From an optimization exercise on the open Yosys and OpenROAD flow, aimed at small area; shortcuts taken in it are not production practice.
RTL that was checked went through simulation tests only; none was proved equivalent to the original.
Not every run is shown, and edits may drop behaviour that the tests do not exercise.
No functional check of the RTL was part of run 6.

--- flow/design.v: outline only ---
// module GraphicDriver: 4771 lines
module GraphicDriver(clk, reset, VGA_HS, VGA_VS, VGA_R, VGA_G, VGA_B, VGA_SYNC_N, VGA_BLANK_N, KEY, enable, getAttack, blood1, blood2, magic, life, command);
  // ...
==> flow/flow/run.sh <==
#!/bin/bash
# Own layout flow: the standard synthesis, then the combinational logic of its
# netlist is re-mapped for area (flip-flop cells and their names are kept),
# then the standard ORFS flow from floorplan on, with 1x port buffers.
# Every tool's output goes to a log file of its own in this folder.
set -euo pipefail
W=$PWD
R=$W/orfs/results/sky130hd/GraphicDriver/base
LIB=$FLOW_HOME/platforms/sky130hd/lib/sky130_fd_sc_hd__tt_025C_1v80.lib

# 1. standard synthesis
bash standard.sh synth > $W/log_1_standard_synth.log 2>&1
cp $R/1_2_yosys.v $W/std_1_2_yosys.v

# 2. re-map the combinational logic for area
DU=$(sed -n '/DONT_USE_CELLS += /,/^#/p' $FLOW_HOME/platforms/sky130hd/config.mk | grep -o 'sky130_fd_sc_hd__[a-z0-9_]*' | sed 's/^/-dont_use /' | tr '\n' ' ')
echo "strash; dch -f; amap; topo" > $W/remap.abc
cat > $W/remap.ys <<EOS
read_liberty -ignore_miss_func $LIB
read_verilog $W/std_1_2_yosys.v
hierarchy -top GraphicDriver
setattr -mod -set keep_hierarchy 1 sky130_fd_sc_hd__dfxtp_1
flatten
opt_clean -purge
abc -script $W/remap.abc -liberty $LIB $DU
opt_clean -purge
hilomap -singleton -hicell sky130_fd_sc_hd__conb_1 HI -locell sky130_fd_sc_hd__conb_1 LO
insbuf -buf sky130_fd_sc_hd__buf_4 A X
opt_clean -purge
select GraphicDriver
write_verilog -noattr -noexpr -selected $W/remapped.v
EOS
yosys -s $W/remap.ys > $W/log_2_remap.log 2>&1
cp $W/remapped.v $R/1_2_yosys.v
rm -f $R/1_synth.odb $R/1_synth.sdc
bash standard.sh synth > $W/log_3_synth_odb.log 2>&1

# 3. floorplan to final layout
bash standard.sh BUFFER_PORTS_ARGS="-buffer_cell sky130_fd_sc_hd__buf_1" finish > $W/log_4_finish.log 2>&1
==> flow/standard.sh <==
#!/bin/bash
# synth_recipe.tcl (not shown) runs the flow's synth.tcl, then flattens the netlist and writes it again
# the make line also repeats each setting of config.mk as NAME=value (left out here)
make -C /OpenROAD-flow-scripts/flow DESIGN_CONFIG=/design/flow/config.mk WORK_HOME=/design/flow/orfs CLKGATE_MAP_FILE= SYNTH_SCRIPT=/design/flow/synth_recipe.tcl "${@:-finish}"
==> flow/config.mk <==
export PLATFORM = sky130hd
export DESIGN_NAME = GraphicDriver
export DESIGN_NICKNAME = GraphicDriver
export VERILOG_FILES = /design/flow/design.v
export SDC_FILE = /design/flow/constraint.sdc
export NUM_CORES = 4
export LEC_CHECK = 0
export ABC_AREA = 1
export CAP_MARGIN = 20
export CORE_MARGIN = 2
export CORE_UTILIZATION = 50
export SLEW_MARGIN = 20
==> flow/constraint.sdc <==
create_clock -name core_clock -period 8.0 [get_ports {clk}]
set_input_delay 1.6000 -clock core_clock [delete_from_list [all_inputs] [get_ports {clk}]]
set_output_delay 1.6000 -clock core_clock [all_outputs]
set_load 0.01 [all_outputs]
Figure 1. Critical path on the layout (run 1).
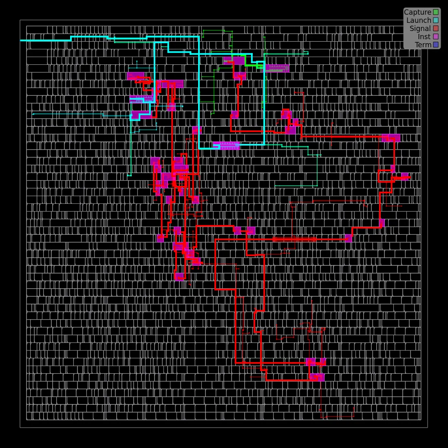
minimum period implied by the final worst setup slack: 8040 ps
Util after Layout: 66.2%
Worst Slack Setup Final: -39.2 ps
TNS Setup: -64.2 ps
Final Non-Filler Cells: 2268

Figure 2. Routed metal, one colour a layer (run 1).
Bar = 50 um. Two of the layers only.
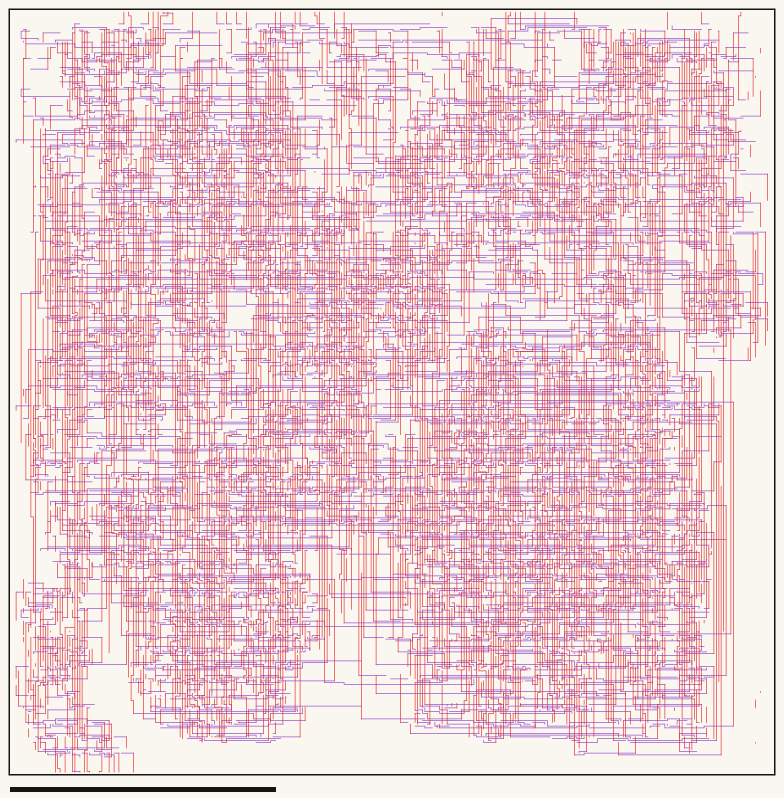
layer	colour	wire length
met2	red	21.0 mm
met1	purple	17600 um

Figure 3. M1 wires (run 1).
Bar = 50 um. Cells faint in the background.
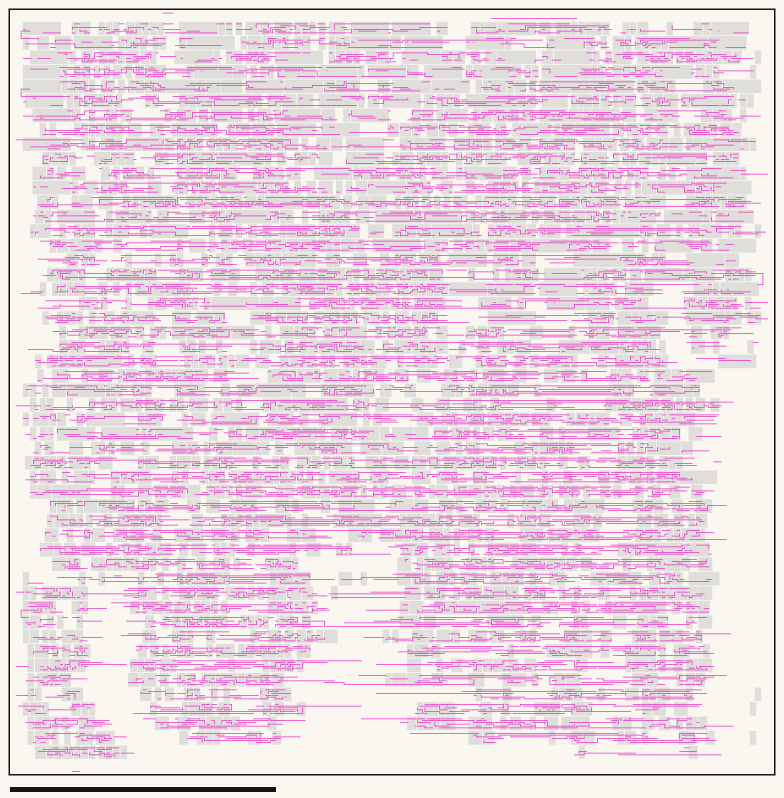
longest straight run	38.6 um
nets with wire on the layer	1948
main direction	horizontal
wire length on this layer	17600 um

==> summary.txt, run 1 <==
- Buf+Inv Stages, Crit Path: 9
- Clock tree from TritonCTS: done
- Most crowded layer after global routing: met2
- Final-report setup violation count: 2
- Total global routing track utilization: 47.1%
- Fail Reasons: negative setup slack
- Final Hold Slack: 389 ps
- Clock-cell share of area: 2.44%
- Proportion of layout cells with a drive suffix above 1: 18.0%
- Average footprint of a synthesized cell: 5.65 um^2
- Number of max-cap violations: 0
- Kind of critical path: reg2reg
- Residual DRC: 0
- Largest area class, layout: multi-input combinational cells
- Placed cells: 2234
- Count of clock buffers in the final design: 10
- Ys Warns: 1
- Number of setup buffers added after CTS: 5
- Number of tap instances: 265
- Required time of the worst setup path: 8240 ps
- Worst Slack Setup Final: -39.2 ps
- Cell count after synthesis: 1722
- Number of inserted filler cells in the final layout: 1785
- Setup crit end kind: register
- Die span in y: 144 um
- Wire length on met3: 7660 um
- Number of vias after detailed routing: 15.3k
- Cell family with most CP delay: compound AO/OA/AOI/OAI gates
- Buffer levels on the longest clock path: 2
- CP arrival: 8280 ps
- HPWL Detailed: 38300 um
- Maximum number of pins on one net before global-route repair: 18
- Setup Slack @ Placement: -333 ps
- Total of plain and repair buffers excluding clock buffers: 270
- Avg WL per Cell: 22.2 um
- Commonest cells after routing, fill and taps aside: 433 x sky130_fd_sc_hd__nor2_1, 209 x sky130_fd_sc_hd__clkinv_1, 192 x sky130_fd_sc_hd__buf_4
- Via count of the first global-routing pass: 13.6k
- Total routed wirelength: 50300 um
- Hold violation total from the final report: 0
- Remaining number of nets flagged by the antenna check after routing: 0
- DRT met1 WL: 17600 um
- Achievable frequency: 0.124 GHz
- Non-clock buffer contribution to total cell area: 13.7%
- Final-report max-slew violation count: 0
- Total CTS buffers: 9
- Clock skew: 13.4 ps
- Die area: 20600 um^2
- Initial standard-cell utilization of the core: 50.5%
- Gp weighted congestion: 1.21
- Worst min-delay path class: reg2reg
- Post-detailed-placement cell area: 11700 um^2
- Uppermost routed layer: met5
- Global routing met1 resource utilization: 56.4%
- Global routing usage on met3: 19.5%
- Library cell contributing the largest single delay on the critical path: sky130_fd_sc_hd__or3_1
- Most common library cell in the layout ignoring fill and taps: sky130_fd_sc_hd__nor2_1
- Number of I/O port buffers: 77
- Worst-path maximum fanout: 10
- Register-to-Register Setup Slack: -40 ps
- CTS sink count: 86
- Seq/total area: 13.5%
- Critical path depth in cells: 45
- Outcome: failed layout checks
- Max_slew headroom: 45.4%
- Number of placement rows: 51
- Area of the multi-input gates: 7750 um^2
- Critical path startpoint category: register
- Share of cell area taken by multi-input logic gates: 60.7%
- Logic depth of the worst register-to-register path: 45
- Horizontal extent of the die: 144 um
- Met2 layer wire length in the routed design: 21000 um
- Period utilisation layout: 100%
- First-pass GRT wire length: 74500 um
- Drt first pass iters: 12
- Number of buffers added to fix hold violations after cts: 0
- CTS H-tree lvls: 3
- Residual overflow from global routing: 0
- Number of diodes added for antenna fixing: 0
- Reg clk slew, reported paths: 70 ps
- Number of gates resized after cts: 18
- Number of antenna violations at the first check in global routing: 2
- Final design instance area without fill: 12800 um^2
- Detailed-route vias per instance: 6.72
- Number of DRC markers after the initial detailed-route iteration: 2487
- Area of the core: 19300 um^2
- Area Growth Syn to Fin: 31.1%
- Insertion delay of the later-clocked pin in the worst-skew pair: 360 ps
- Seq. cell area: 1720 um^2
- Worst stage delay on the critical path: 450 ps
- Number of flip-flops and latches: 86
- Cell area after synthesis: 9740 um^2
- Number of top-level pins: 86
- Number of non-clock inverters in the layout: 235
- Hold Crit Depth: 1
Figure 4. Gate families picked out (run 1).
Bar = 50 um.
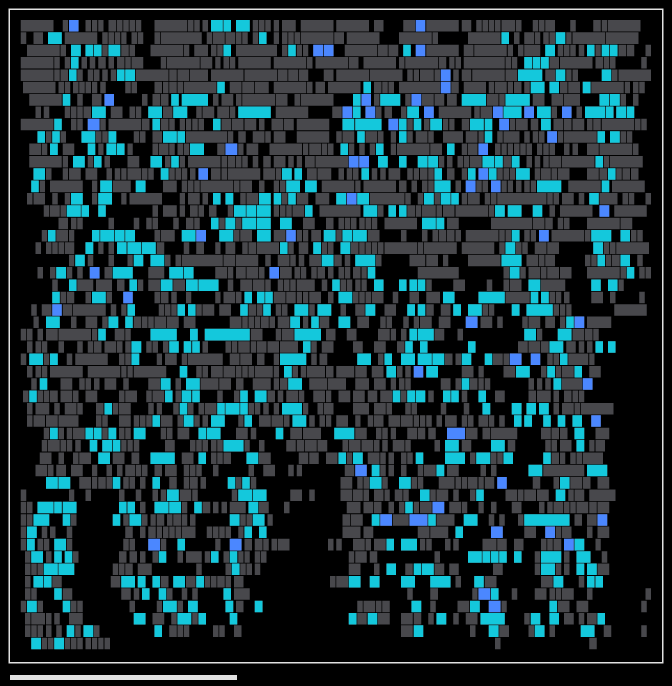

## Run 2: what changed since run 1
--- a/flow/flow/run.sh
+++ b/flow/flow/run.sh
@@ -16,3 +16,3 @@
 DU=$(sed -n '/DONT_USE_CELLS += /,/^#/p' $FLOW_HOME/platforms/sky130hd/config.mk | grep -o 'sky130_fd_sc_hd__[a-z0-9_]*' | sed 's/^/-dont_use /' | tr '\n' ' ')
-echo "strash; dch -f; amap; topo" > $W/remap.abc
+echo "strash; dch -f; amap; topo; buffer -c; upsize -c; dnsize -c" > $W/remap.abc
 cat > $W/remap.ys <<EOS
@@ -24,3 +24,3 @@
 opt_clean -purge
-abc -script $W/remap.abc -liberty $LIB $DU
+abc -D 8000 -script $W/remap.abc -liberty $LIB $DU
 opt_clean -purge
Figure 5. Gate families picked out (run 2).
Bar = 50 um.
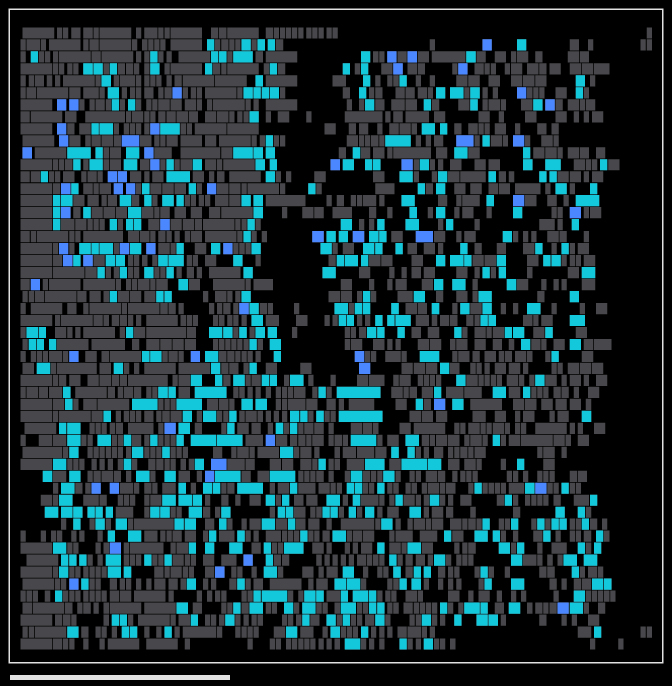
family	colour	cells	most used	where
inverting AOI/OAI gates	cyan	454	o21ai_0	spread over the die
AND and OR gates	blue	59	or2_2	spread over the die

Figure 6. M1 wires (run 2).
Bar = 50 um. Cells faint in the background.
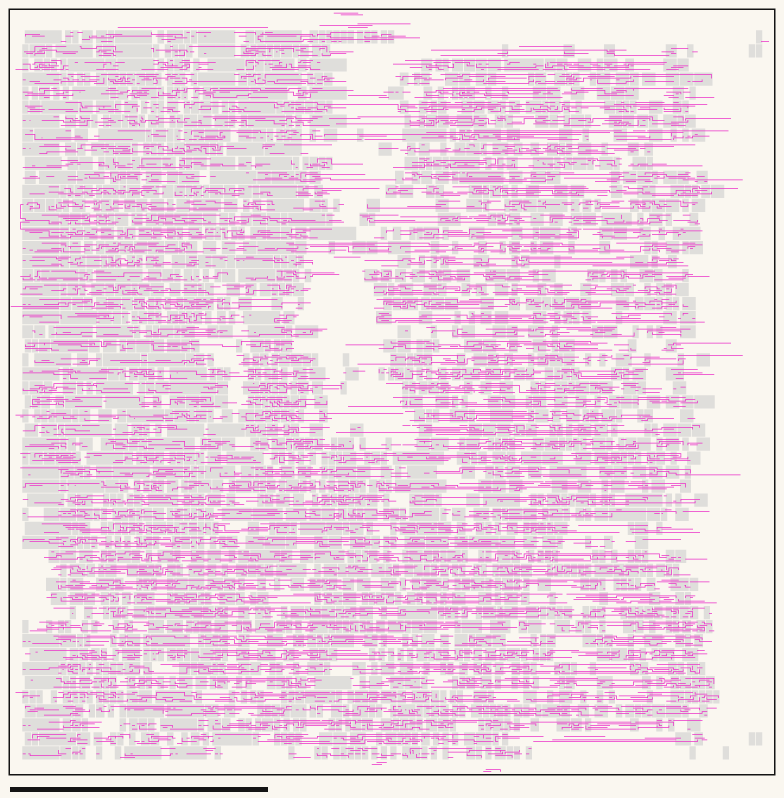
nets with wire on the layer	2013
main direction	horizontal
share of all routed wire	34%
wire length on this layer	17900 um
longest straight run	35.4 um

==> summary.txt, run 2 <==
- Total routed wirelength: 52300 um (was 50300 um)
- Avg WL per Cell: 22.3 um (was 22.2 um)
- Cell area after synthesis: 10400 um^2 (was 9740 um^2)
- Required time of the worst setup path: 8230 ps (was 8240 ps)
- Setup crit end kind: register (unchanged)
- CP arrival: 8020 ps (was 8280 ps)
- Worst min-delay path class: reg2reg (unchanged)
- Detailed-route vias per instance: 6.65 (was 6.72)
- TNS Setup: 0 ps (was -64.2 ps)
- Average footprint of a synthesized cell: 5.94 um^2 (was 5.65 um^2)
- CTS H-tree lvls: 3 (unchanged)
- Final design instance area without fill: 13400 um^2 (was 12800 um^2)
- Most crowded layer after global routing: met2 (unchanged)
- Layout net count: 2124 (was 2050)
- Residual overflow from global routing: 0 (unchanged)
- Multi-input gates: 1396 (unchanged)
- Number of I/O port buffers: 77 (unchanged)
- Worst Slack Setup Final: 213 ps (was -39.2 ps)
- Worst stage delay on the critical path: 480 ps (was 450 ps)
- DRT met1 WL: 17900 um (was 17600 um)
- CTS sink count: 86 (unchanged)
- Wire length on met3: 7800 um (was 7660 um)
- Non-clock buffer contribution to total cell area: 17.3% (was 13.7%)
- Most prevalent standard cell on the critical path: sky130_fd_sc_hd__nor2_4
- Proportion of layout cells with a drive suffix above 1: 21.2% (was 18.0%)
- Slew @ Worst Pin: 922 ps (was 811 ps)
- Maximum number of pins on one net before global-route repair: 17 (was 18)
- Setup Slack @ Placement: 185 ps (was -333 ps)
- Count of clock buffers in the final design: 10 (unchanged)
- Final Non-Filler Cells: 2347 (was 2268)
- Global routing usage on met3: 13.7% (was 19.5%)
- Number of top-level pins: 86 (unchanged)
- Outcome: timing/DRC/antenna clean (was failed layout checks)
- Max_slew headroom: 38.1% (was 45.4%)
- Total of plain and repair buffers excluding clock buffers: 344 (was 270)
- Number of vias after detailed routing: 15.6k (was 15.3k)
- Number of setup buffers added after CTS: 0 (was 5)
- Area of the core: 20300 um^2 (was 19300 um^2)
- Uppermost routed layer: met4 (was met5)
- Number of placement rows: 52 (was 51)
- Die span in y: 148 um (was 144 um)
- Die area: 21900 um^2 (was 20600 um^2)
- Logic depth of the worst register-to-register path: 49 (was 45)
- Initial standard-cell utilization of the core: 51.1% (was 50.5%)
- Commonest cells after routing, fill and taps aside: 432 x sky130_fd_sc_hd__nor2_1, 266 x sky130_fd_sc_hd__buf_4, 201 x sky130_fd_sc_hd__inv_1 (was 433 x sky130_fd_sc_hd__nor2_1, 209 x sky130_fd_sc_hd__clkinv_1, 192 x sky130_fd_sc_hd__buf_4)
- Insertion delay of the later-clocked pin in the worst-skew pair: 350 ps (was 360 ps)
- Final Hold Slack: 383 ps (was 389 ps)
- Clock skew: 7.46 ps (was 13.4 ps)
- Library cell contributing the largest single delay on the critical path: sky130_fd_sc_hd__a2111oi_1 (was sky130_fd_sc_hd__or3_1)
- Met2 track utilization from global routing: 72.2% (was 70.6%)
- Seq/total area: 12.9% (was 13.5%)
- Number of buffers added to fix hold violations after cts: 0 (unchanged)
- Via count of the first global-routing pass: 14.5k (was 13.6k)
- Area Growth Syn to Fin: 28.7% (was 31.1%)
- Buf+Inv Stages, Crit Path: 10 (was 9)
- Buffer levels on the longest clock path: 2 (unchanged)
- Placed cells: 2318 (was 2234)
- Critical path depth in cells: 49 (was 45)
- Number of inserted filler cells in the final layout: 1807 (was 1785)
- Cell family with most CP delay: simple AND/OR/NAND/NOR gates (was compound AO/OA/AOI/OAI gates)
- Share of cell area taken by multi-input logic gates: 58.2% (was 60.7%)
- Seq. cell area: 1720 um^2 (about the same)
- Total CTS buffers: 9 (unchanged)
- Gp weighted congestion: 1.14 (was 1.21)
- First-pass GRT wire length: 79400 um (was 74500 um)
- Final-report setup violation count: 0 (was 2)
- Met2 layer wire length in the routed design: 22000 um (was 21000 um)
- Cell at the root of the clock tree: sky130_fd_sc_hd__clkbuf_16 (unchanged)
- Critical path startpoint category: register (unchanged)
- Kind of critical path: reg2reg (unchanged)
- Ys Warns: 1 (unchanged)
- Number of tap instances: 270 (was 265)
- Minimum period implied by the final worst setup slack: 7790 ps (was 8040 ps)
- Post-detailed-placement cell area: 12700 um^2 (was 11700 um^2)
- Remaining number of nets flagged by the antenna check after routing: 0 (unchanged)
- Number of non-clock inverters in the layout: 235 (unchanged)
- Worst-path maximum fanout: 13 (was 10)
- Number of max-cap violations: 0 (unchanged)
- Hold Crit Depth: 1 (unchanged)
- Hold violation total from the final report: 0 (unchanged)
- Period utilisation layout: 97.3% (was 100%)
- Cell count after synthesis: 1745 (was 1722)
- Number of diodes added for antenna fixing: 0 (unchanged)
- Largest area class, layout: multi-input combinational cells (unchanged)
- Register-to-Register Setup Slack: 210 ps (was -40 ps)
- Drt first pass iters: 10 (was 12)
- Util after Layout: 65.8% (was 66.2%)
- Reg clk slew, reported paths: 70 ps (about the same)
- Clock tree from TritonCTS: done (unchanged)
- Global routing met1 resource utilization: 56.2% (was 56.4%)
- Number of flip-flops and latches: 86 (unchanged)
- RSZ-0062 raised after global routing: yes
- Final-report max-slew violation count: 0 (unchanged)
- Clock-cell share of area: 2.20% (was 2.44%)
- Number of antenna violations at the first check in global routing: 0 (was 2)
- Achievable frequency: 0.128 GHz (was 0.124 GHz)
- Most common library cell in the layout ignoring fill and taps: sky130_fd_sc_hd__nor2_1 (unchanged)
- Residual DRC: 0 (unchanged)
- HPWL Detailed: 41000 um (was 38300 um)
- Total global routing track utilization: 46.4% (was 47.1%)
- Number of gates resized after cts: 0 (was 18)
- Number of DRC markers after the initial detailed-route iteration: 2665 (was 2487)
- Horizontal extent of the die: 148 um (was 144 um)
- Area of the multi-input gates: 7760 um^2 (was 7750 um^2)
Figure 7. Routed metal, one colour a layer (run 2).
Bar = 50 um. Two of the layers only.
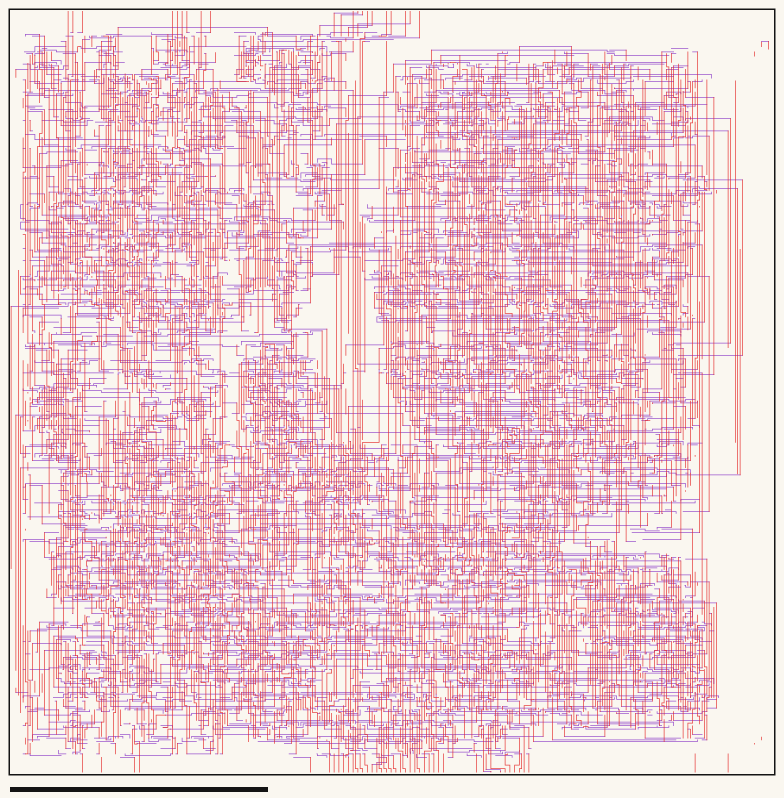

## Run 3: what changed since run 2
==> flow/run.sh (new file) <==
#!/bin/bash
# synth_recipe.tcl (not shown) runs the flow's synth.tcl, then flattens the netlist and writes it again
# the make line also repeats each setting of config.mk as NAME=value (left out here)
make -C /OpenROAD-flow-scripts/flow DESIGN_CONFIG=/design/flow/config.mk WORK_HOME=/design/flow/orfs CLKGATE_MAP_FILE= SYNTH_SCRIPT=/design/flow/synth_recipe.tcl finish
removed: flow/flow/run.sh
removed: flow/standard.sh
Figure 8. Routed metal, one colour a layer (run 3).
Bar = 50 um. Two of the layers only.
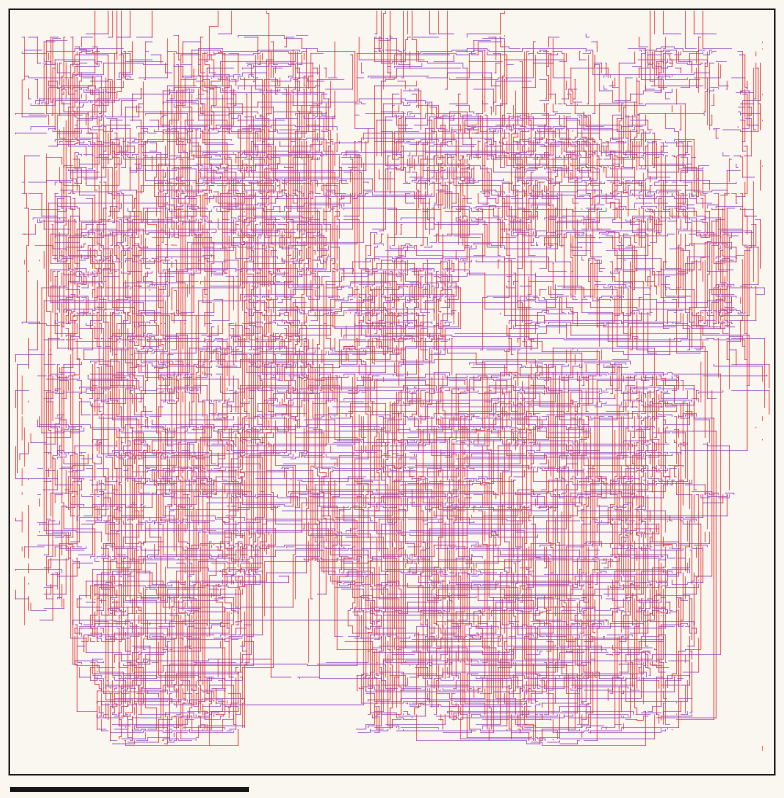
layer	colour	wire length
met2	red	22.1 mm
met1	purple	19500 um

==> summary.txt, run 3 <==
- Final Non-Filler Cells: 2613 (was 2347)
- Clock skew: 10.3 ps (was 7.46 ps)
- Horizontal extent of the die: 160 um (was 148 um)
- Parity-gate share of the synthesized area counting xor and xnor cells: 0.362%
- Buffer levels on the longest clock path: 2 (unchanged)
- Total CTS buffers: 9 (unchanged)
- Library cell contributing the largest single delay on the critical path: sky130_fd_sc_hd__ha_1 (was sky130_fd_sc_hd__a2111oi_1)
- Logic depth of the worst register-to-register path: 45 (was 49)
- Util after Layout: 57.7% (was 65.8%)
- Number of max-cap violations: 0 (unchanged)
- Most crowded layer after global routing: met2 (unchanged)
- Via count of the first global-routing pass: 14.8k (was 14.5k)
- Total of plain and repair buffers excluding clock buffers: 114 (was 344)
- Multi-input gates: 1745 (was 1396)
- CTS H-tree lvls: 3 (unchanged)
- CP arrival: 7800 ps (was 8020 ps)
- Number of distinct library cells after synthesis: 66
- Count of clock buffers in the final design: 9 (was 10)
- Avg WL per Cell: 20.0 um (was 22.3 um)
- Reg clk slew, reported paths: 80 ps (was 70 ps)
- Largest area class, layout: multi-input combinational cells (unchanged)
- Cell at the root of the clock tree: sky130_fd_sc_hd__clkbuf_16 (unchanged)
- Share of cell area taken by multi-input logic gates: 65.3% (was 58.2%)
- Uppermost routed layer: met4 (unchanged)
- Number of buffers added to fix hold violations after cts: 0 (unchanged)
- Seq. cell area: 1720 um^2 (about the same)
- Setup Slack @ Placement: 840 ps (was 185 ps)
- Placed cells: 2596 (was 2318)
- Required time of the worst setup path: 8260 ps (was 8230 ps)
- Residual DRC: 0 (unchanged)
- Insertion delay of the later-clocked pin in the worst-skew pair: 360 ps (was 350 ps)
- CTS sink count: 86 (unchanged)
- Gp weighted congestion: 1.11 (was 1.14)
- Total routed wirelength: 52200 um (was 52300 um)
- Wire length on met3: 7160 um (was 7800 um)
- Proportion of layout cells with a drive suffix above 1: 9.81% (was 21.2%)
- Flip-flop and latch count after synthesis: 86
- Final-report max-slew violation count: 0 (unchanged)
- Area Growth Syn to Fin: 12.7% (was 28.7%)
- Max_slew headroom: 38.5% (was 38.1%)
- Ys Warns: 1 (unchanged)
- Die area: 25400 um^2 (was 21900 um^2)
- Outcome: timing/DRC/antenna clean (unchanged)
- Most common library cell in the layout ignoring fill and taps: sky130_fd_sc_hd__nand2_1 (was sky130_fd_sc_hd__nor2_1)
- Worst stage delay on the critical path: 500 ps (was 480 ps)
- Seq/total area: 12.6% (was 12.9%)
- Most prevalent standard cell on the critical path: sky130_fd_sc_hd__nand2_1 (was sky130_fd_sc_hd__nor2_4)
- Final Hold Slack: 390 ps (was 383 ps)
- Setup crit end kind: register (unchanged)
- Met2 track utilization from global routing: 61.7% (was 72.2%)
- Number of diodes added for antenna fixing: 1 (was 0)
- Buf+Inv Stages, Crit Path: 7 (was 10)
- HPWL Detailed: 42500 um (was 41000 um)
- Cell area after synthesis: 12100 um^2 (was 10400 um^2)
- Number of tap instances: 319 (was 270)
- Final design instance area without fill: 13600 um^2 (was 13400 um^2)
- Number of I/O port buffers: 77 (unchanged)
- Worst Slack Setup Final: 463 ps (was 213 ps)
- Total global routing track utilization: 39.3% (was 46.4%)
- Minimum period implied by the final worst setup slack: 7540 ps (was 7790 ps)
- Critical path startpoint category: register (unchanged)
- Global routing met1 resource utilization: 49.1% (was 56.2%)
- Final-report setup violation count: 0 (unchanged)
- Residual overflow from global routing: 0 (unchanged)
- Commonest cells after routing, fill and taps aside: 610 x sky130_fd_sc_hd__nand2_1, 338 x sky130_fd_sc_hd__nor2_1, 281 x sky130_fd_sc_hd__inv_1 (was 432 x sky130_fd_sc_hd__nor2_1, 266 x sky130_fd_sc_hd__buf_4, 201 x sky130_fd_sc_hd__inv_1)
- Drt first pass iters: 8 (was 10)
- Number of antenna violations at the first check in global routing: 0 (unchanged)
- Global routing usage on met3: 9.90% (was 13.7%)
- Met2 layer wire length in the routed design: 22100 um (was 22000 um)
- Most instantiated cells after synthesis: 610 x sky130_fd_sc_hd__nand2_1, 338 x sky130_fd_sc_hd__nor2_1, 281 x sky130_fd_sc_hd__inv_1, 168 x sky130_fd_sc_hd__nand3_1, 103 x sky130_fd_sc_hd__o21ai_0
- Non-clock buffer contribution to total cell area: 7.70% (was 17.3%)
- Area of the core: 23600 um^2 (was 20300 um^2)
- Kind of critical path: reg2reg (unchanged)
- Achievable frequency: 0.133 GHz (was 0.128 GHz)
- Clock tree from TritonCTS: done (unchanged)
- Yosys top cell area share: 18.9%
- Number of flip-flops and latches: 86 (unchanged)
- Number of vias after detailed routing: 16.1k (was 15.6k)
- Layout net count: 2396 (was 2124)
- Hold Crit Depth: 1 (unchanged)
- Detailed-route vias per instance: 6.18 (was 6.65)
- TNS Setup: 0 ps (unchanged)
- Average footprint of a synthesized cell: 5.50 um^2 (was 5.94 um^2)
- Number of top-level pins: 86 (unchanged)
- Slew @ Worst Pin: 912 ps (was 922 ps)
- Initial standard-cell utilization of the core: 51.2% (was 51.1%)
- RSZ-0062 raised after global routing: no (was yes)
- Area share of and/or/nand/nor cells after synthesis: 50.3%
- Post-detailed-placement cell area: 13300 um^2 (was 12700 um^2)
- Die span in y: 160 um (was 148 um)
- Worst-path maximum fanout: 17 (was 13)
- Critical path depth in cells: 45 (was 49)
- Cell count after synthesis: 2197 (was 1745)
- Top cell type by total area after synthesis: sky130_fd_sc_hd__nand2_1
- First-pass GRT wire length: 79300 um (was 79400 um)
- Biggest area contributors in the synthesized netlist: sky130_fd_sc_hd__nand2_1 19%, sky130_fd_sc_hd__dfxtp_1 14%, sky130_fd_sc_hd__nor2_1 10%
- Number of placement rows: 56 (was 52)
- Number of inserted filler cells in the final layout: 2411 (was 1807)
- Area of the multi-input gates: 8900 um^2 (was 7760 um^2)
- Number of setup buffers added after CTS: 0 (unchanged)
- Hold violation total from the final report: 0 (unchanged)
- Number of DRC markers after the initial detailed-route iteration: 2385 (was 2665)
- Clock-cell share of area: 2.21% (was 2.20%)
- Maximum number of pins on one net before global-route repair: 19 (was 17)
- Cell family with most CP delay: simple AND/OR/NAND/NOR gates (unchanged)
- EDFF count, synth: 0
- Remaining number of nets flagged by the antenna check after routing: 0 (unchanged)
- Register-to-Register Setup Slack: 460 ps (was 210 ps)
- Period utilisation layout: 94.2% (was 97.3%)
- Dominant combinational cell family by area after synthesis: simple AND/OR/NAND/NOR gates
- Number of gates resized after cts: 0 (unchanged)
- Number of non-clock inverters in the layout: 332 (was 235)
- DRT met1 WL: 19500 um (was 17900 um)
- Worst min-delay path class: reg2reg (unchanged)
Figure 9. Cell classes on the final placement (run 3).
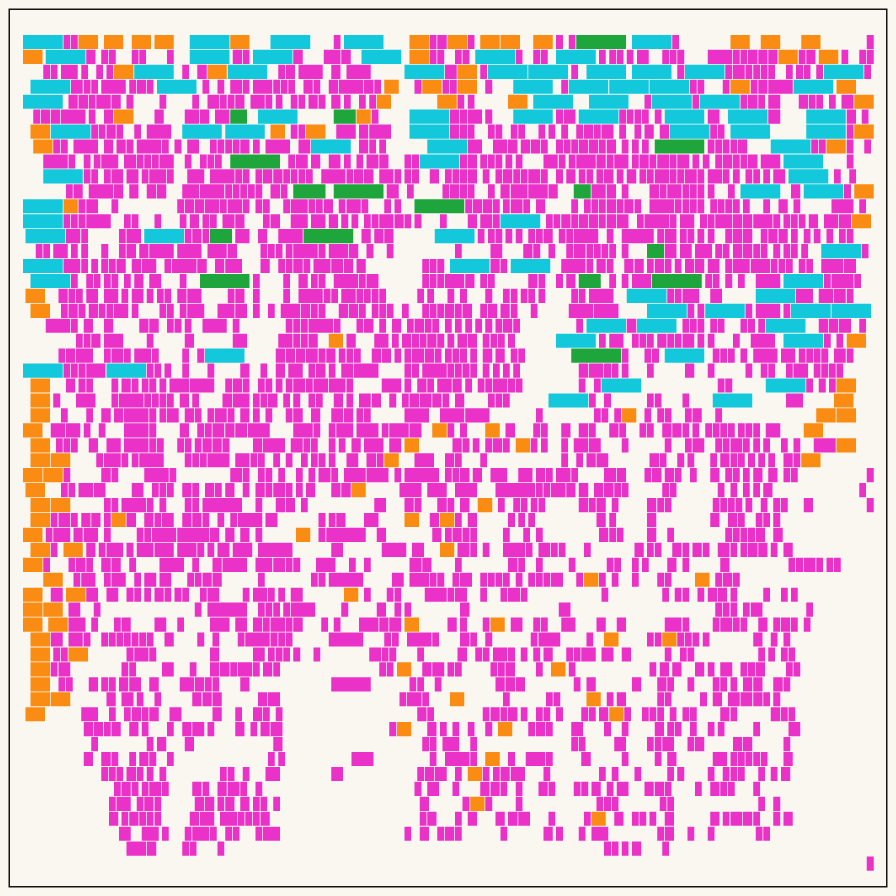
class	colour	cells
clock drivers and dummy loads	green	16
all other logic	magenta	2077
flops	cyan	86
other buffers and delay cells	orange	114

Figure 10. M1 wires (run 3).
Bar = 50 um. Cells faint in the background.
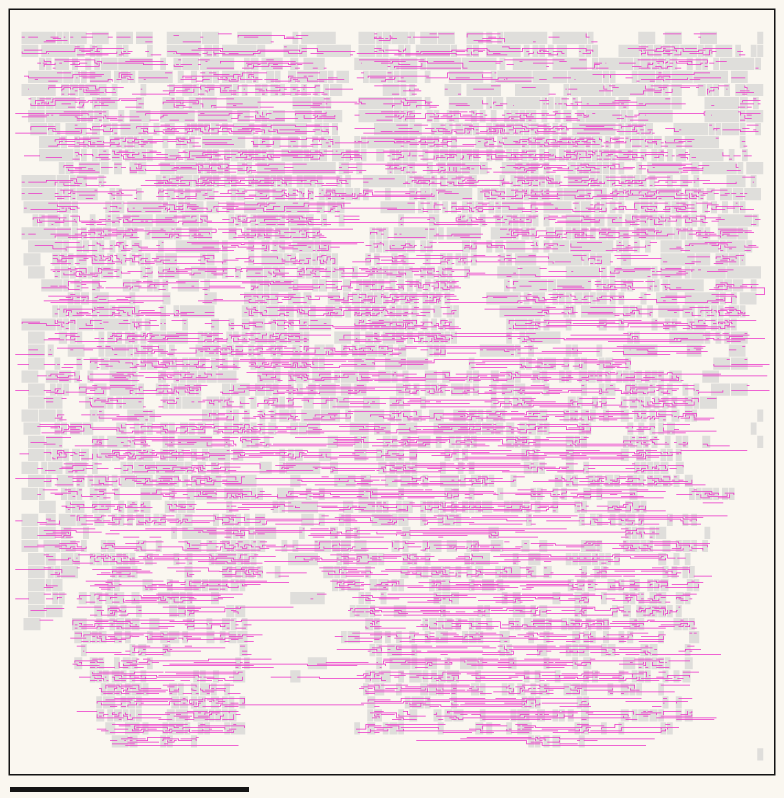

## Run 4: large edit since run 3, in outline
flow/design.v: 4771 -> 4617 lines; modules unchanged: 0
  GraphicDriver: edited, 4771 -> 4617 lines
==> flow/flow/run.sh (new file) <==
#!/bin/bash
# Own layout flow: the standard synthesis, then the combinational logic of its
# netlist is re-mapped for area (flip-flop cells and their names are kept),
# then the standard ORFS flow from floorplan on, with 1x port buffers.
# Every tool's output goes to a log file of its own in this folder.
set -euo pipefail
W=$PWD
R=$W/orfs/results/sky130hd/GraphicDriver/base
LIB=$FLOW_HOME/platforms/sky130hd/lib/sky130_fd_sc_hd__tt_025C_1v80.lib

# 1. standard synthesis
bash standard.sh synth > $W/log_1_standard_synth.log 2>&1
cp $R/1_2_yosys.v $W/std_1_2_yosys.v

# 2. re-map the combinational logic for area
DU=$(sed -n '/DONT_USE_CELLS += /,/^#/p' $FLOW_HOME/platforms/sky130hd/config.mk | grep -o 'sky130_fd_sc_hd__[a-z0-9_]*' | sed 's/^/-dont_use /' | tr '\n' ' ')
cp $W/flow/remap.abc $W/remap.abc
cat > $W/remap.ys <<EOS
read_liberty -ignore_miss_func $LIB
read_verilog $W/std_1_2_yosys.v
hierarchy -top GraphicDriver
setattr -mod -set keep_hierarchy 1 sky130_fd_sc_hd__dfxtp_1
flatten
opt_clean -purge
abc -D 8000 -script $W/remap.abc -liberty $LIB $DU
opt_clean -purge
hilomap -singleton -hicell sky130_fd_sc_hd__conb_1 HI -locell sky130_fd_sc_hd__conb_1 LO
insbuf -buf sky130_fd_sc_hd__buf_4 A X
opt_clean -purge
select GraphicDriver
write_verilog -noattr -noexpr -selected $W/remapped.v
EOS
yosys -s $W/remap.ys > $W/log_2_remap.log 2>&1
cp $W/remapped.v $R/1_2_yosys.v
rm -f $R/1_synth.odb $R/1_synth.sdc
bash standard.sh synth > $W/log_3_synth_odb.log 2>&1

# 3. floorplan to final layout
bash standard.sh BUFFER_PORTS_ARGS="-buffer_cell sky130_fd_sc_hd__buf_1" finish > $W/log_4_finish.log 2>&1
==> flow/flow/remap.abc (new file) <==
strash; balance; dch -f; map -D 5500; topo; buffer -c; upsize -c; dnsize -c
==> flow/standard.sh (new file) <==
#!/bin/bash
# synth_recipe.tcl (not shown) runs the flow's synth.tcl, then flattens the netlist and writes it again
# the make line also repeats each setting of config.mk as NAME=value (left out here)
make -C /OpenROAD-flow-scripts/flow DESIGN_CONFIG=/design/flow/config.mk WORK_HOME=/design/flow/orfs CLKGATE_MAP_FILE= SYNTH_SCRIPT=/design/flow/synth_recipe.tcl "${@:-finish}"
--- a/flow/config.mk
+++ b/flow/config.mk
@@ -10,3 +10,5 @@
 export CORE_MARGIN = 2
 export CORE_UTILIZATION = 50
+export GPL_TIMING_DRIVEN = 0
+export SETUP_SLACK_MARGIN = 0.3
 export SLEW_MARGIN = 20
removed: flow/run.sh
Figure 11. M1 wires (run 4).
Bar = 50 um. Cells faint in the background.
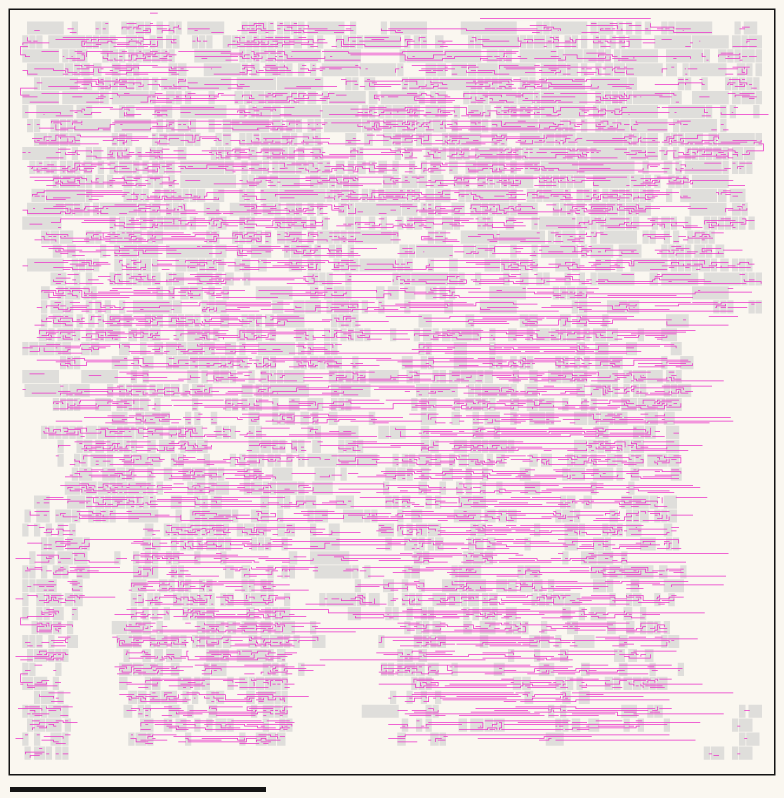
wire length on this layer	18100 um
nets with wire on the layer	1887

Figure 12. Gate families picked out (run 4).
Bar = 50 um.
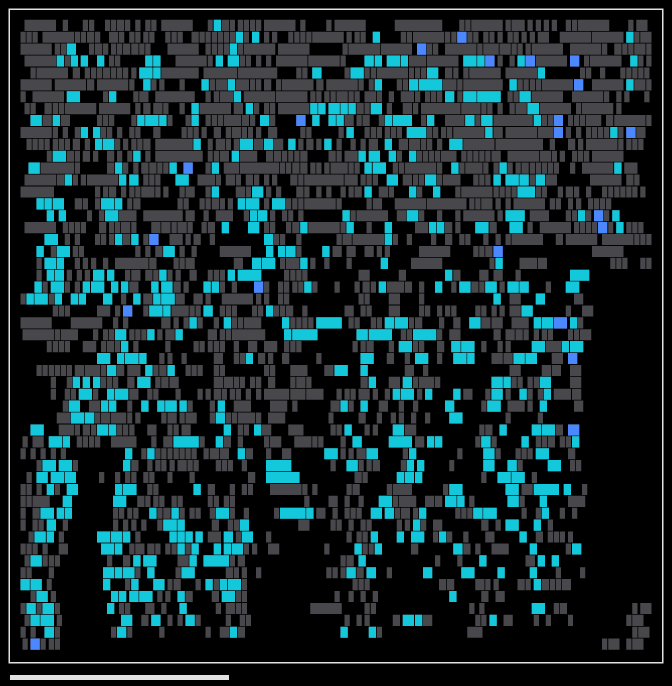
family	colour	cells	most used
inverting AOI/OAI gates	cyan	451	a21oi_1
AND and OR gates	blue	21	or2_2

==> summary.txt, run 4 <==
- Number of setup buffers added after CTS: 0 (unchanged)
- Buf+Inv Stages, Crit Path: 9 (was 7)
- Number of DRC markers after the initial detailed-route iteration: 2492 (was 2385)
- Number of buffers added to fix hold violations after cts: 0 (unchanged)
- Outcome: timing/DRC/antenna clean (unchanged)
- Uppermost routed layer: met4 (unchanged)
- Cell at the root of the clock tree: sky130_fd_sc_hd__clkbuf_16 (unchanged)
- Number of antenna violations at the first check in global routing: 0 (unchanged)
- Final-report setup violation count: 0 (unchanged)
- Number of non-clock inverters in the layout: 328 (was 332)
- Final design instance area without fill: 11800 um^2 (was 13600 um^2)
- Worst min-delay path class: reg2reg (unchanged)
- Final-report max-slew violation count: 0 (unchanged)
- DRT met1 WL: 18100 um (was 19500 um)
- Buffer levels on the longest clock path: 2 (unchanged)
- Number of I/O port buffers: 77 (unchanged)
- First-pass GRT wire length: 72200 um (was 79300 um)
- Kind of critical path: reg2reg (unchanged)
- Count of clock buffers in the final design: 9 (unchanged)
- Number of flip-flops and latches: 86 (unchanged)
- Util after Layout: 56.6% (was 57.7%)
- Seq. cell area: 1740 um^2 (was 1720 um^2)
- Residual overflow from global routing: 0 (unchanged)
- Residual DRC: 0 (unchanged)
- Worst stage delay on the critical path: 660 ps (was 500 ps)
- Register-to-Register Setup Slack: 430 ps (was 460 ps)
- Avg WL per Cell: 22.1 um (was 20.0 um)
- Hold Crit Depth: 1 (unchanged)
- Number of tap instances: 275 (was 319)
- Number of vias after detailed routing: 14.5k (was 16.1k)
- Met2 layer wire length in the routed design: 20200 um (was 22100 um)
- Number of diodes added for antenna fixing: 0 (was 1)
- Initial standard-cell utilization of the core: 50.5% (was 51.2%)
- Cell area after synthesis: 10500 um^2 (was 12100 um^2)
- Final Hold Slack: 385 ps (was 390 ps)
- Total global routing track utilization: 42.5% (was 39.3%)
- Global routing usage on met3: 12.7% (was 9.90%)
- Area of the multi-input gates: 7540 um^2 (was 8900 um^2)
- Most crowded layer after global routing: met2 (unchanged)
- Number of placement rows: 53 (was 56)
- RSZ-0062 raised after global routing: yes (was no)
- Most common library cell in the layout ignoring fill and taps: sky130_fd_sc_hd__nor2_1 (was sky130_fd_sc_hd__nand2_1)
- Setup Slack @ Placement: 220 ps (was 840 ps)
- Total routed wirelength: 49200 um (was 52200 um)
- Met2 track utilization from global routing: 64.4% (was 61.7%)
- Multi-input gates: 1406 (was 1745)
- Insertion delay of the later-clocked pin in the worst-skew pair: 350 ps (was 360 ps)
- Clock tree from TritonCTS: done (unchanged)
- Number of inserted filler cells in the final layout: 2099 (was 2411)
- Non-clock buffer contribution to total cell area: 4.58% (was 7.70%)
- Slew @ Worst Pin: 1160 ps (was 912 ps)
- Maximum number of pins on one net before global-route repair: 19 (unchanged)
- Period utilisation layout: 94.6% (was 94.2%)
- Total of plain and repair buffers excluding clock buffers: 114 (unchanged)
- Required time of the worst setup path: 8240 ps (was 8260 ps)
- Number of max-cap violations: 0 (unchanged)
- Worst Slack Setup Final: 435 ps (was 463 ps)
- Detailed-route vias per instance: 6.54 (was 6.18)
- Layout net count: 1997 (was 2396)
- Largest area class, layout: multi-input combinational cells (unchanged)
- Critical path startpoint category: register (unchanged)
- HPWL Detailed: 38500 um (was 42500 um)
- Via count of the first global-routing pass: 12.9k (was 14.8k)
- Ys Warns: 1 (unchanged)
- Hold violation total from the final report: 0 (unchanged)
- Worst-path maximum fanout: 10 (was 17)
- Area of the core: 20800 um^2 (was 23600 um^2)
- Number of top-level pins: 86 (unchanged)
- Average footprint of a synthesized cell: 5.73 um^2 (was 5.50 um^2)
- Library cell contributing the largest single delay on the critical path: sky130_fd_sc_hd__nor2_1 (was sky130_fd_sc_hd__ha_1)
- Share of cell area taken by multi-input logic gates: 64.0% (was 65.3%)
- Setup crit end kind: register (unchanged)
- Cell count after synthesis: 1836 (was 2197)
- Remaining number of nets flagged by the antenna check after routing: 0 (unchanged)
- Die area: 22200 um^2 (was 25400 um^2)
- Drt first pass iters: 9 (was 8)
Figure 13. Routed metal, one colour a layer (run 4).
Bar = 50 um. Two of the layers only.
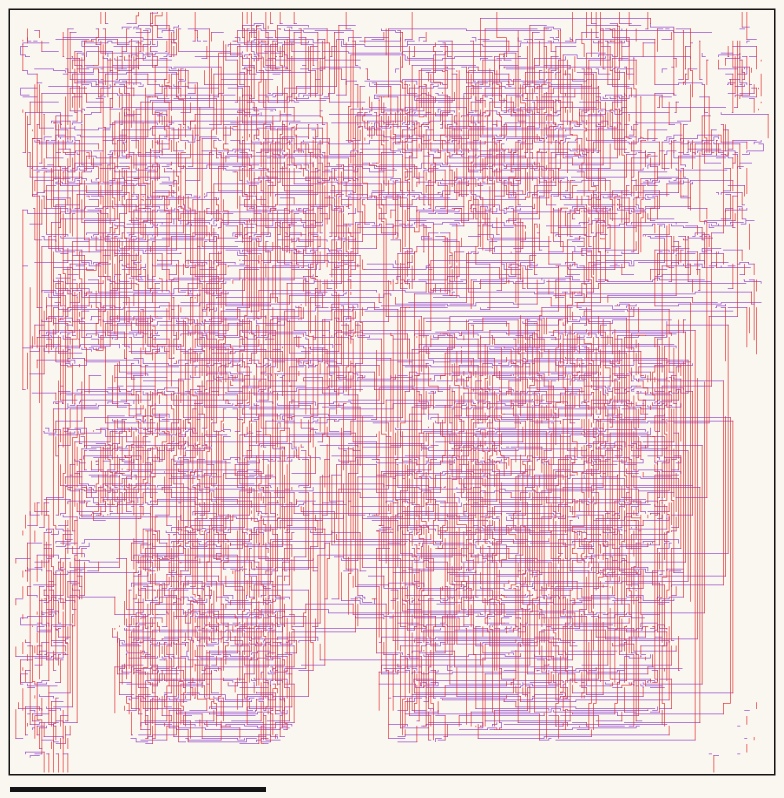

## Run 5: what changed since run 4
==> flow/flow/remap.abc (replaced) <==
strash; balance; dch -f; map -D 4500; topo; buffer -c; upsize -c; dnsize -c
--- a/flow/config.mk
+++ b/flow/config.mk
@@ -12,3 +12,3 @@
 export GPL_TIMING_DRIVEN = 0
-export SETUP_SLACK_MARGIN = 0.3
+export SETUP_SLACK_MARGIN = 0.2
 export SLEW_MARGIN = 20
Figure 14. Routed metal, one colour a layer (run 5).
Bar = 50 um. Two of the layers only.
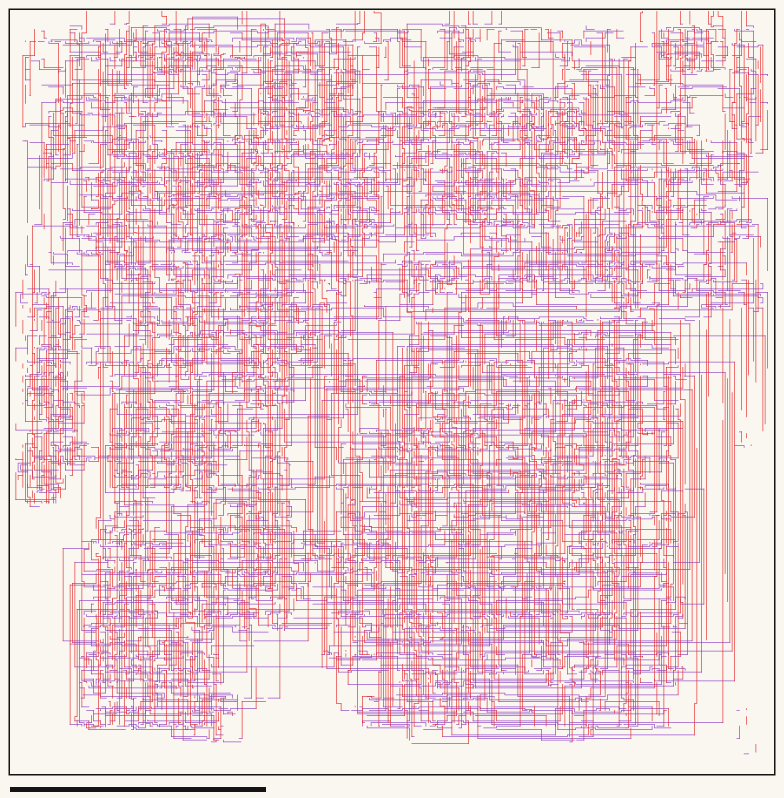
layer	colour	wire length
met2	red	21.2 mm
met1	purple	18300 um

==> summary.txt, run 5 <==
- Number of tap instances: 275 (unchanged)
- Multi-input gates: 1417 (was 1406)
- Total CTS buffers: 9 (unchanged)
- Final Non-Filler Cells: 2205 (was 2225)
- Layout net count: 1977 (was 1997)
- Outcome: timing/DRC/antenna clean (unchanged)
- Met2 layer wire length in the routed design: 21200 um (was 20200 um)
- Number of DRC markers after the initial detailed-route iteration: 2560 (was 2492)
- Average footprint of a synthesized cell: 5.75 um^2 (was 5.73 um^2)
- Global routing met1 resource utilization: 55.3% (was 52.9%)
- Area Growth Syn to Fin: 9.60% (was 12.0%)
- Most crowded layer after global routing: met2 (unchanged)
- Library cell contributing the largest single delay on the critical path: sky130_fd_sc_hd__dfxtp_1 (was sky130_fd_sc_hd__nor2_1)
- Number of flip-flops and latches: 86 (unchanged)
- Achievable frequency: 0.134 GHz (was 0.132 GHz)
- Residual overflow from global routing: 0 (unchanged)
- Buf+Inv Stages, Crit Path: 7 (was 9)
- Via count of the first global-routing pass: 13.2k (was 12.9k)
- Avg WL per Cell: 22.9 um (was 22.1 um)
- Seq/total area: 15.0% (was 14.7%)
- Hold violation total from the final report: 0 (unchanged)
- Final Hold Slack: 383 ps (was 385 ps)
- Setup crit end kind: register (unchanged)
- Initial standard-cell utilization of the core: 50.6% (was 50.5%)
- DRT met1 WL: 18300 um (was 18100 um)
- Required time of the worst setup path: 8190 ps (was 8240 ps)
- Maximum number of pins on one net before global-route repair: 18 (was 19)
- Total routed wirelength: 50500 um (was 49200 um)
- Period utilisation layout: 93.3% (was 94.6%)
- Total global routing track utilization: 44.2% (was 42.5%)
- Clock tree from TritonCTS: done (unchanged)
- Register-to-Register Setup Slack: 540 ps (was 430 ps)
- Number of placement rows: 53 (unchanged)
- Count of clock buffers in the final design: 9 (unchanged)
- Worst Slack Setup Final: 536 ps (was 435 ps)
- Uppermost routed layer: met4 (unchanged)
- Detailed-route vias per instance: 6.59 (was 6.54)
- Kind of critical path: reg2reg (unchanged)
- Number of setup buffers added after CTS: 0 (unchanged)
- HPWL Detailed: 39300 um (was 38500 um)
- Cell at the root of the clock tree: sky130_fd_sc_hd__clkbuf_16 (unchanged)
- Drt first pass iters: 9 (unchanged)
- Logic depth of the worst register-to-register path: 34 (was 43)
- Residual DRC: 0 (unchanged)
- Most prevalent standard cell on the critical path: sky130_fd_sc_hd__nand2_1
- First-pass GRT wire length: 75000 um (was 72200 um)
- Worst-path maximum fanout: 10 (unchanged)
- Cell family with most CP delay: compound AO/OA/AOI/OAI gates (was simple AND/OR/NAND/NOR gates)
- Total of plain and repair buffers excluding clock buffers: 103 (was 114)
- Horizontal extent of the die: 149 um (about the same)
- Minimum period implied by the final worst setup slack: 7460 ps (was 7570 ps)
- Cell count after synthesis: 1831 (was 1836)
- Gp weighted congestion: 1.07 (was 1.15)
- Buffer levels on the longest clock path: 2 (unchanged)
- Final design instance area without fill: 11500 um^2 (was 11800 um^2)
- Slew @ Worst Pin: 1250 ps (was 1160 ps)
- CTS sink count: 86 (unchanged)
- Final-report setup violation count: 0 (unchanged)
- Die area: 22200 um^2 (about the same)
- Clock-cell share of area: 2.70% (was 2.99%)
- Proportion of layout cells with a drive suffix above 1: 10.6% (was 12.9%)
- Number of I/O port buffers: 77 (unchanged)
Figure 15. M1 wires (run 5).
Bar = 50 um. Cells faint in the background.
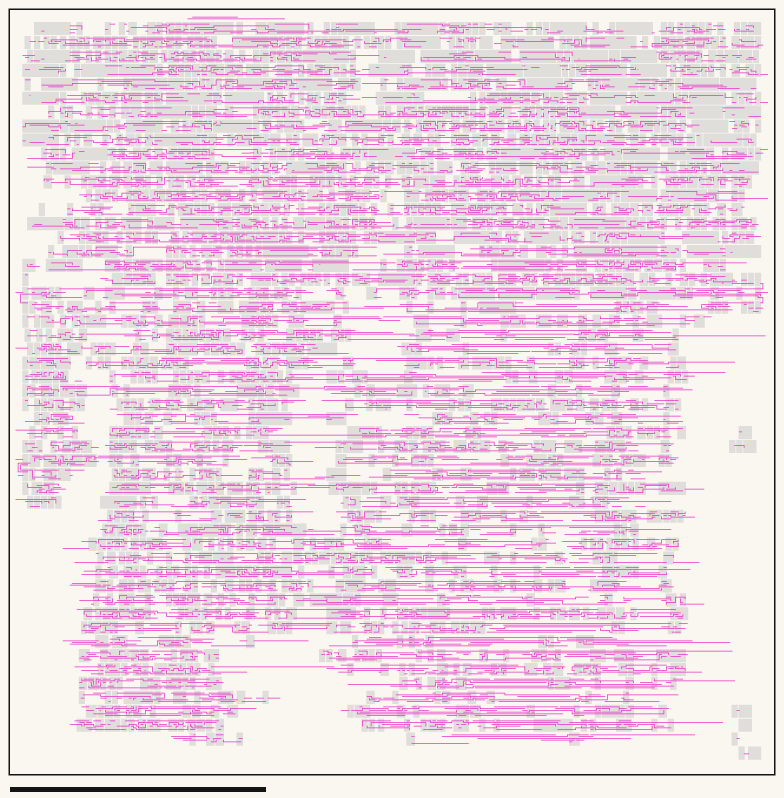
nets with wire on the layer	1875
longest straight run	60.7 um

Figure 16. Critical path on the layout (run 5).
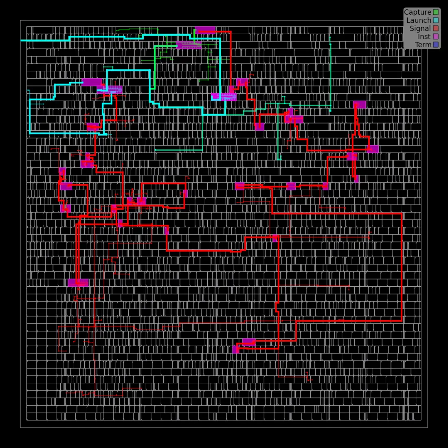

## Run 6: large edit since run 5, in outline
flow/design.v: 4617 -> 4623 lines; modules unchanged: 0
  GraphicDriver: edited, 4617 -> 4623 lines
--- a/flow/flow/run.sh
+++ b/flow/flow/run.sh
@@ -15,5 +15,5 @@
 # 2. re-map the combinational logic for area
 DU=$(sed -n '/DONT_USE_CELLS += /,/^#/p' $FLOW_HOME/platforms/sky130hd/config.mk | grep -o 'sky130_fd_sc_hd__[a-z0-9_]*' | sed 's/^/-dont_use /' | tr '\n' ' ')
-cp $W/flow/remap.abc $W/remap.abc
+echo "strash; dch -f; amap; topo; buffer -c; upsize -c; dnsize -c" > $W/remap.abc
 cat > $W/remap.ys <<EOS
 read_liberty -ignore_miss_func $LIB
--- a/flow/config.mk
+++ b/flow/config.mk
@@ -11,4 +11,3 @@
 export CORE_UTILIZATION = 50
 export GPL_TIMING_DRIVEN = 0
-export SETUP_SLACK_MARGIN = 0.2
 export SLEW_MARGIN = 20
removed: flow/flow/remap.abc
Figure 17. Critical path on the layout (run 6).
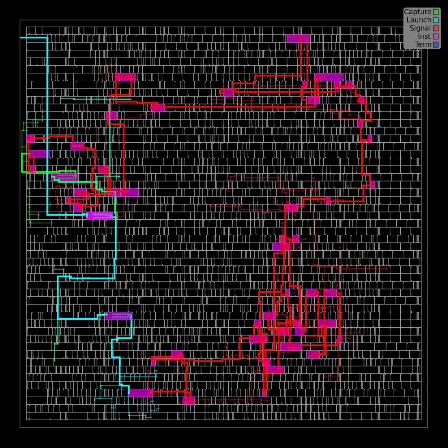
Util after Layout: 64.2%
Final Non-Filler Cells: 2108
minimum period implied by the final worst setup slack: 8240 ps

==> summary.txt, run 6 <==
- Library cell contributing the largest single delay on the critical path: sky130_fd_sc_hd__or4_4 (was sky130_fd_sc_hd__dfxtp_1)
- Number of inserted filler cells in the final layout: 1655 (was 2081)
- Worst Slack Setup Final: -245 ps (was 536 ps)
- Cell count after synthesis: 1657 (was 1831)
- Avg WL per Cell: 23.3 um (was 22.9 um)
- Via count of the first global-routing pass: 13.1k (was 13.2k)
- Met2 track utilization from global routing: 68.5% (was 68.2%)
- Number of non-clock inverters in the layout: 231 (was 308)
- Uppermost routed layer: met5 (was met4)
- Residual DRC: 0 (unchanged)
- Die span in y: 144 um (was 149 um)
- Non-clock buffer contribution to total cell area: 9.03% (was 3.97%)
- Outcome: failed layout checks (was timing/DRC/antenna clean)
- Number of tap instances: 265 (was 275)
- Total routed wirelength: 49100 um (was 50500 um)
- Insertion delay of the later-clocked pin in the worst-skew pair: 350 ps (was 360 ps)
- Wire length on met3: 7540 um (was 6950 um)
- Achievable frequency: 0.121 GHz (was 0.134 GHz)
- Clock skew: 9.74 ps (was 7.41 ps)
- Initial standard-cell utilization of the core: 50.6% (about the same)
- Number of gates resized after cts: 128 (was 0)
- Number of flip-flops and latches: 86 (unchanged)
- Ys Warns: 1 (unchanged)
- Number of placement rows: 51 (was 53)
- Number of max-cap violations: 0 (unchanged)
- Buf+Inv Stages, Crit Path: 11 (was 7)
- Final-report setup violation count: 7 (was 0)
- Fail Reasons: negative setup slack
- CTS sink count: 86 (unchanged)
- Gp weighted congestion: 1.12 (was 1.07)
- Kind of critical path: reg2reg (unchanged)
- Slew @ Worst Pin: 1130 ps (was 1250 ps)
- Clock-cell share of area: 2.39% (was 2.70%)
- Multi-input gates: 1315 (was 1417)
- Final-report max-slew violation count: 0 (unchanged)
- RSZ-0062 raised after global routing: yes (was no)
- Register-to-Register Setup Slack: -240 ps (was 540 ps)
- Placed cells: 2005 (was 2189)
- Total CTS buffers: 9 (unchanged)
- First-pass GRT wire length: 73000 um (was 75000 um)
- Residual overflow from global routing: 0 (unchanged)
- Worst-path maximum fanout: 7 (was 10)
- Area of the core: 19300 um^2 (was 20800 um^2)
- Share of cell area taken by multi-input logic gates: 64.5% (was 65.3%)
- Number of setup buffers added after CTS: 41 (was 0)
- Largest area class, layout: multi-input combinational cells (unchanged)
- Setup crit end kind: register (unchanged)
- Area Growth Syn to Fin: 26.9% (was 9.60%)
- Number of vias after detailed routing: 14.6k (was 14.5k)
- Seq/total area: 14.1% (was 15.0%)
- Worst min-delay path class: reg2reg (unchanged)
- Post-detailed-placement cell area: 10400 um^2 (was 11200 um^2)
- Number of top-level pins: 86 (unchanged)
- Period utilisation layout: 103% (was 93.3%)
- Number of diodes added for antenna fixing: 0 (unchanged)
- CP arrival: 8520 ps (was 7650 ps)
- Cell family with most CP delay: simple AND/OR/NAND/NOR gates (was compound AO/OA/AOI/OAI gates)
- Proportion of layout cells with a drive suffix above 1: 20.7% (was 10.6%)
Figure 18. Cell classes on the final placement (run 6).
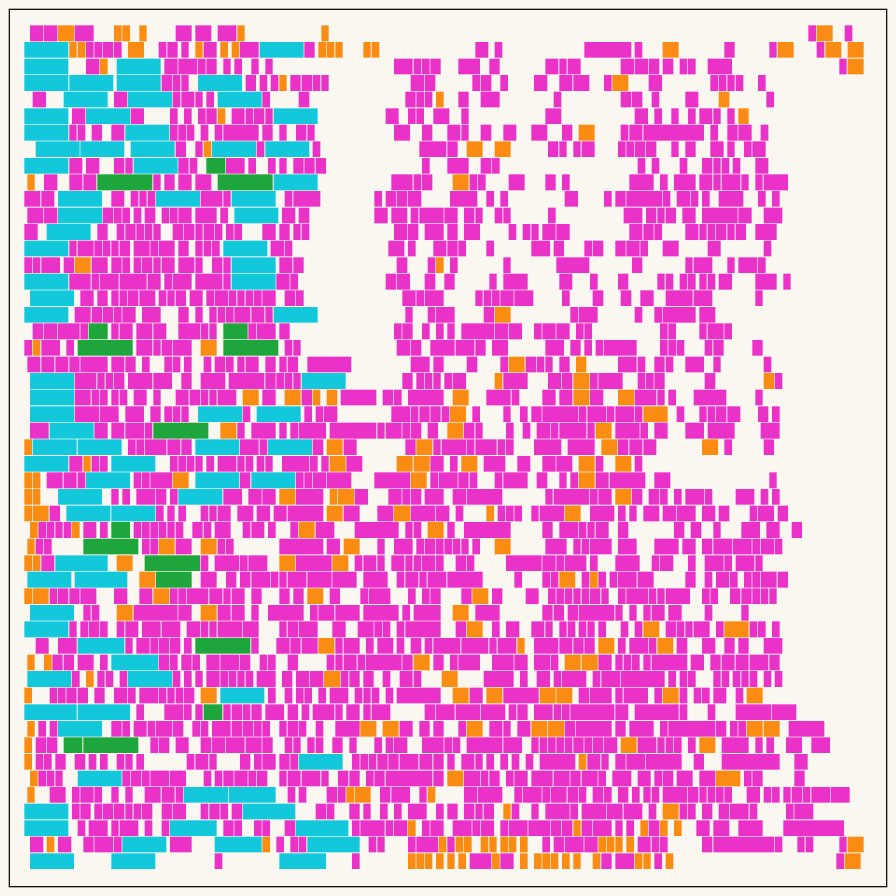
class	colour	cells
all other logic	magenta	1546
flops	cyan	86
clock drivers and dummy loads	green	16
other buffers and delay cells	orange	195

Figure 19. M1 wires (run 6).
Bar = 50 um. Cells faint in the background.
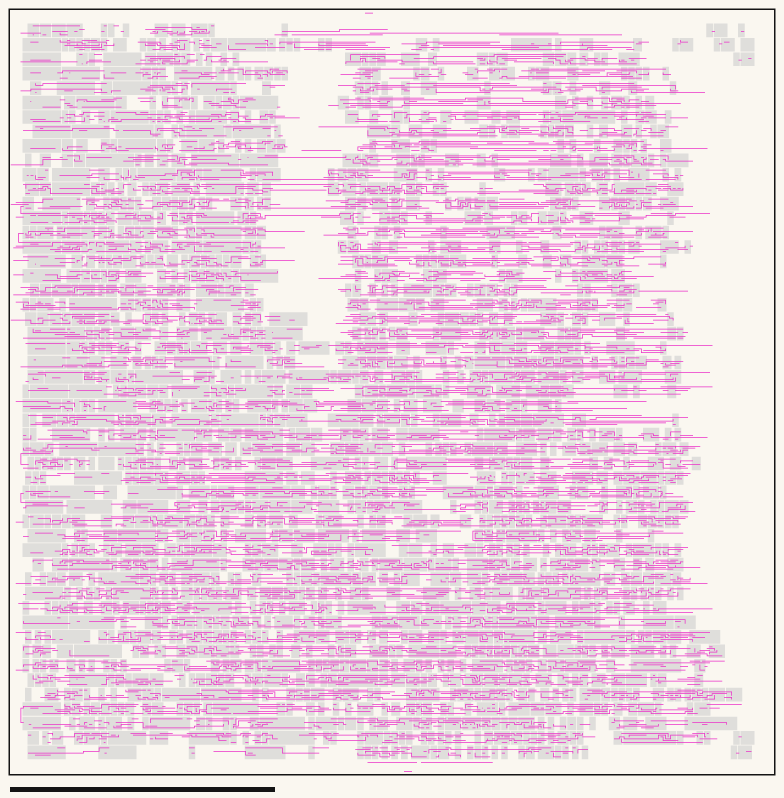

==> run 7: too many edits to list; what changed since run 6 <==
flow/design.v: 4623 -> 4247 lines; modules unchanged: 0
  GraphicDriver: edited, 4623 -> 4247 lines
--- a/flow/flow/run.sh
+++ b/flow/flow/run.sh
@@ -15,5 +15,5 @@
 # 2. re-map the combinational logic for area
 DU=$(sed -n '/DONT_USE_CELLS += /,/^#/p' $FLOW_HOME/platforms/sky130hd/config.mk | grep -o 'sky130_fd_sc_hd__[a-z0-9_]*' | sed 's/^/-dont_use /' | tr '\n' ' ')
-echo "strash; dch -f; amap; topo; buffer -c; upsize -c; dnsize -c" > $W/remap.abc
+cp $W/flow/remap.abc $W/remap.abc
 cat > $W/remap.ys <<EOS
 read_liberty -ignore_miss_func $LIB
==> flow/flow/remap.abc (new file) <==
strash; balance; dch -f; map -D 4500; topo; buffer -c; upsize -c; dnsize -c
--- a/flow/config.mk
+++ b/flow/config.mk
@@ -11,3 +11,4 @@
 export CORE_UTILIZATION = 50
 export GPL_TIMING_DRIVEN = 0
+export SETUP_SLACK_MARGIN = 0.2
 export SLEW_MARGIN = 20
Figure 20. M1 wires (run 7).
Bar = 50 um. Cells faint in the background.
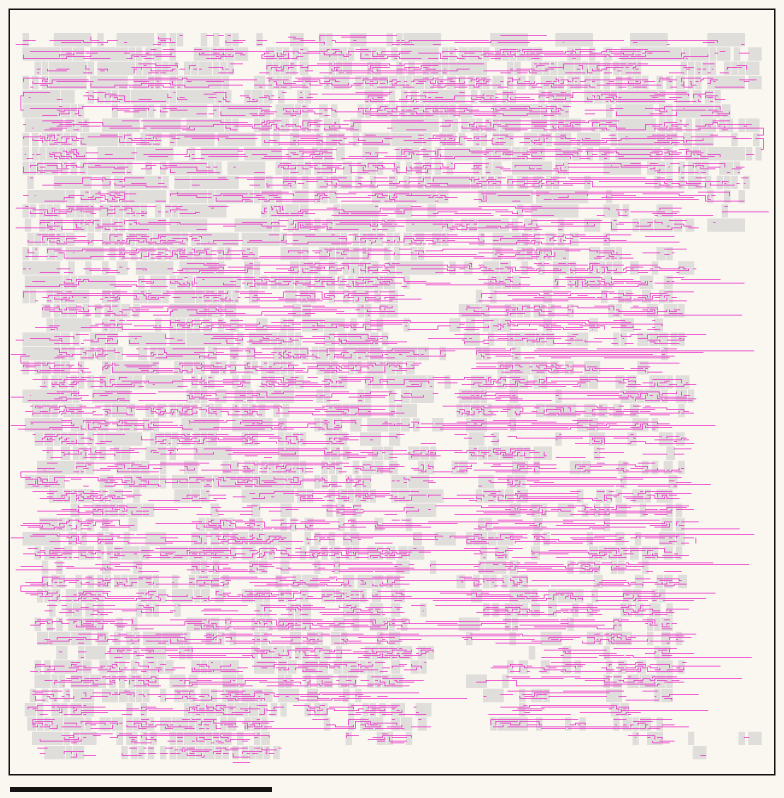
share of all routed wire	37%
wire length on this layer	17200 um
nets with wire on the layer	1776

==> summary.txt, run 7 <==
- Outcome: timing/DRC/antenna clean (was failed layout checks)
- Critical path depth in cells: 34 (was 51)
- Seq/total area: 15.7% (was 14.1%)
- Minimum period implied by the final worst setup slack: 7480 ps (was 8240 ps)
- CP arrival: 7700 ps (was 8520 ps)
- Number of flip-flops and latches: 86 (unchanged)
- Met2 layer wire length in the routed design: 19700 um (was 20200 um)
- Detailed-route vias per instance: 6.35 (was 6.91)
- Area Growth Syn to Fin: 9.44% (was 26.9%)
- Critical path startpoint category: register (unchanged)
- Total of plain and repair buffers excluding clock buffers: 98 (was 195)
- Placed cells: 2063 (was 2005)
- Worst-path maximum fanout: 18 (was 7)
- Global routing usage on met3: 11.3% (was 18.2%)
- Non-clock buffer contribution to total cell area: 3.91% (was 9.03%)
- Library cell contributing the largest single delay on the critical path: sky130_fd_sc_hd__dfxtp_1 (was sky130_fd_sc_hd__or4_4)
- Largest area class, layout: multi-input combinational cells (unchanged)
- Number of placement rows: 51 (unchanged)
- Worst min-delay path class: reg2reg (unchanged)
- Share of cell area taken by multi-input logic gates: 64.2% (was 64.5%)
- Required time of the worst setup path: 8220 ps (was 8280 ps)
- Initial standard-cell utilization of the core: 51.3% (was 50.6%)
- Total global routing track utilization: 42.8% (was 45.9%)
- Cell count after synthesis: 1715 (was 1657)
- Area of the multi-input gates: 7060 um^2 (was 8010 um^2)
- Number of non-clock inverters in the layout: 296 (was 231)
- Global routing met1 resource utilization: 52.2% (was 56.7%)
- Setup crit end kind: register (unchanged)
- Buf+Inv Stages, Crit Path: 5 (was 11)
- Commonest cells after routing, fill and taps aside: 312 x sky130_fd_sc_hd__nor2_1, 273 x sky130_fd_sc_hd__nand2_1, 252 x sky130_fd_sc_hd__inv_1 (was 356 x sky130_fd_sc_hd__nor2_1, 173 x sky130_fd_sc_hd__inv_1, 152 x sky130_fd_sc_hd__nand2_1)
- Worst stage delay on the critical path: 890 ps (was 490 ps)
- Register-to-Register Setup Slack: 520 ps (was -240 ps)
- Multi-input gates: 1318 (was 1315)
- Cell at the root of the clock tree: sky130_fd_sc_hd__clkbuf_16 (unchanged)
- Layout net count: 1861 (was 1890)
- HPWL Detailed: 36800 um (was 35500 um)
- Cell area after synthesis: 10000 um^2 (was 9790 um^2)
- Most common library cell in the layout ignoring fill and taps: sky130_fd_sc_hd__nor2_1 (unchanged)
- Clock-cell share of area: 2.72% (was 2.39%)
- Count of clock buffers in the final design: 9 (unchanged)
- Residual DRC: 0 (unchanged)
- Area of the core: 19600 um^2 (was 19300 um^2)
- Die span in y: 146 um (was 144 um)
- Hold violation total from the final report: 0 (unchanged)
- Via count of the first global-routing pass: 12.2k (was 13.1k)
- Ys Warns: 1 (unchanged)
- Util after Layout: 56.1% (was 64.2%)
- RSZ-0062 raised after global routing: no (was yes)
- Number of gates resized after cts: 0 (was 128)
- Met2 track utilization from global routing: 66.0% (was 68.5%)
- Kind of critical path: reg2reg (unchanged)
- Cell family with most CP delay: simple AND/OR/NAND/NOR gates (unchanged)
- Wire length on met3: 5930 um (was 7540 um)
- Remaining number of nets flagged by the antenna check after routing: 0 (unchanged)
- Clock tree from TritonCTS: done (unchanged)
- Number of setup buffers added after CTS: 0 (was 41)
- Reg clk slew, reported paths: 80 ps (was 70 ps)
- Hold Crit Depth: 1 (unchanged)
- Period utilisation layout: 93.5% (was 103%)
- CTS sink count: 86 (unchanged)
- Post-detailed-placement cell area: 10700 um^2 (was 10400 um^2)
Figure 21. Gate families picked out (run 7).
Bar = 50 um.
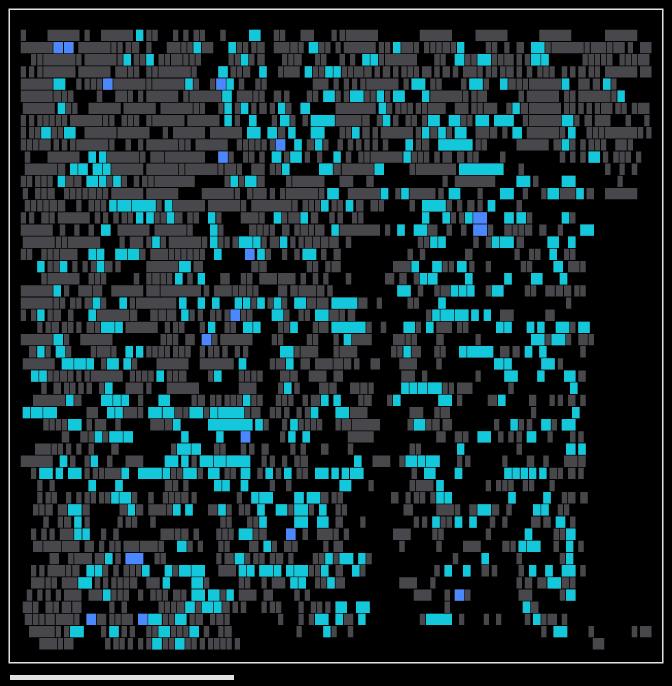
family	colour	cells	most used
inverting AOI/OAI gates	cyan	429	a21oi_1
AND and OR gates	blue	17	or2_2

Figure 22. Critical path on the layout (run 7).
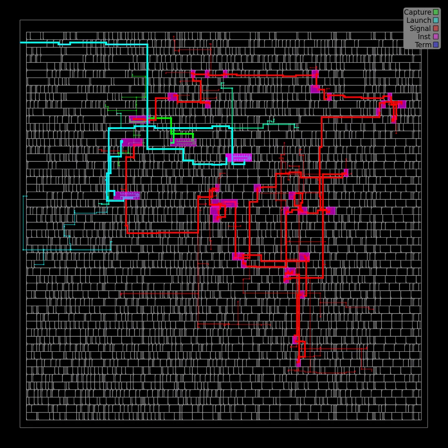

## Run 8: what changed since run 7
--- a/flow/config.mk
+++ b/flow/config.mk
@@ -11,2 +11,3 @@
 export CORE_UTILIZATION = 50
+export CTS_BUF_LIST = sky130_fd_sc_hd__clkbuf_8
 export GPL_TIMING_DRIVEN = 0
Figure 23. Critical path on the layout (run 8).
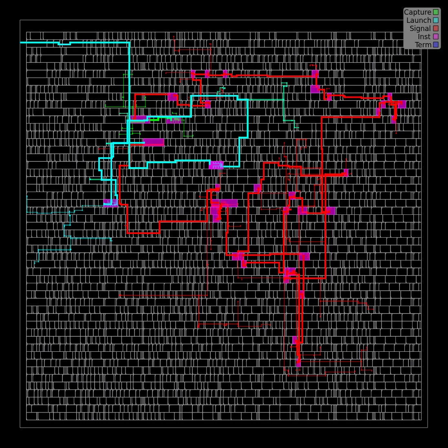
TNS Setup: 0 ps
Util after Layout: 55.6%

Figure 24. Gate families picked out (run 8).
Bar = 50 um.
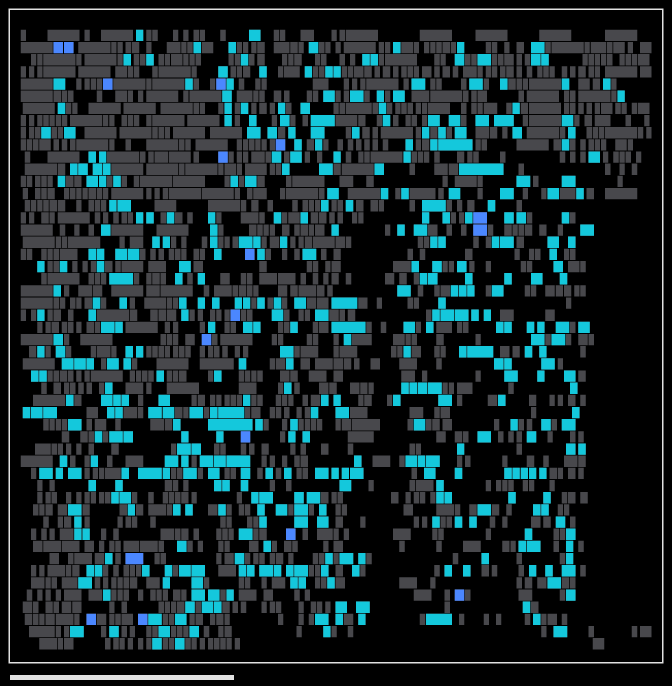
family	colour	cells	most used
AND and OR gates	blue	17	or2_2
inverting AOI/OAI gates	cyan	429	a21oi_1

==> summary.txt, run 8 <==
- Outcome: timing/DRC/antenna clean (unchanged)
- Global routing usage on met3: 11.7% (was 11.3%)
- Seq/total area: 15.8% (was 15.7%)
- Cell family with most CP delay: simple AND/OR/NAND/NOR gates (unchanged)
- Final design instance area without fill: 10900 um^2 (was 11000 um^2)
- Reg clk slew, reported paths: 120 ps (was 80 ps)
- Setup crit end kind: register (unchanged)
- Die area: 21200 um^2 (unchanged)
- Final-report max-slew violation count: 0 (unchanged)
- Share of cell area taken by multi-input logic gates: 64.8% (was 64.2%)
- Area of the core: 19600 um^2 (unchanged)
- Met2 track utilization from global routing: 66.4% (was 66.0%)
- Area of the multi-input gates: 7060 um^2 (unchanged)
- Largest area class, layout: multi-input combinational cells (unchanged)
- CTS sink count: 86 (unchanged)
- Total CTS buffers: 9 (unchanged)
- Minimum period implied by the final worst setup slack: 7510 ps (was 7480 ps)
- Remaining number of nets flagged by the antenna check after routing: 0 (unchanged)
- Post-detailed-placement cell area: 10700 um^2 (unchanged)
- Horizontal extent of the die: 146 um (unchanged)
- Seq. cell area: 1720 um^2 (unchanged)
- Number of inserted filler cells in the final layout: 1980 (was 1959)
- Drt first pass iters: 6 (was 7)
- Proportion of layout cells with a drive suffix above 1: 10.6% (unchanged)
- Worst-path maximum fanout: 18 (unchanged)
- Number of tap instances: 265 (unchanged)
- Library cell contributing the largest single delay on the critical path: sky130_fd_sc_hd__dfxtp_1 (unchanged)
- Number of setup buffers added after CTS: 0 (unchanged)
- Number of max-cap violations: 0 (unchanged)
- Met2 layer wire length in the routed design: 19800 um (was 19700 um)
- Number of I/O port buffers: 77 (unchanged)
- Clock-cell share of area: 1.81% (was 2.72%)
- Number of antenna violations at the first check in global routing: 0 (unchanged)
- Multi-input gates: 1318 (unchanged)
- Hold violation total from the final report: 0 (unchanged)
- Non-clock buffer contribution to total cell area: 3.95% (was 3.91%)
- Layout net count: 1861 (unchanged)
- Number of vias after detailed routing: 13.2k (about the same)
- Count of clock buffers in the final design: 9 (unchanged)
- Clock tree from TritonCTS: done (unchanged)
- Hold Crit Depth: 1 (unchanged)
- Setup Slack @ Placement: 1070 ps (unchanged)
- Number of placement rows: 51 (unchanged)
- Critical path startpoint category: register (unchanged)
- Cell at the root of the clock tree: sky130_fd_sc_hd__clkbuf_8 (was sky130_fd_sc_hd__clkbuf_16)
- Average footprint of a synthesized cell: 5.86 um^2 (unchanged)
- Most crowded layer after global routing: met2 (unchanged)
- RSZ-0062 raised after global routing: no (unchanged)
- Max_slew headroom: 21.1% (was 19.6%)
- Required time of the worst setup path: 8250 ps (was 8220 ps)
- Worst min-delay path class: reg2reg (unchanged)
- Gp weighted congestion: 1.07 (unchanged)
- Worst stage delay on the critical path: 930 ps (was 890 ps)
- Final Hold Slack: 400 ps (was 396 ps)
- Die span in y: 146 um (unchanged)
- Buffer levels on the longest clock path: 2 (unchanged)
- Total global routing track utilization: 42.8% (about the same)
- Most common library cell in the layout ignoring fill and taps: sky130_fd_sc_hd__nor2_1 (unchanged)
- Final Non-Filler Cells: 2079 (unchanged)
- Kind of critical path: reg2reg (unchanged)
- HPWL Detailed: 36800 um (unchanged)
- Buf+Inv Stages, Crit Path: 5 (unchanged)
- Worst Slack Setup Final: 486 ps (was 520 ps)
- Commonest cells after routing, fill and taps aside: 312 x sky130_fd_sc_hd__nor2_1, 273 x sky130_fd_sc_hd__nand2_1, 252 x sky130_fd_sc_hd__inv_1 (unchanged)
- Slew @ Worst Pin: 1180 ps (was 1200 ps)
- Total routed wirelength: 46900 um (about the same)
- Residual overflow from global routing: 0 (unchanged)
- Number of buffers added to fix hold violations after cts: 0 (unchanged)
- Via count of the first global-routing pass: 12.1k (was 12.2k)
- Number of non-clock inverters in the layout: 296 (unchanged)
- Placed cells: 2063 (unchanged)
- Number of DRC markers after the initial detailed-route iteration: 1945 (was 1924)
- First-pass GRT wire length: 70500 um (about the same)
- Wire length on met3: 5850 um (was 5930 um)
- Residual DRC: 0 (unchanged)
- Insertion delay of the later-clocked pin in the worst-skew pair: 390 ps (was 350 ps)
- Detailed-route vias per instance: 6.36 (was 6.35)
- Maximum number of pins on one net before global-route repair: 19 (unchanged)
- Area Growth Syn to Fin: 8.43% (was 9.44%)
- Ys Warns: 1 (unchanged)
- CTS H-tree lvls: 3 (unchanged)
- Period utilisation layout: 93.9% (was 93.5%)
- Total of plain and repair buffers excluding clock buffers: 98 (unchanged)
- Final-report setup violation count: 0 (unchanged)
- Cell area after synthesis: 10000 um^2 (unchanged)
- Uppermost routed layer: met4 (unchanged)
- Number of diodes added for antenna fixing: 0 (unchanged)
- Achievable frequency: 0.133 GHz (was 0.134 GHz)
Figure 25. M1 wires (run 8).
Bar = 50 um. Cells faint in the background.
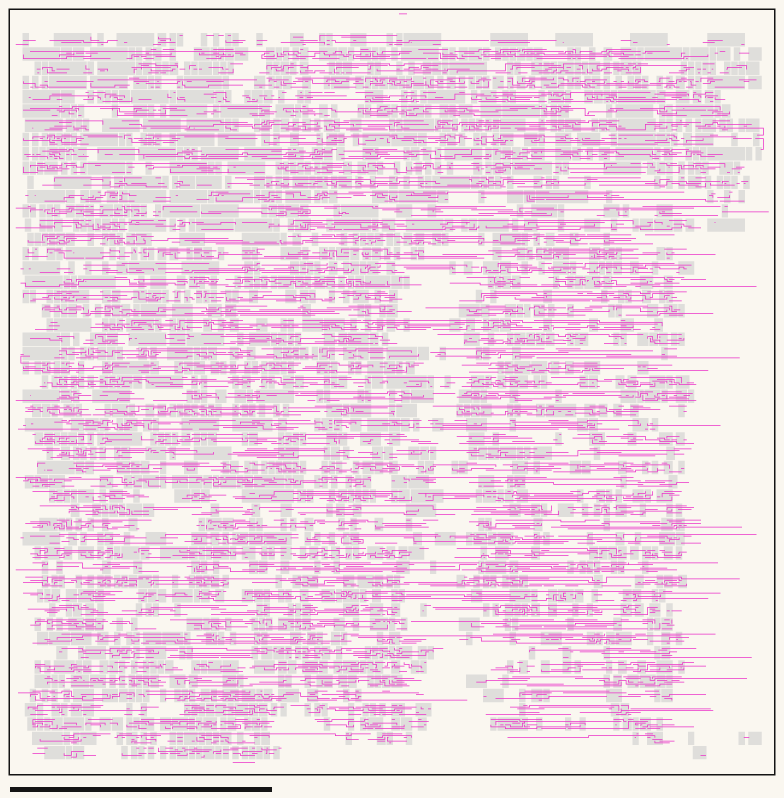

## Run 9: what changed since run 8
--- a/flow/config.mk
+++ b/flow/config.mk
@@ -10,6 +10,5 @@
 export CORE_MARGIN = 2
-export CORE_UTILIZATION = 50
-export CTS_BUF_LIST = sky130_fd_sc_hd__clkbuf_8
+export CORE_UTILIZATION = 55
 export GPL_TIMING_DRIVEN = 0
-export SETUP_SLACK_MARGIN = 0.2
+export SETUP_SLACK_MARGIN = 0.05
 export SLEW_MARGIN = 20
Figure 26. M1 wires (run 9).
Bar = 50 um. Cells faint in the background.
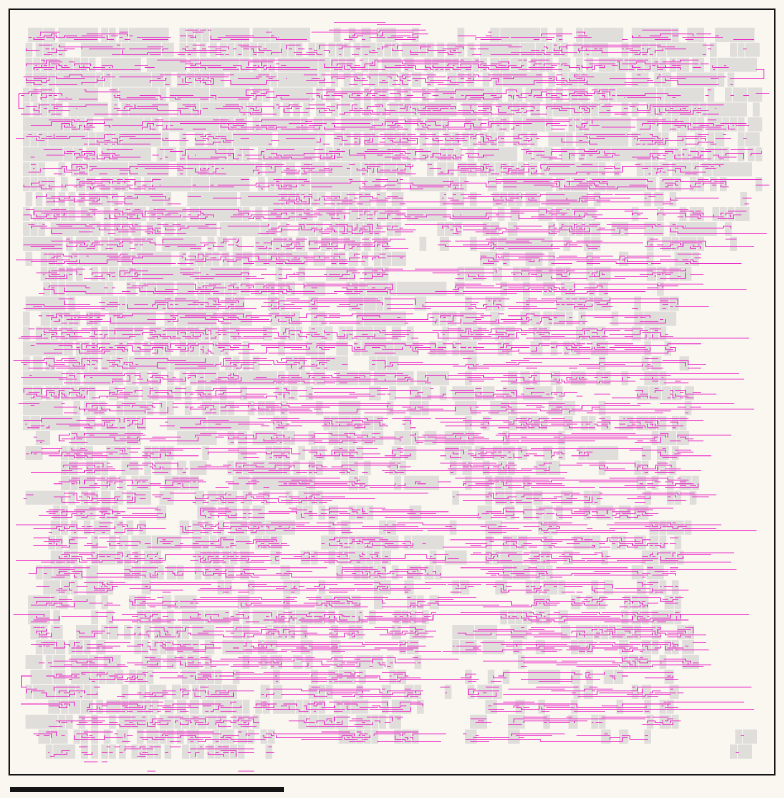
wire length on this layer	16600 um
nets with wire on the layer	1757

Figure 27. Critical path on the layout (run 9).
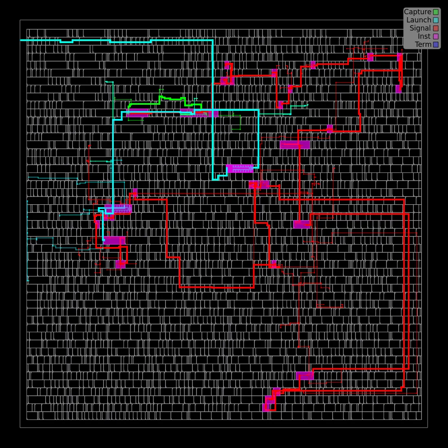
Util after Layout: 61.0%
Worst Slack Setup Final: 433 ps
minimum period implied by the final worst setup slack: 7570 ps

==> summary.txt, run 9 <==
- Outcome: timing/DRC/antenna clean (unchanged)
- Cell family with most CP delay: simple AND/OR/NAND/NOR gates (unchanged)
- Final-report setup violation count: 0 (unchanged)
- Seq/total area: 15.7% (was 15.8%)
- Post-detailed-placement cell area: 10700 um^2 (about the same)
- Number of diodes added for antenna fixing: 0 (unchanged)
- Non-clock buffer contribution to total cell area: 3.93% (was 3.95%)
- Area of the core: 18000 um^2 (was 19600 um^2)
- Final Hold Slack: 374 ps (was 400 ps)
- Area of the multi-input gates: 7060 um^2 (unchanged)
- Most common library cell in the layout ignoring fill and taps: sky130_fd_sc_hd__nor2_1 (unchanged)
- Required time of the worst setup path: 8210 ps (was 8250 ps)
- Library cell contributing the largest single delay on the critical path: sky130_fd_sc_hd__nor2_1 (was sky130_fd_sc_hd__dfxtp_1)
- Number of flip-flops and latches: 86 (unchanged)
- Total global routing track utilization: 47.8% (was 42.8%)
- Seq. cell area: 1720 um^2 (about the same)
- Most crowded layer after global routing: met2 (unchanged)
- Maximum number of pins on one net before global-route repair: 19 (unchanged)
- Cell at the root of the clock tree: sky130_fd_sc_hd__clkbuf_16 (was sky130_fd_sc_hd__clkbuf_8)
- DRT met1 WL: 16600 um (was 17200 um)
- Ys Warns: 1 (unchanged)
- Achievable frequency: 0.132 GHz (was 0.133 GHz)
- Number of vias after detailed routing: 13.6k (was 13.2k)
- Initial standard-cell utilization of the core: 55.9% (was 51.3%)
- Proportion of layout cells with a drive suffix above 1: 10.7% (was 10.6%)
- Worst-path maximum fanout: 9 (was 18)
- CTS sink count: 86 (unchanged)
- Buffer levels on the longest clock path: 2 (unchanged)
- Avg WL per Cell: 23.5 um (was 22.6 um)
- CTS H-tree lvls: 3 (unchanged)
- Largest area class, layout: multi-input combinational cells (unchanged)
- HPWL Detailed: 36600 um (was 36800 um)
- Met2 layer wire length in the routed design: 19900 um (was 19800 um)
- Number of antenna violations at the first check in global routing: 1 (was 0)
- First-pass GRT wire length: 71800 um (was 70500 um)
- Count of clock buffers in the final design: 9 (unchanged)
- Residual overflow from global routing: 0 (unchanged)
- Layout net count: 1861 (unchanged)
- Cell count after synthesis: 1715 (unchanged)
- RSZ-0062 raised after global routing: no (unchanged)
- Number of buffers added to fix hold violations after cts: 0 (unchanged)
- Clock tree from TritonCTS: done (unchanged)
- Buf+Inv Stages, Crit Path: 3 (was 5)
- Max_slew headroom: 26.7% (was 21.1%)
- Met2 track utilization from global routing: 72.9% (was 66.4%)
- Placed cells: 2027 (was 2063)
- Drt first pass iters: 8 (was 6)
- Worst min-delay path class: reg2reg (unchanged)
- Setup crit end kind: register (unchanged)
- Uppermost routed layer: met5 (was met4)
- Number of non-clock inverters in the layout: 296 (unchanged)
- Reg clk slew, reported paths: 80 ps (was 120 ps)
- Final design instance area without fill: 11000 um^2 (was 10900 um^2)
- Horizontal extent of the die: 139 um (was 146 um)
- Commonest cells after routing, fill and taps aside: 312 x sky130_fd_sc_hd__nor2_1, 273 x sky130_fd_sc_hd__nand2_1, 252 x sky130_fd_sc_hd__inv_1 (unchanged)
- Number of gates resized after cts: 0 (unchanged)
- Remaining number of nets flagged by the antenna check after routing: 0 (unchanged)
- Critical path startpoint category: register (unchanged)
- Number of setup buffers added after CTS: 0 (unchanged)
- Share of cell area taken by multi-input logic gates: 64.5% (was 64.8%)
Figure 28. Routed metal, one colour a layer (run 9).
Bar = 50 um. Two of the layers only.
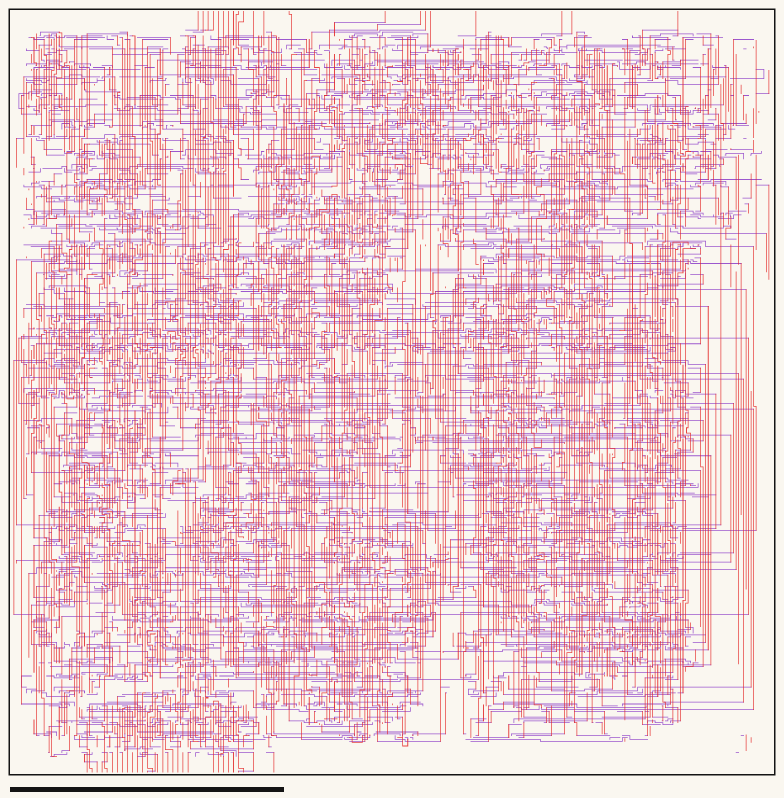

## Run 10: what changed since run 9
==> flow/flow/remap.abc (replaced) <==
strash; balance; dch -f; map -D 4500 -a; topo; buffer -c; upsize -c; dnsize -c
--- a/flow/config.mk
+++ b/flow/config.mk
@@ -10,5 +10,5 @@
 export CORE_MARGIN = 2
-export CORE_UTILIZATION = 55
+export CORE_UTILIZATION = 50
 export GPL_TIMING_DRIVEN = 0
-export SETUP_SLACK_MARGIN = 0.05
+export SETUP_SLACK_MARGIN = 0.2
 export SLEW_MARGIN = 20
Figure 29. Routed metal, one colour a layer (run 10).
Bar = 50 um. Two of the layers only.
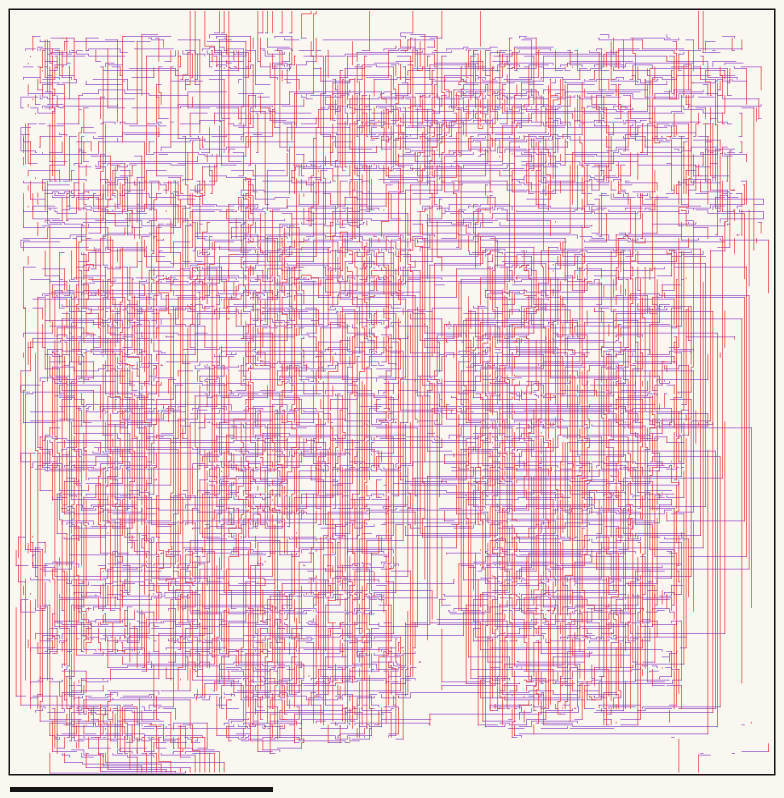
layer	colour	wire length
met2	red	19000 um
met1	purple	17200 um

Figure 30. Cell classes on the final placement (run 10).
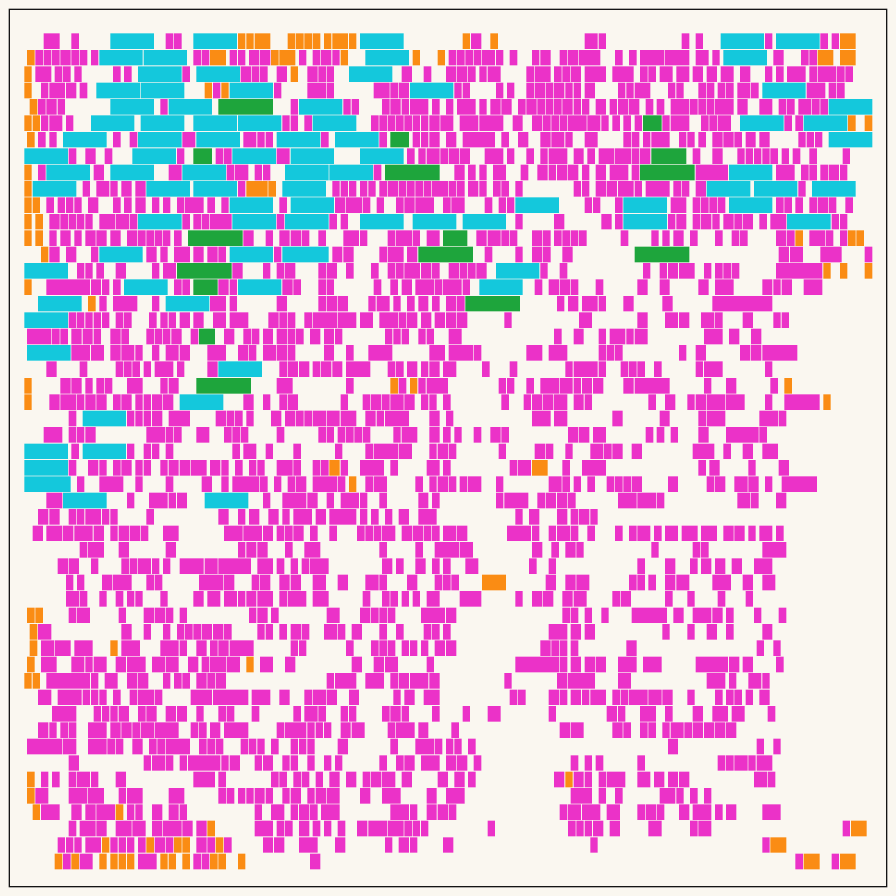
class	colour	cells
other buffers and delay cells	orange	98
flops	cyan	86
clock drivers and dummy loads	green	16
all other logic	magenta	1627

==> summary.txt, run 10 <==
- Cell area after synthesis: 9980 um^2 (was 10000 um^2)
- Global routing usage on met3: 11.1% (was 15.5%)
- Gp weighted congestion: 1.10 (was 1.11)
- Reg clk slew, reported paths: 80 ps (about the same)
- Die area: 21100 um^2 (was 19400 um^2)
- Final-report setup violation count: 0 (unchanged)
- Number of flip-flops and latches: 86 (unchanged)
- Setup crit end kind: register (unchanged)
- Number of placement rows: 51 (was 49)
- Number of buffers added to fix hold violations after cts: 0 (unchanged)
- Cell family with most CP delay: simple AND/OR/NAND/NOR gates (unchanged)
- RSZ-0062 raised after global routing: no (unchanged)
- Cell at the root of the clock tree: sky130_fd_sc_hd__clkbuf_16 (unchanged)
- First-pass GRT wire length: 69300 um (was 71800 um)
- Worst min-delay path class: reg2reg (unchanged)
- CTS sink count: 86 (unchanged)
- Number of vias after detailed routing: 13.2k (was 13.6k)
- Buf+Inv Stages, Crit Path: 5 (was 3)
- Multi-input gates: 1315 (was 1318)
- Initial standard-cell utilization of the core: 51.1% (was 55.9%)
- Wire length on met3: 5940 um (was 6910 um)
- Post-detailed-placement cell area: 10600 um^2 (was 10700 um^2)
- Critical path depth in cells: 34 (was 27)
- Horizontal extent of the die: 145 um (was 139 um)
- Number of max-cap violations: 0 (unchanged)
- Number of setup buffers added after CTS: 0 (unchanged)
- Die span in y: 145 um (was 139 um)
- Worst-path maximum fanout: 8 (was 9)
- Drt first pass iters: 6 (was 8)
- Placed cells: 2076 (was 2027)
- Detailed-route vias per instance: 6.30 (was 6.63)
- Number of tap instances: 265 (was 229)
- Most prevalent standard cell on the critical path: sky130_fd_sc_hd__nand2_1
- Number of inserted filler cells in the final layout: 2025 (was 1738)
- DRT met1 WL: 17200 um (was 16600 um)
- Clock tree from TritonCTS: done (unchanged)
- Insertion delay of the later-clocked pin in the worst-skew pair: 350 ps (about the same)
- Area of the core: 19500 um^2 (was 18000 um^2)
- Clock skew: 12.1 ps (was 15.7 ps)
- CTS H-tree lvls: 3 (unchanged)
- Global routing met1 resource utilization: 52.5% (was 56.3%)
- Final Hold Slack: 383 ps (was 374 ps)
- Met2 layer wire length in the routed design: 19000 um (was 19900 um)
- HPWL Detailed: 36400 um (was 36600 um)
- Largest area class, layout: multi-input combinational cells (unchanged)
- Maximum number of pins on one net before global-route repair: 20 (was 19)
- Remaining number of nets flagged by the antenna check after routing: 0 (unchanged)
- Area Growth Syn to Fin: 9.76% (was 9.04%)
- Cell count after synthesis: 1727 (was 1715)
- Minimum period implied by the final worst setup slack: 7480 ps (was 7570 ps)
- Buffer levels on the longest clock path: 2 (unchanged)
- Total routed wirelength: 46100 um (was 48000 um)
- Area of the multi-input gates: 6960 um^2 (was 7060 um^2)
- Hold violation total from the final report: 0 (unchanged)
- Critical path startpoint category: register (unchanged)
- Register-to-Register Setup Slack: 520 ps (was 430 ps)
- Library cell contributing the largest single delay on the critical path: sky130_fd_sc_hd__dfxtp_1 (was sky130_fd_sc_hd__nor2_1)
- Final-report max-slew violation count: 0 (unchanged)
- Seq. cell area: 1720 um^2 (unchanged)
- Proportion of layout cells with a drive suffix above 1: 11.1% (was 10.7%)
- Met2 track utilization from global routing: 64.0% (was 72.9%)
- Total of plain and repair buffers excluding clock buffers: 98 (unchanged)
- Share of cell area taken by multi-input logic gates: 63.5% (was 64.5%)
- Average footprint of a synthesized cell: 5.78 um^2 (was 5.86 um^2)
- Required time of the worst setup path: 8190 ps (was 8210 ps)
- Via count of the first global-routing pass: 12.1k (was 12.4k)
- Worst stage delay on the critical path: 530 ps (was 820 ps)
- Hold Crit Depth: 1 (unchanged)
- Achievable frequency: 0.134 GHz (was 0.132 GHz)
- Worst Slack Setup Final: 519 ps (was 433 ps)
- Number of top-level pins: 86 (unchanged)
- Setup Slack @ Placement: 725 ps (was 1080 ps)
- Number of DRC markers after the initial detailed-route iteration: 1884 (was 2244)
- Most crowded layer after global routing: met2 (unchanged)
- Residual DRC: 0 (unchanged)
- Seq/total area: 15.7% (about the same)
- Slew @ Worst Pin: 1150 ps (was 1090 ps)
- Avg WL per Cell: 22.1 um (was 23.5 um)
- Ys Warns: 1 (unchanged)
- Residual overflow from global routing: 0 (unchanged)
- Total global routing track utilization: 42.2% (was 47.8%)
- Commonest cells after routing, fill and taps aside: 340 x sky130_fd_sc_hd__nor2_1, 250 x sky130_fd_sc_hd__inv_1, 245 x sky130_fd_sc_hd__nand2_1 (was 312 x sky130_fd_sc_hd__nor2_1, 273 x sky130_fd_sc_hd__nand2_1, 252 x sky130_fd_sc_hd__inv_1)
- Number of I/O port buffers: 77 (unchanged)
- Uppermost routed layer: met5 (unchanged)
- Number of diodes added for antenna fixing: 0 (unchanged)
- Most common library cell in the layout ignoring fill and taps: sky130_fd_sc_hd__nor2_1 (unchanged)
- Clock-cell share of area: 2.72% (was 2.75%)
- Number of antenna violations at the first check in global routing: 1 (unchanged)
- Final design instance area without fill: 11000 um^2 (about the same)
- Logic depth of the worst register-to-register path: 34 (was 27)
- Number of gates resized after cts: 0 (unchanged)
- Util after Layout: 56.1% (was 61.0%)
- Final Non-Filler Cells: 2092 (was 2043)
- Number of non-clock inverters in the layout: 312 (was 296)
- Non-clock buffer contribution to total cell area: 3.91% (was 3.93%)
- Total CTS buffers: 9 (unchanged)
- Layout net count: 1874 (was 1861)
- TNS Setup: 0 ps (unchanged)
- CP arrival: 7670 ps (was 7780 ps)
- Period utilisation layout: 93.5% (was 94.6%)
- Outcome: timing/DRC/antenna clean (unchanged)
- Count of clock buffers in the final design: 9 (unchanged)
- Max_slew headroom: 22.9% (was 26.7%)
- Kind of critical path: reg2reg (unchanged)
Figure 31. Critical path on the layout (run 10).
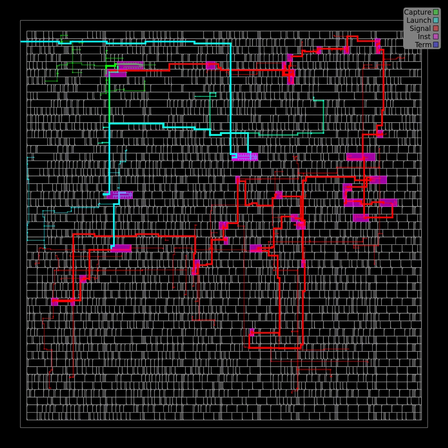

## Run 11: what changed since run 10
--- a/flow/config.mk
+++ b/flow/config.mk
@@ -11,2 +11,3 @@
 export CORE_UTILIZATION = 50
+export CTS_BUF_LIST = sky130_fd_sc_hd__clkbuf_8
 export GPL_TIMING_DRIVEN = 0
Figure 32. Critical path on the layout (run 11).
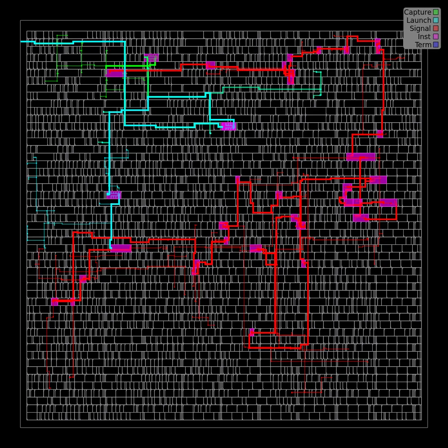
minimum period implied by the final worst setup slack: 7530 ps
Worst Slack Setup Final: 474 ps
Final Non-Filler Cells: 2092
Util after Layout: 55.6%

Figure 33. Cell classes on the final placement (run 11).
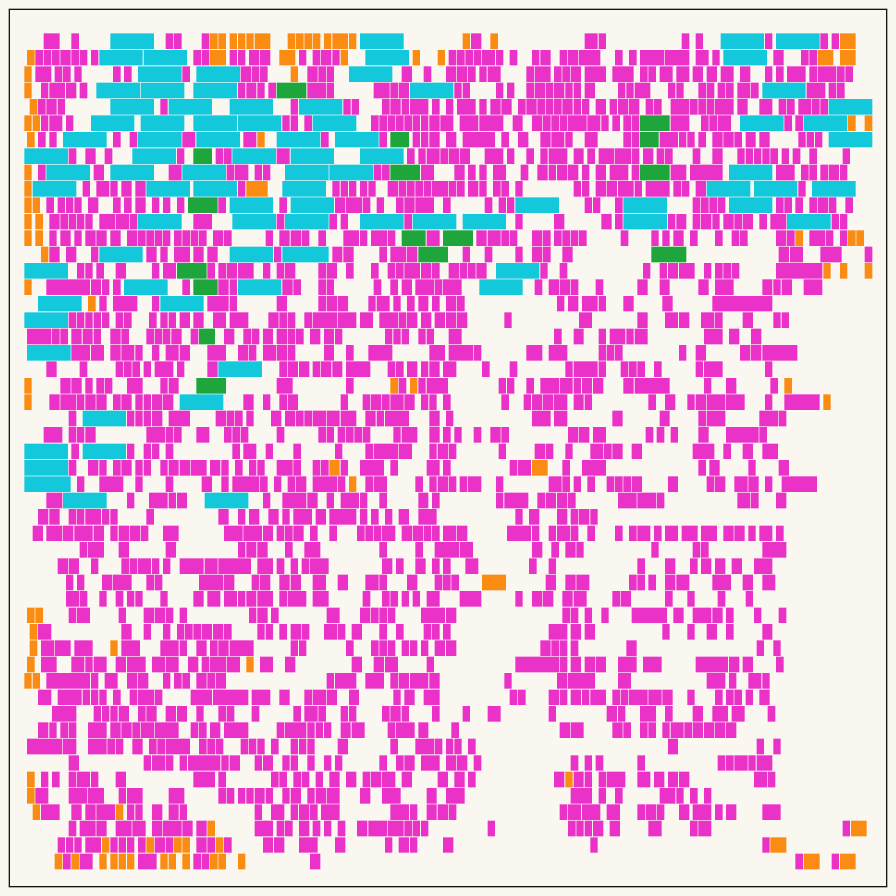
class	colour	cells
clock drivers and dummy loads	green	16
other buffers and delay cells	orange	98
flops	cyan	86
all other logic	magenta	1627

==> summary.txt, run 11 <==
- Cell count after synthesis: 1727 (unchanged)
- Most prevalent standard cell on the critical path: sky130_fd_sc_hd__nand2_1 (unchanged)
- Period utilisation layout: 94.1% (was 93.5%)
- Number of non-clock inverters in the layout: 312 (unchanged)
- Kind of critical path: reg2reg (unchanged)
- Wire length on met3: 5870 um (was 5940 um)
- Avg WL per Cell: 22.0 um (was 22.1 um)
- Multi-input gates: 1315 (unchanged)
- Number of tap instances: 265 (unchanged)
- Cell family with most CP delay: simple AND/OR/NAND/NOR gates (unchanged)
- Drt first pass iters: 13 (was 6)
- Uppermost routed layer: met5 (unchanged)
- Largest area class, layout: multi-input combinational cells (unchanged)
- Clock skew: 17.4 ps (was 12.1 ps)
- Number of vias after detailed routing: 13.2k (about the same)
- Final design instance area without fill: 10800 um^2 (was 11000 um^2)
- Layout net count: 1874 (unchanged)
- Max_slew headroom: 20.3% (was 22.9%)
- Die area: 21100 um^2 (unchanged)
- Total of plain and repair buffers excluding clock buffers: 98 (unchanged)
- DRT met1 WL: 17400 um (was 17200 um)
- Gp weighted congestion: 1.10 (unchanged)
- Remaining number of nets flagged by the antenna check after routing: 0 (unchanged)
- Number of antenna violations at the first check in global routing: 1 (unchanged)
- Initial standard-cell utilization of the core: 51.1% (unchanged)
- Global routing met1 resource utilization: 52.9% (was 52.5%)
- Number of setup buffers added after CTS: 0 (unchanged)
- Reg clk slew, reported paths: 110 ps (was 80 ps)
- Met2 track utilization from global routing: 63.5% (was 64.0%)
- Number of top-level pins: 86 (unchanged)
- Critical path startpoint category: register (unchanged)
- Number of inserted filler cells in the final layout: 2041 (was 2025)
- HPWL Detailed: 36400 um (unchanged)
- Library cell contributing the largest single delay on the critical path: sky130_fd_sc_hd__dfxtp_1 (unchanged)
- Number of gates resized after cts: 0 (unchanged)
- Most crowded layer after global routing: met2 (unchanged)
- Final-report max-slew violation count: 0 (unchanged)
- Number of flip-flops and latches: 86 (unchanged)
- Setup Slack @ Placement: 725 ps (unchanged)
- CTS sink count: 86 (unchanged)
- First-pass GRT wire length: 69300 um (about the same)
- Outcome: timing/DRC/antenna clean (unchanged)
- Buffer levels on the longest clock path: 2 (unchanged)
- Critical path depth in cells: 34 (unchanged)
- Number of DRC markers after the initial detailed-route iteration: 1920 (was 1884)
- Cell area after synthesis: 9980 um^2 (unchanged)
- Via count of the first global-routing pass: 12.1k (about the same)
- Achievable frequency: 0.133 GHz (was 0.134 GHz)
- Die span in y: 145 um (unchanged)
- Total global routing track utilization: 42.3% (was 42.2%)
- Worst min-delay path class: reg2reg (unchanged)
- Hold violation total from the final report: 0 (unchanged)
- Total CTS buffers: 9 (unchanged)
- Met2 layer wire length in the routed design: 18900 um (was 19000 um)
- Slew @ Worst Pin: 1190 ps (was 1150 ps)
- TNS Setup: 0 ps (unchanged)
- Area of the core: 19500 um^2 (unchanged)
- CP arrival: 7740 ps (was 7670 ps)
- Total routed wirelength: 46100 um (about the same)
- Number of I/O port buffers: 77 (unchanged)
- Insertion delay of the later-clocked pin in the worst-skew pair: 380 ps (was 350 ps)
- Most common library cell in the layout ignoring fill and taps: sky130_fd_sc_hd__nor2_1 (unchanged)
- Seq. cell area: 1720 um^2 (unchanged)
- Ys Warns: 1 (unchanged)
- Maximum number of pins on one net before global-route repair: 20 (unchanged)
- Clock tree from TritonCTS: done (unchanged)
- Setup crit end kind: register (unchanged)
- Number of diodes added for antenna fixing: 0 (unchanged)
- Worst-path maximum fanout: 8 (unchanged)
- Post-detailed-placement cell area: 10600 um^2 (unchanged)
- Commonest cells after routing, fill and taps aside: 340 x sky130_fd_sc_hd__nor2_1, 250 x sky130_fd_sc_hd__inv_1, 245 x sky130_fd_sc_hd__nand2_1 (unchanged)
- Non-clock buffer contribution to total cell area: 3.94% (was 3.91%)
- Number of max-cap violations: 0 (unchanged)
- Hold Crit Depth: 1 (unchanged)
- Area of the multi-input gates: 6960 um^2 (unchanged)
- Seq/total area: 15.9% (was 15.7%)
- Residual overflow from global routing: 0 (unchanged)
- Area Growth Syn to Fin: 8.74% (was 9.76%)
- RSZ-0062 raised after global routing: no (unchanged)
- Required time of the worst setup path: 8220 ps (was 8190 ps)
- Clock-cell share of area: 1.81% (was 2.72%)
- Buf+Inv Stages, Crit Path: 5 (unchanged)
- Register-to-Register Setup Slack: 470 ps (was 520 ps)
- CTS H-tree lvls: 3 (unchanged)
- Count of clock buffers in the final design: 9 (unchanged)
- Proportion of layout cells with a drive suffix above 1: 11.1% (unchanged)
- Global routing usage on met3: 11.2% (was 11.1%)
- Placed cells: 2076 (unchanged)
- Share of cell area taken by multi-input logic gates: 64.1% (was 63.5%)
- Detailed-route vias per instance: 6.30 (about the same)
- Number of placement rows: 51 (unchanged)
- Final-report setup violation count: 0 (unchanged)
- Average footprint of a synthesized cell: 5.78 um^2 (unchanged)
- Logic depth of the worst register-to-register path: 34 (unchanged)
- Worst stage delay on the critical path: 550 ps (was 530 ps)
- Cell at the root of the clock tree: sky130_fd_sc_hd__clkbuf_8 (was sky130_fd_sc_hd__clkbuf_16)
- Horizontal extent of the die: 145 um (unchanged)
- Residual DRC: 0 (unchanged)
- Number of buffers added to fix hold violations after cts: 0 (unchanged)
- Final Hold Slack: 387 ps (was 383 ps)

## Gallery

Cell classes on the final placement.
(a)
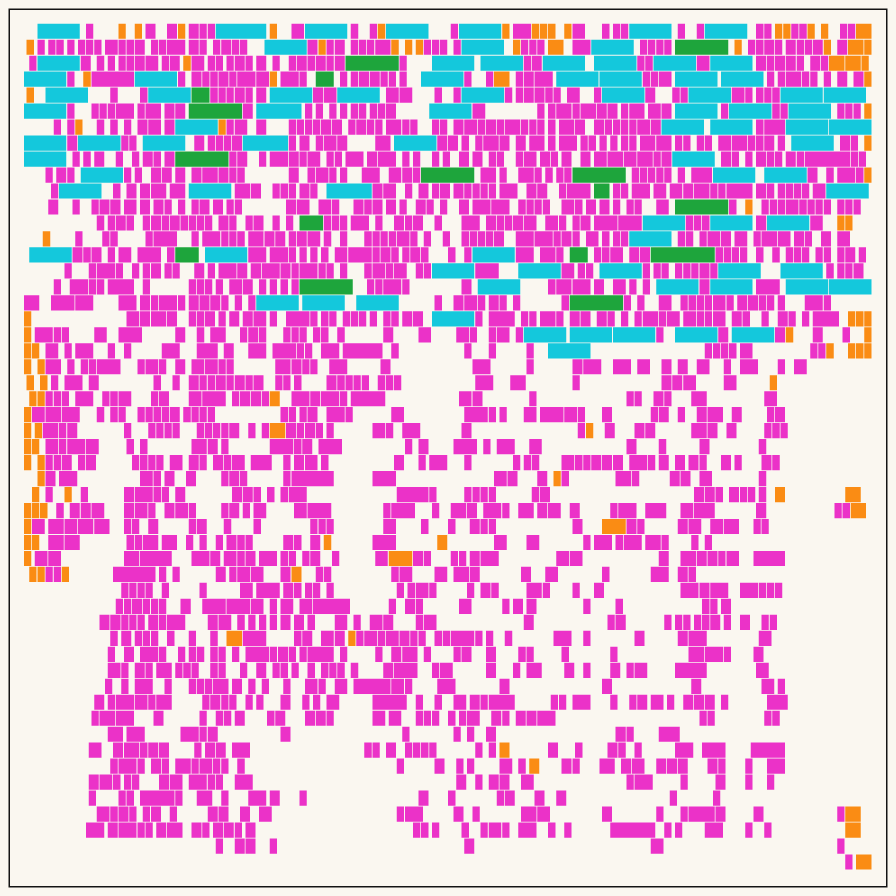
(b)
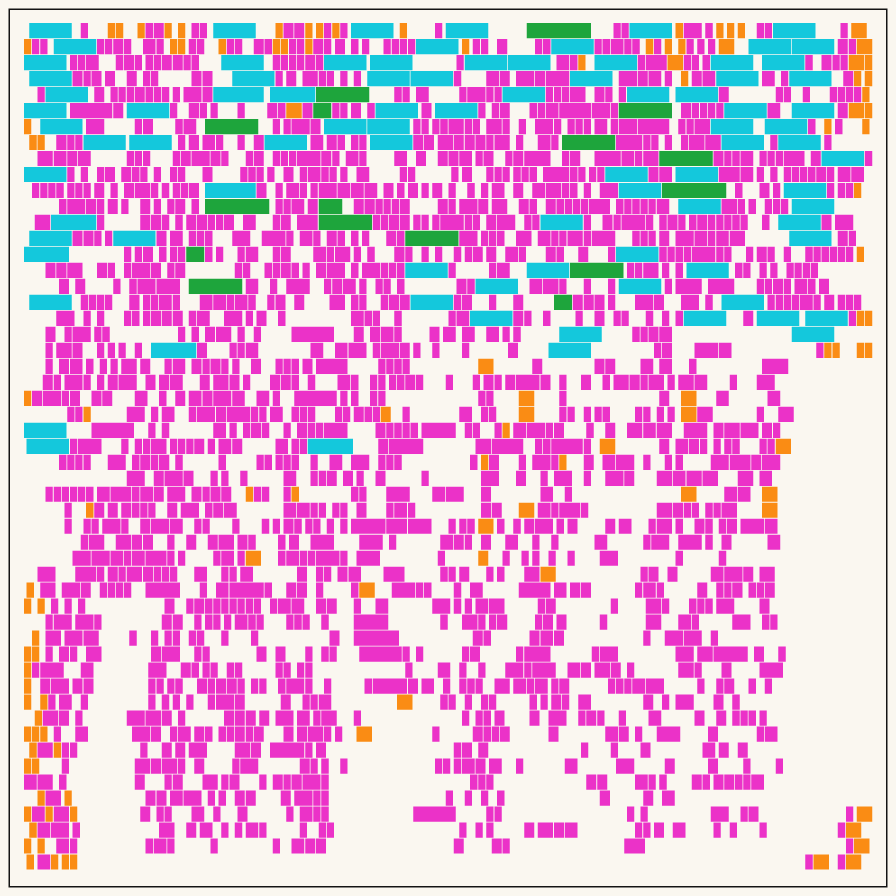
(c)
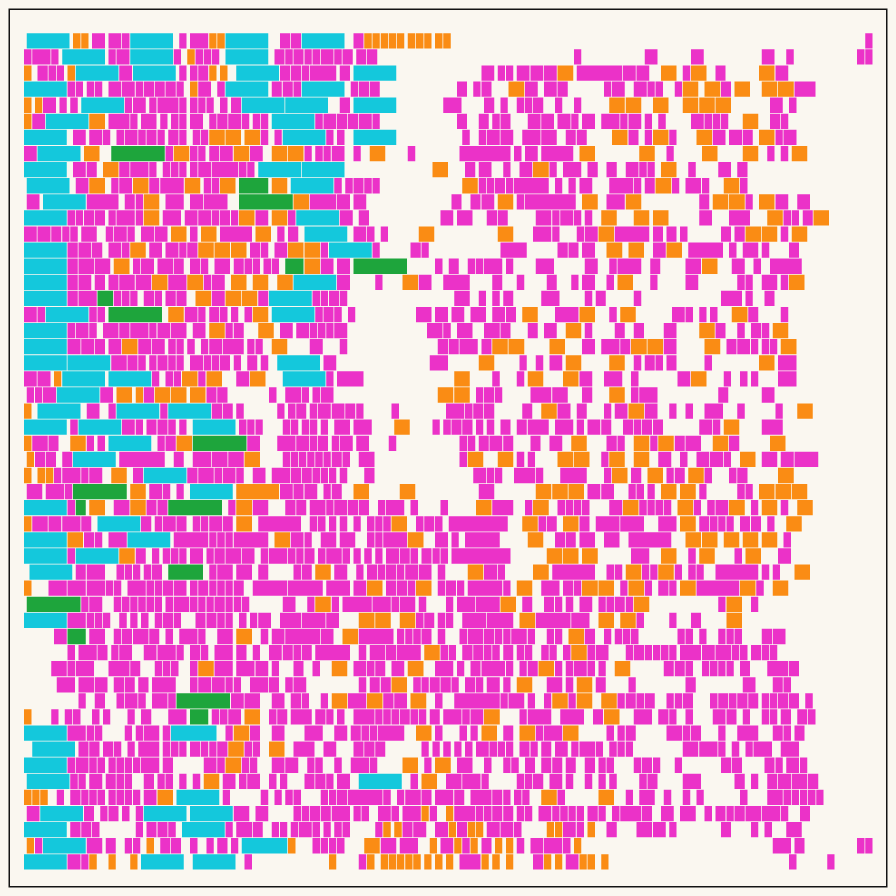
(d)
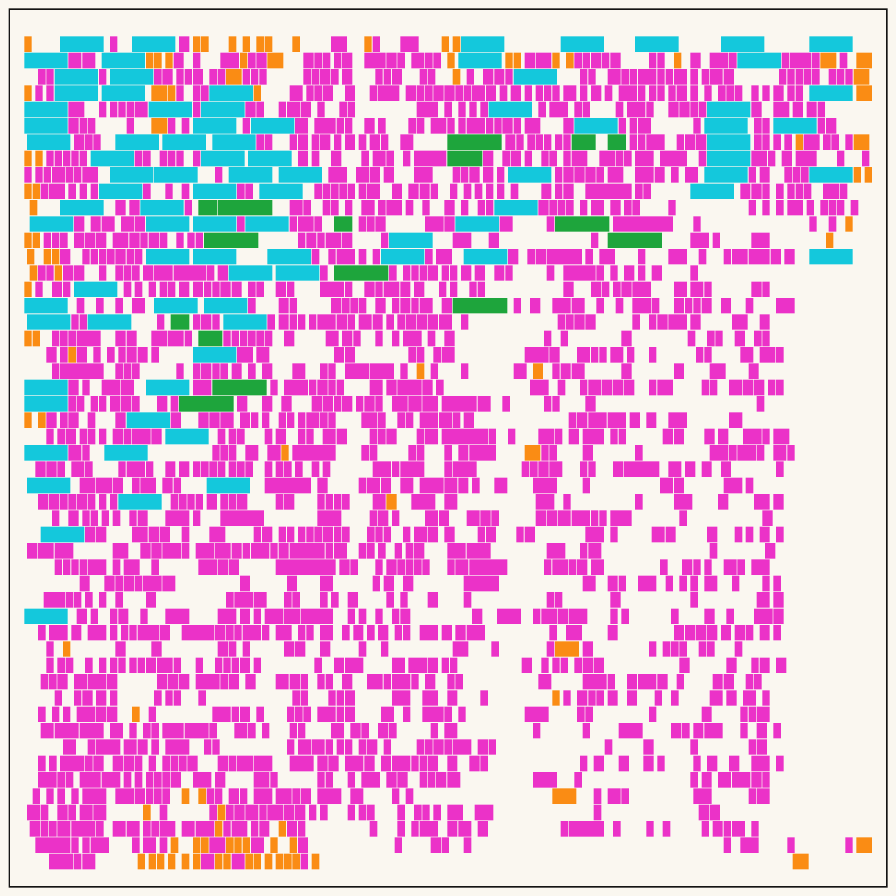
(e)
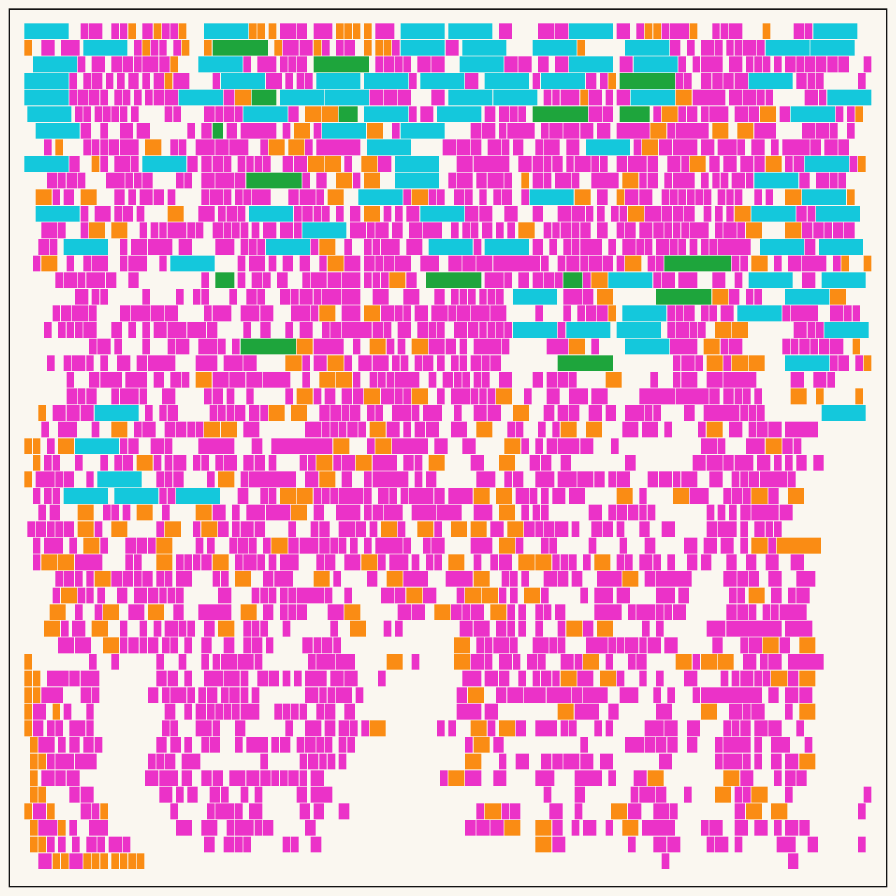
- (d) = run 7
- (c) = run 2
- (e) = run 1
- (b) = run 4
- (a) = run 5

afterwards: timing with drivers on the ports:
How much do the figures lean on ideal ports? The routed layouts below were timed once more, with nothing changed but the port constraints. Step 1 sets driving cells, clkbuf_16 on the clock port and buf_2 on the other inputs (assumed; they add their load-dependent delay and slew). Step 2 also shifts input and output timing later by t, the mid clock arrival at the registers, as if the neighbouring blocks saw the same clock. Three values: no drivers, after step 1, after step 2; two values: the first two.
run | shift t [ns] | setup slack, ns | hold slack, ns | worst setup path at the end | clock arrival spread, ns
run 1 | 0.396 | -0.039 / -0.039 / -0.039 | 0.389 / 0.389 / 0.389 | register to register | 0.014 / 0.014
run 2 | 0.392 | 0.213 / 0.213 / 0.213 | 0.383 / 0.383 / 0.383 | register to register | 0.009 / 0.008
run 3 | 0.399 | 0.463 / 0.463 / 0.463 | 0.390 / 0.390 / 0.390 | register to register | 0.011 / 0.011
run 4 | 0.389 | 0.435 / 0.435 / 0.435 | 0.385 / 0.385 / 0.385 | register to register | 0.014 / 0.013
run 5 | 0.395 | 0.536 / 0.536 / 0.536 | 0.383 / 0.383 / 0.383 | register to register | 0.008 / 0.008
run 6 | 0.384 | -0.245 / -0.245 / -0.245 | 0.393 / 0.393 / 0.393 | register to register | 0.009 / 0.010
run 7 | 0.387 | 0.520 / 0.520 / 0.520 | 0.396 / 0.396 / 0.396 | register to register | 0.017 / 0.017
run 8 | 0.415 | 0.486 / 0.486 / 0.486 | 0.400 / 0.400 / 0.400 | register to register | 0.028 / 0.028
run 9 | 0.392 | 0.433 / 0.433 / 0.433 | 0.374 / 0.374 / 0.374 | register to register | 0.016 / 0.016
run 10 | 0.392 | 0.519 / 0.519 / 0.519 | 0.383 / 0.383 / 0.383 | register to register | 0.012 / 0.012
run 11 | 0.409 | 0.474 / 0.474 / 0.474 | 0.387 / 0.387 / 0.387 | register to register | 0.018 / 0.018
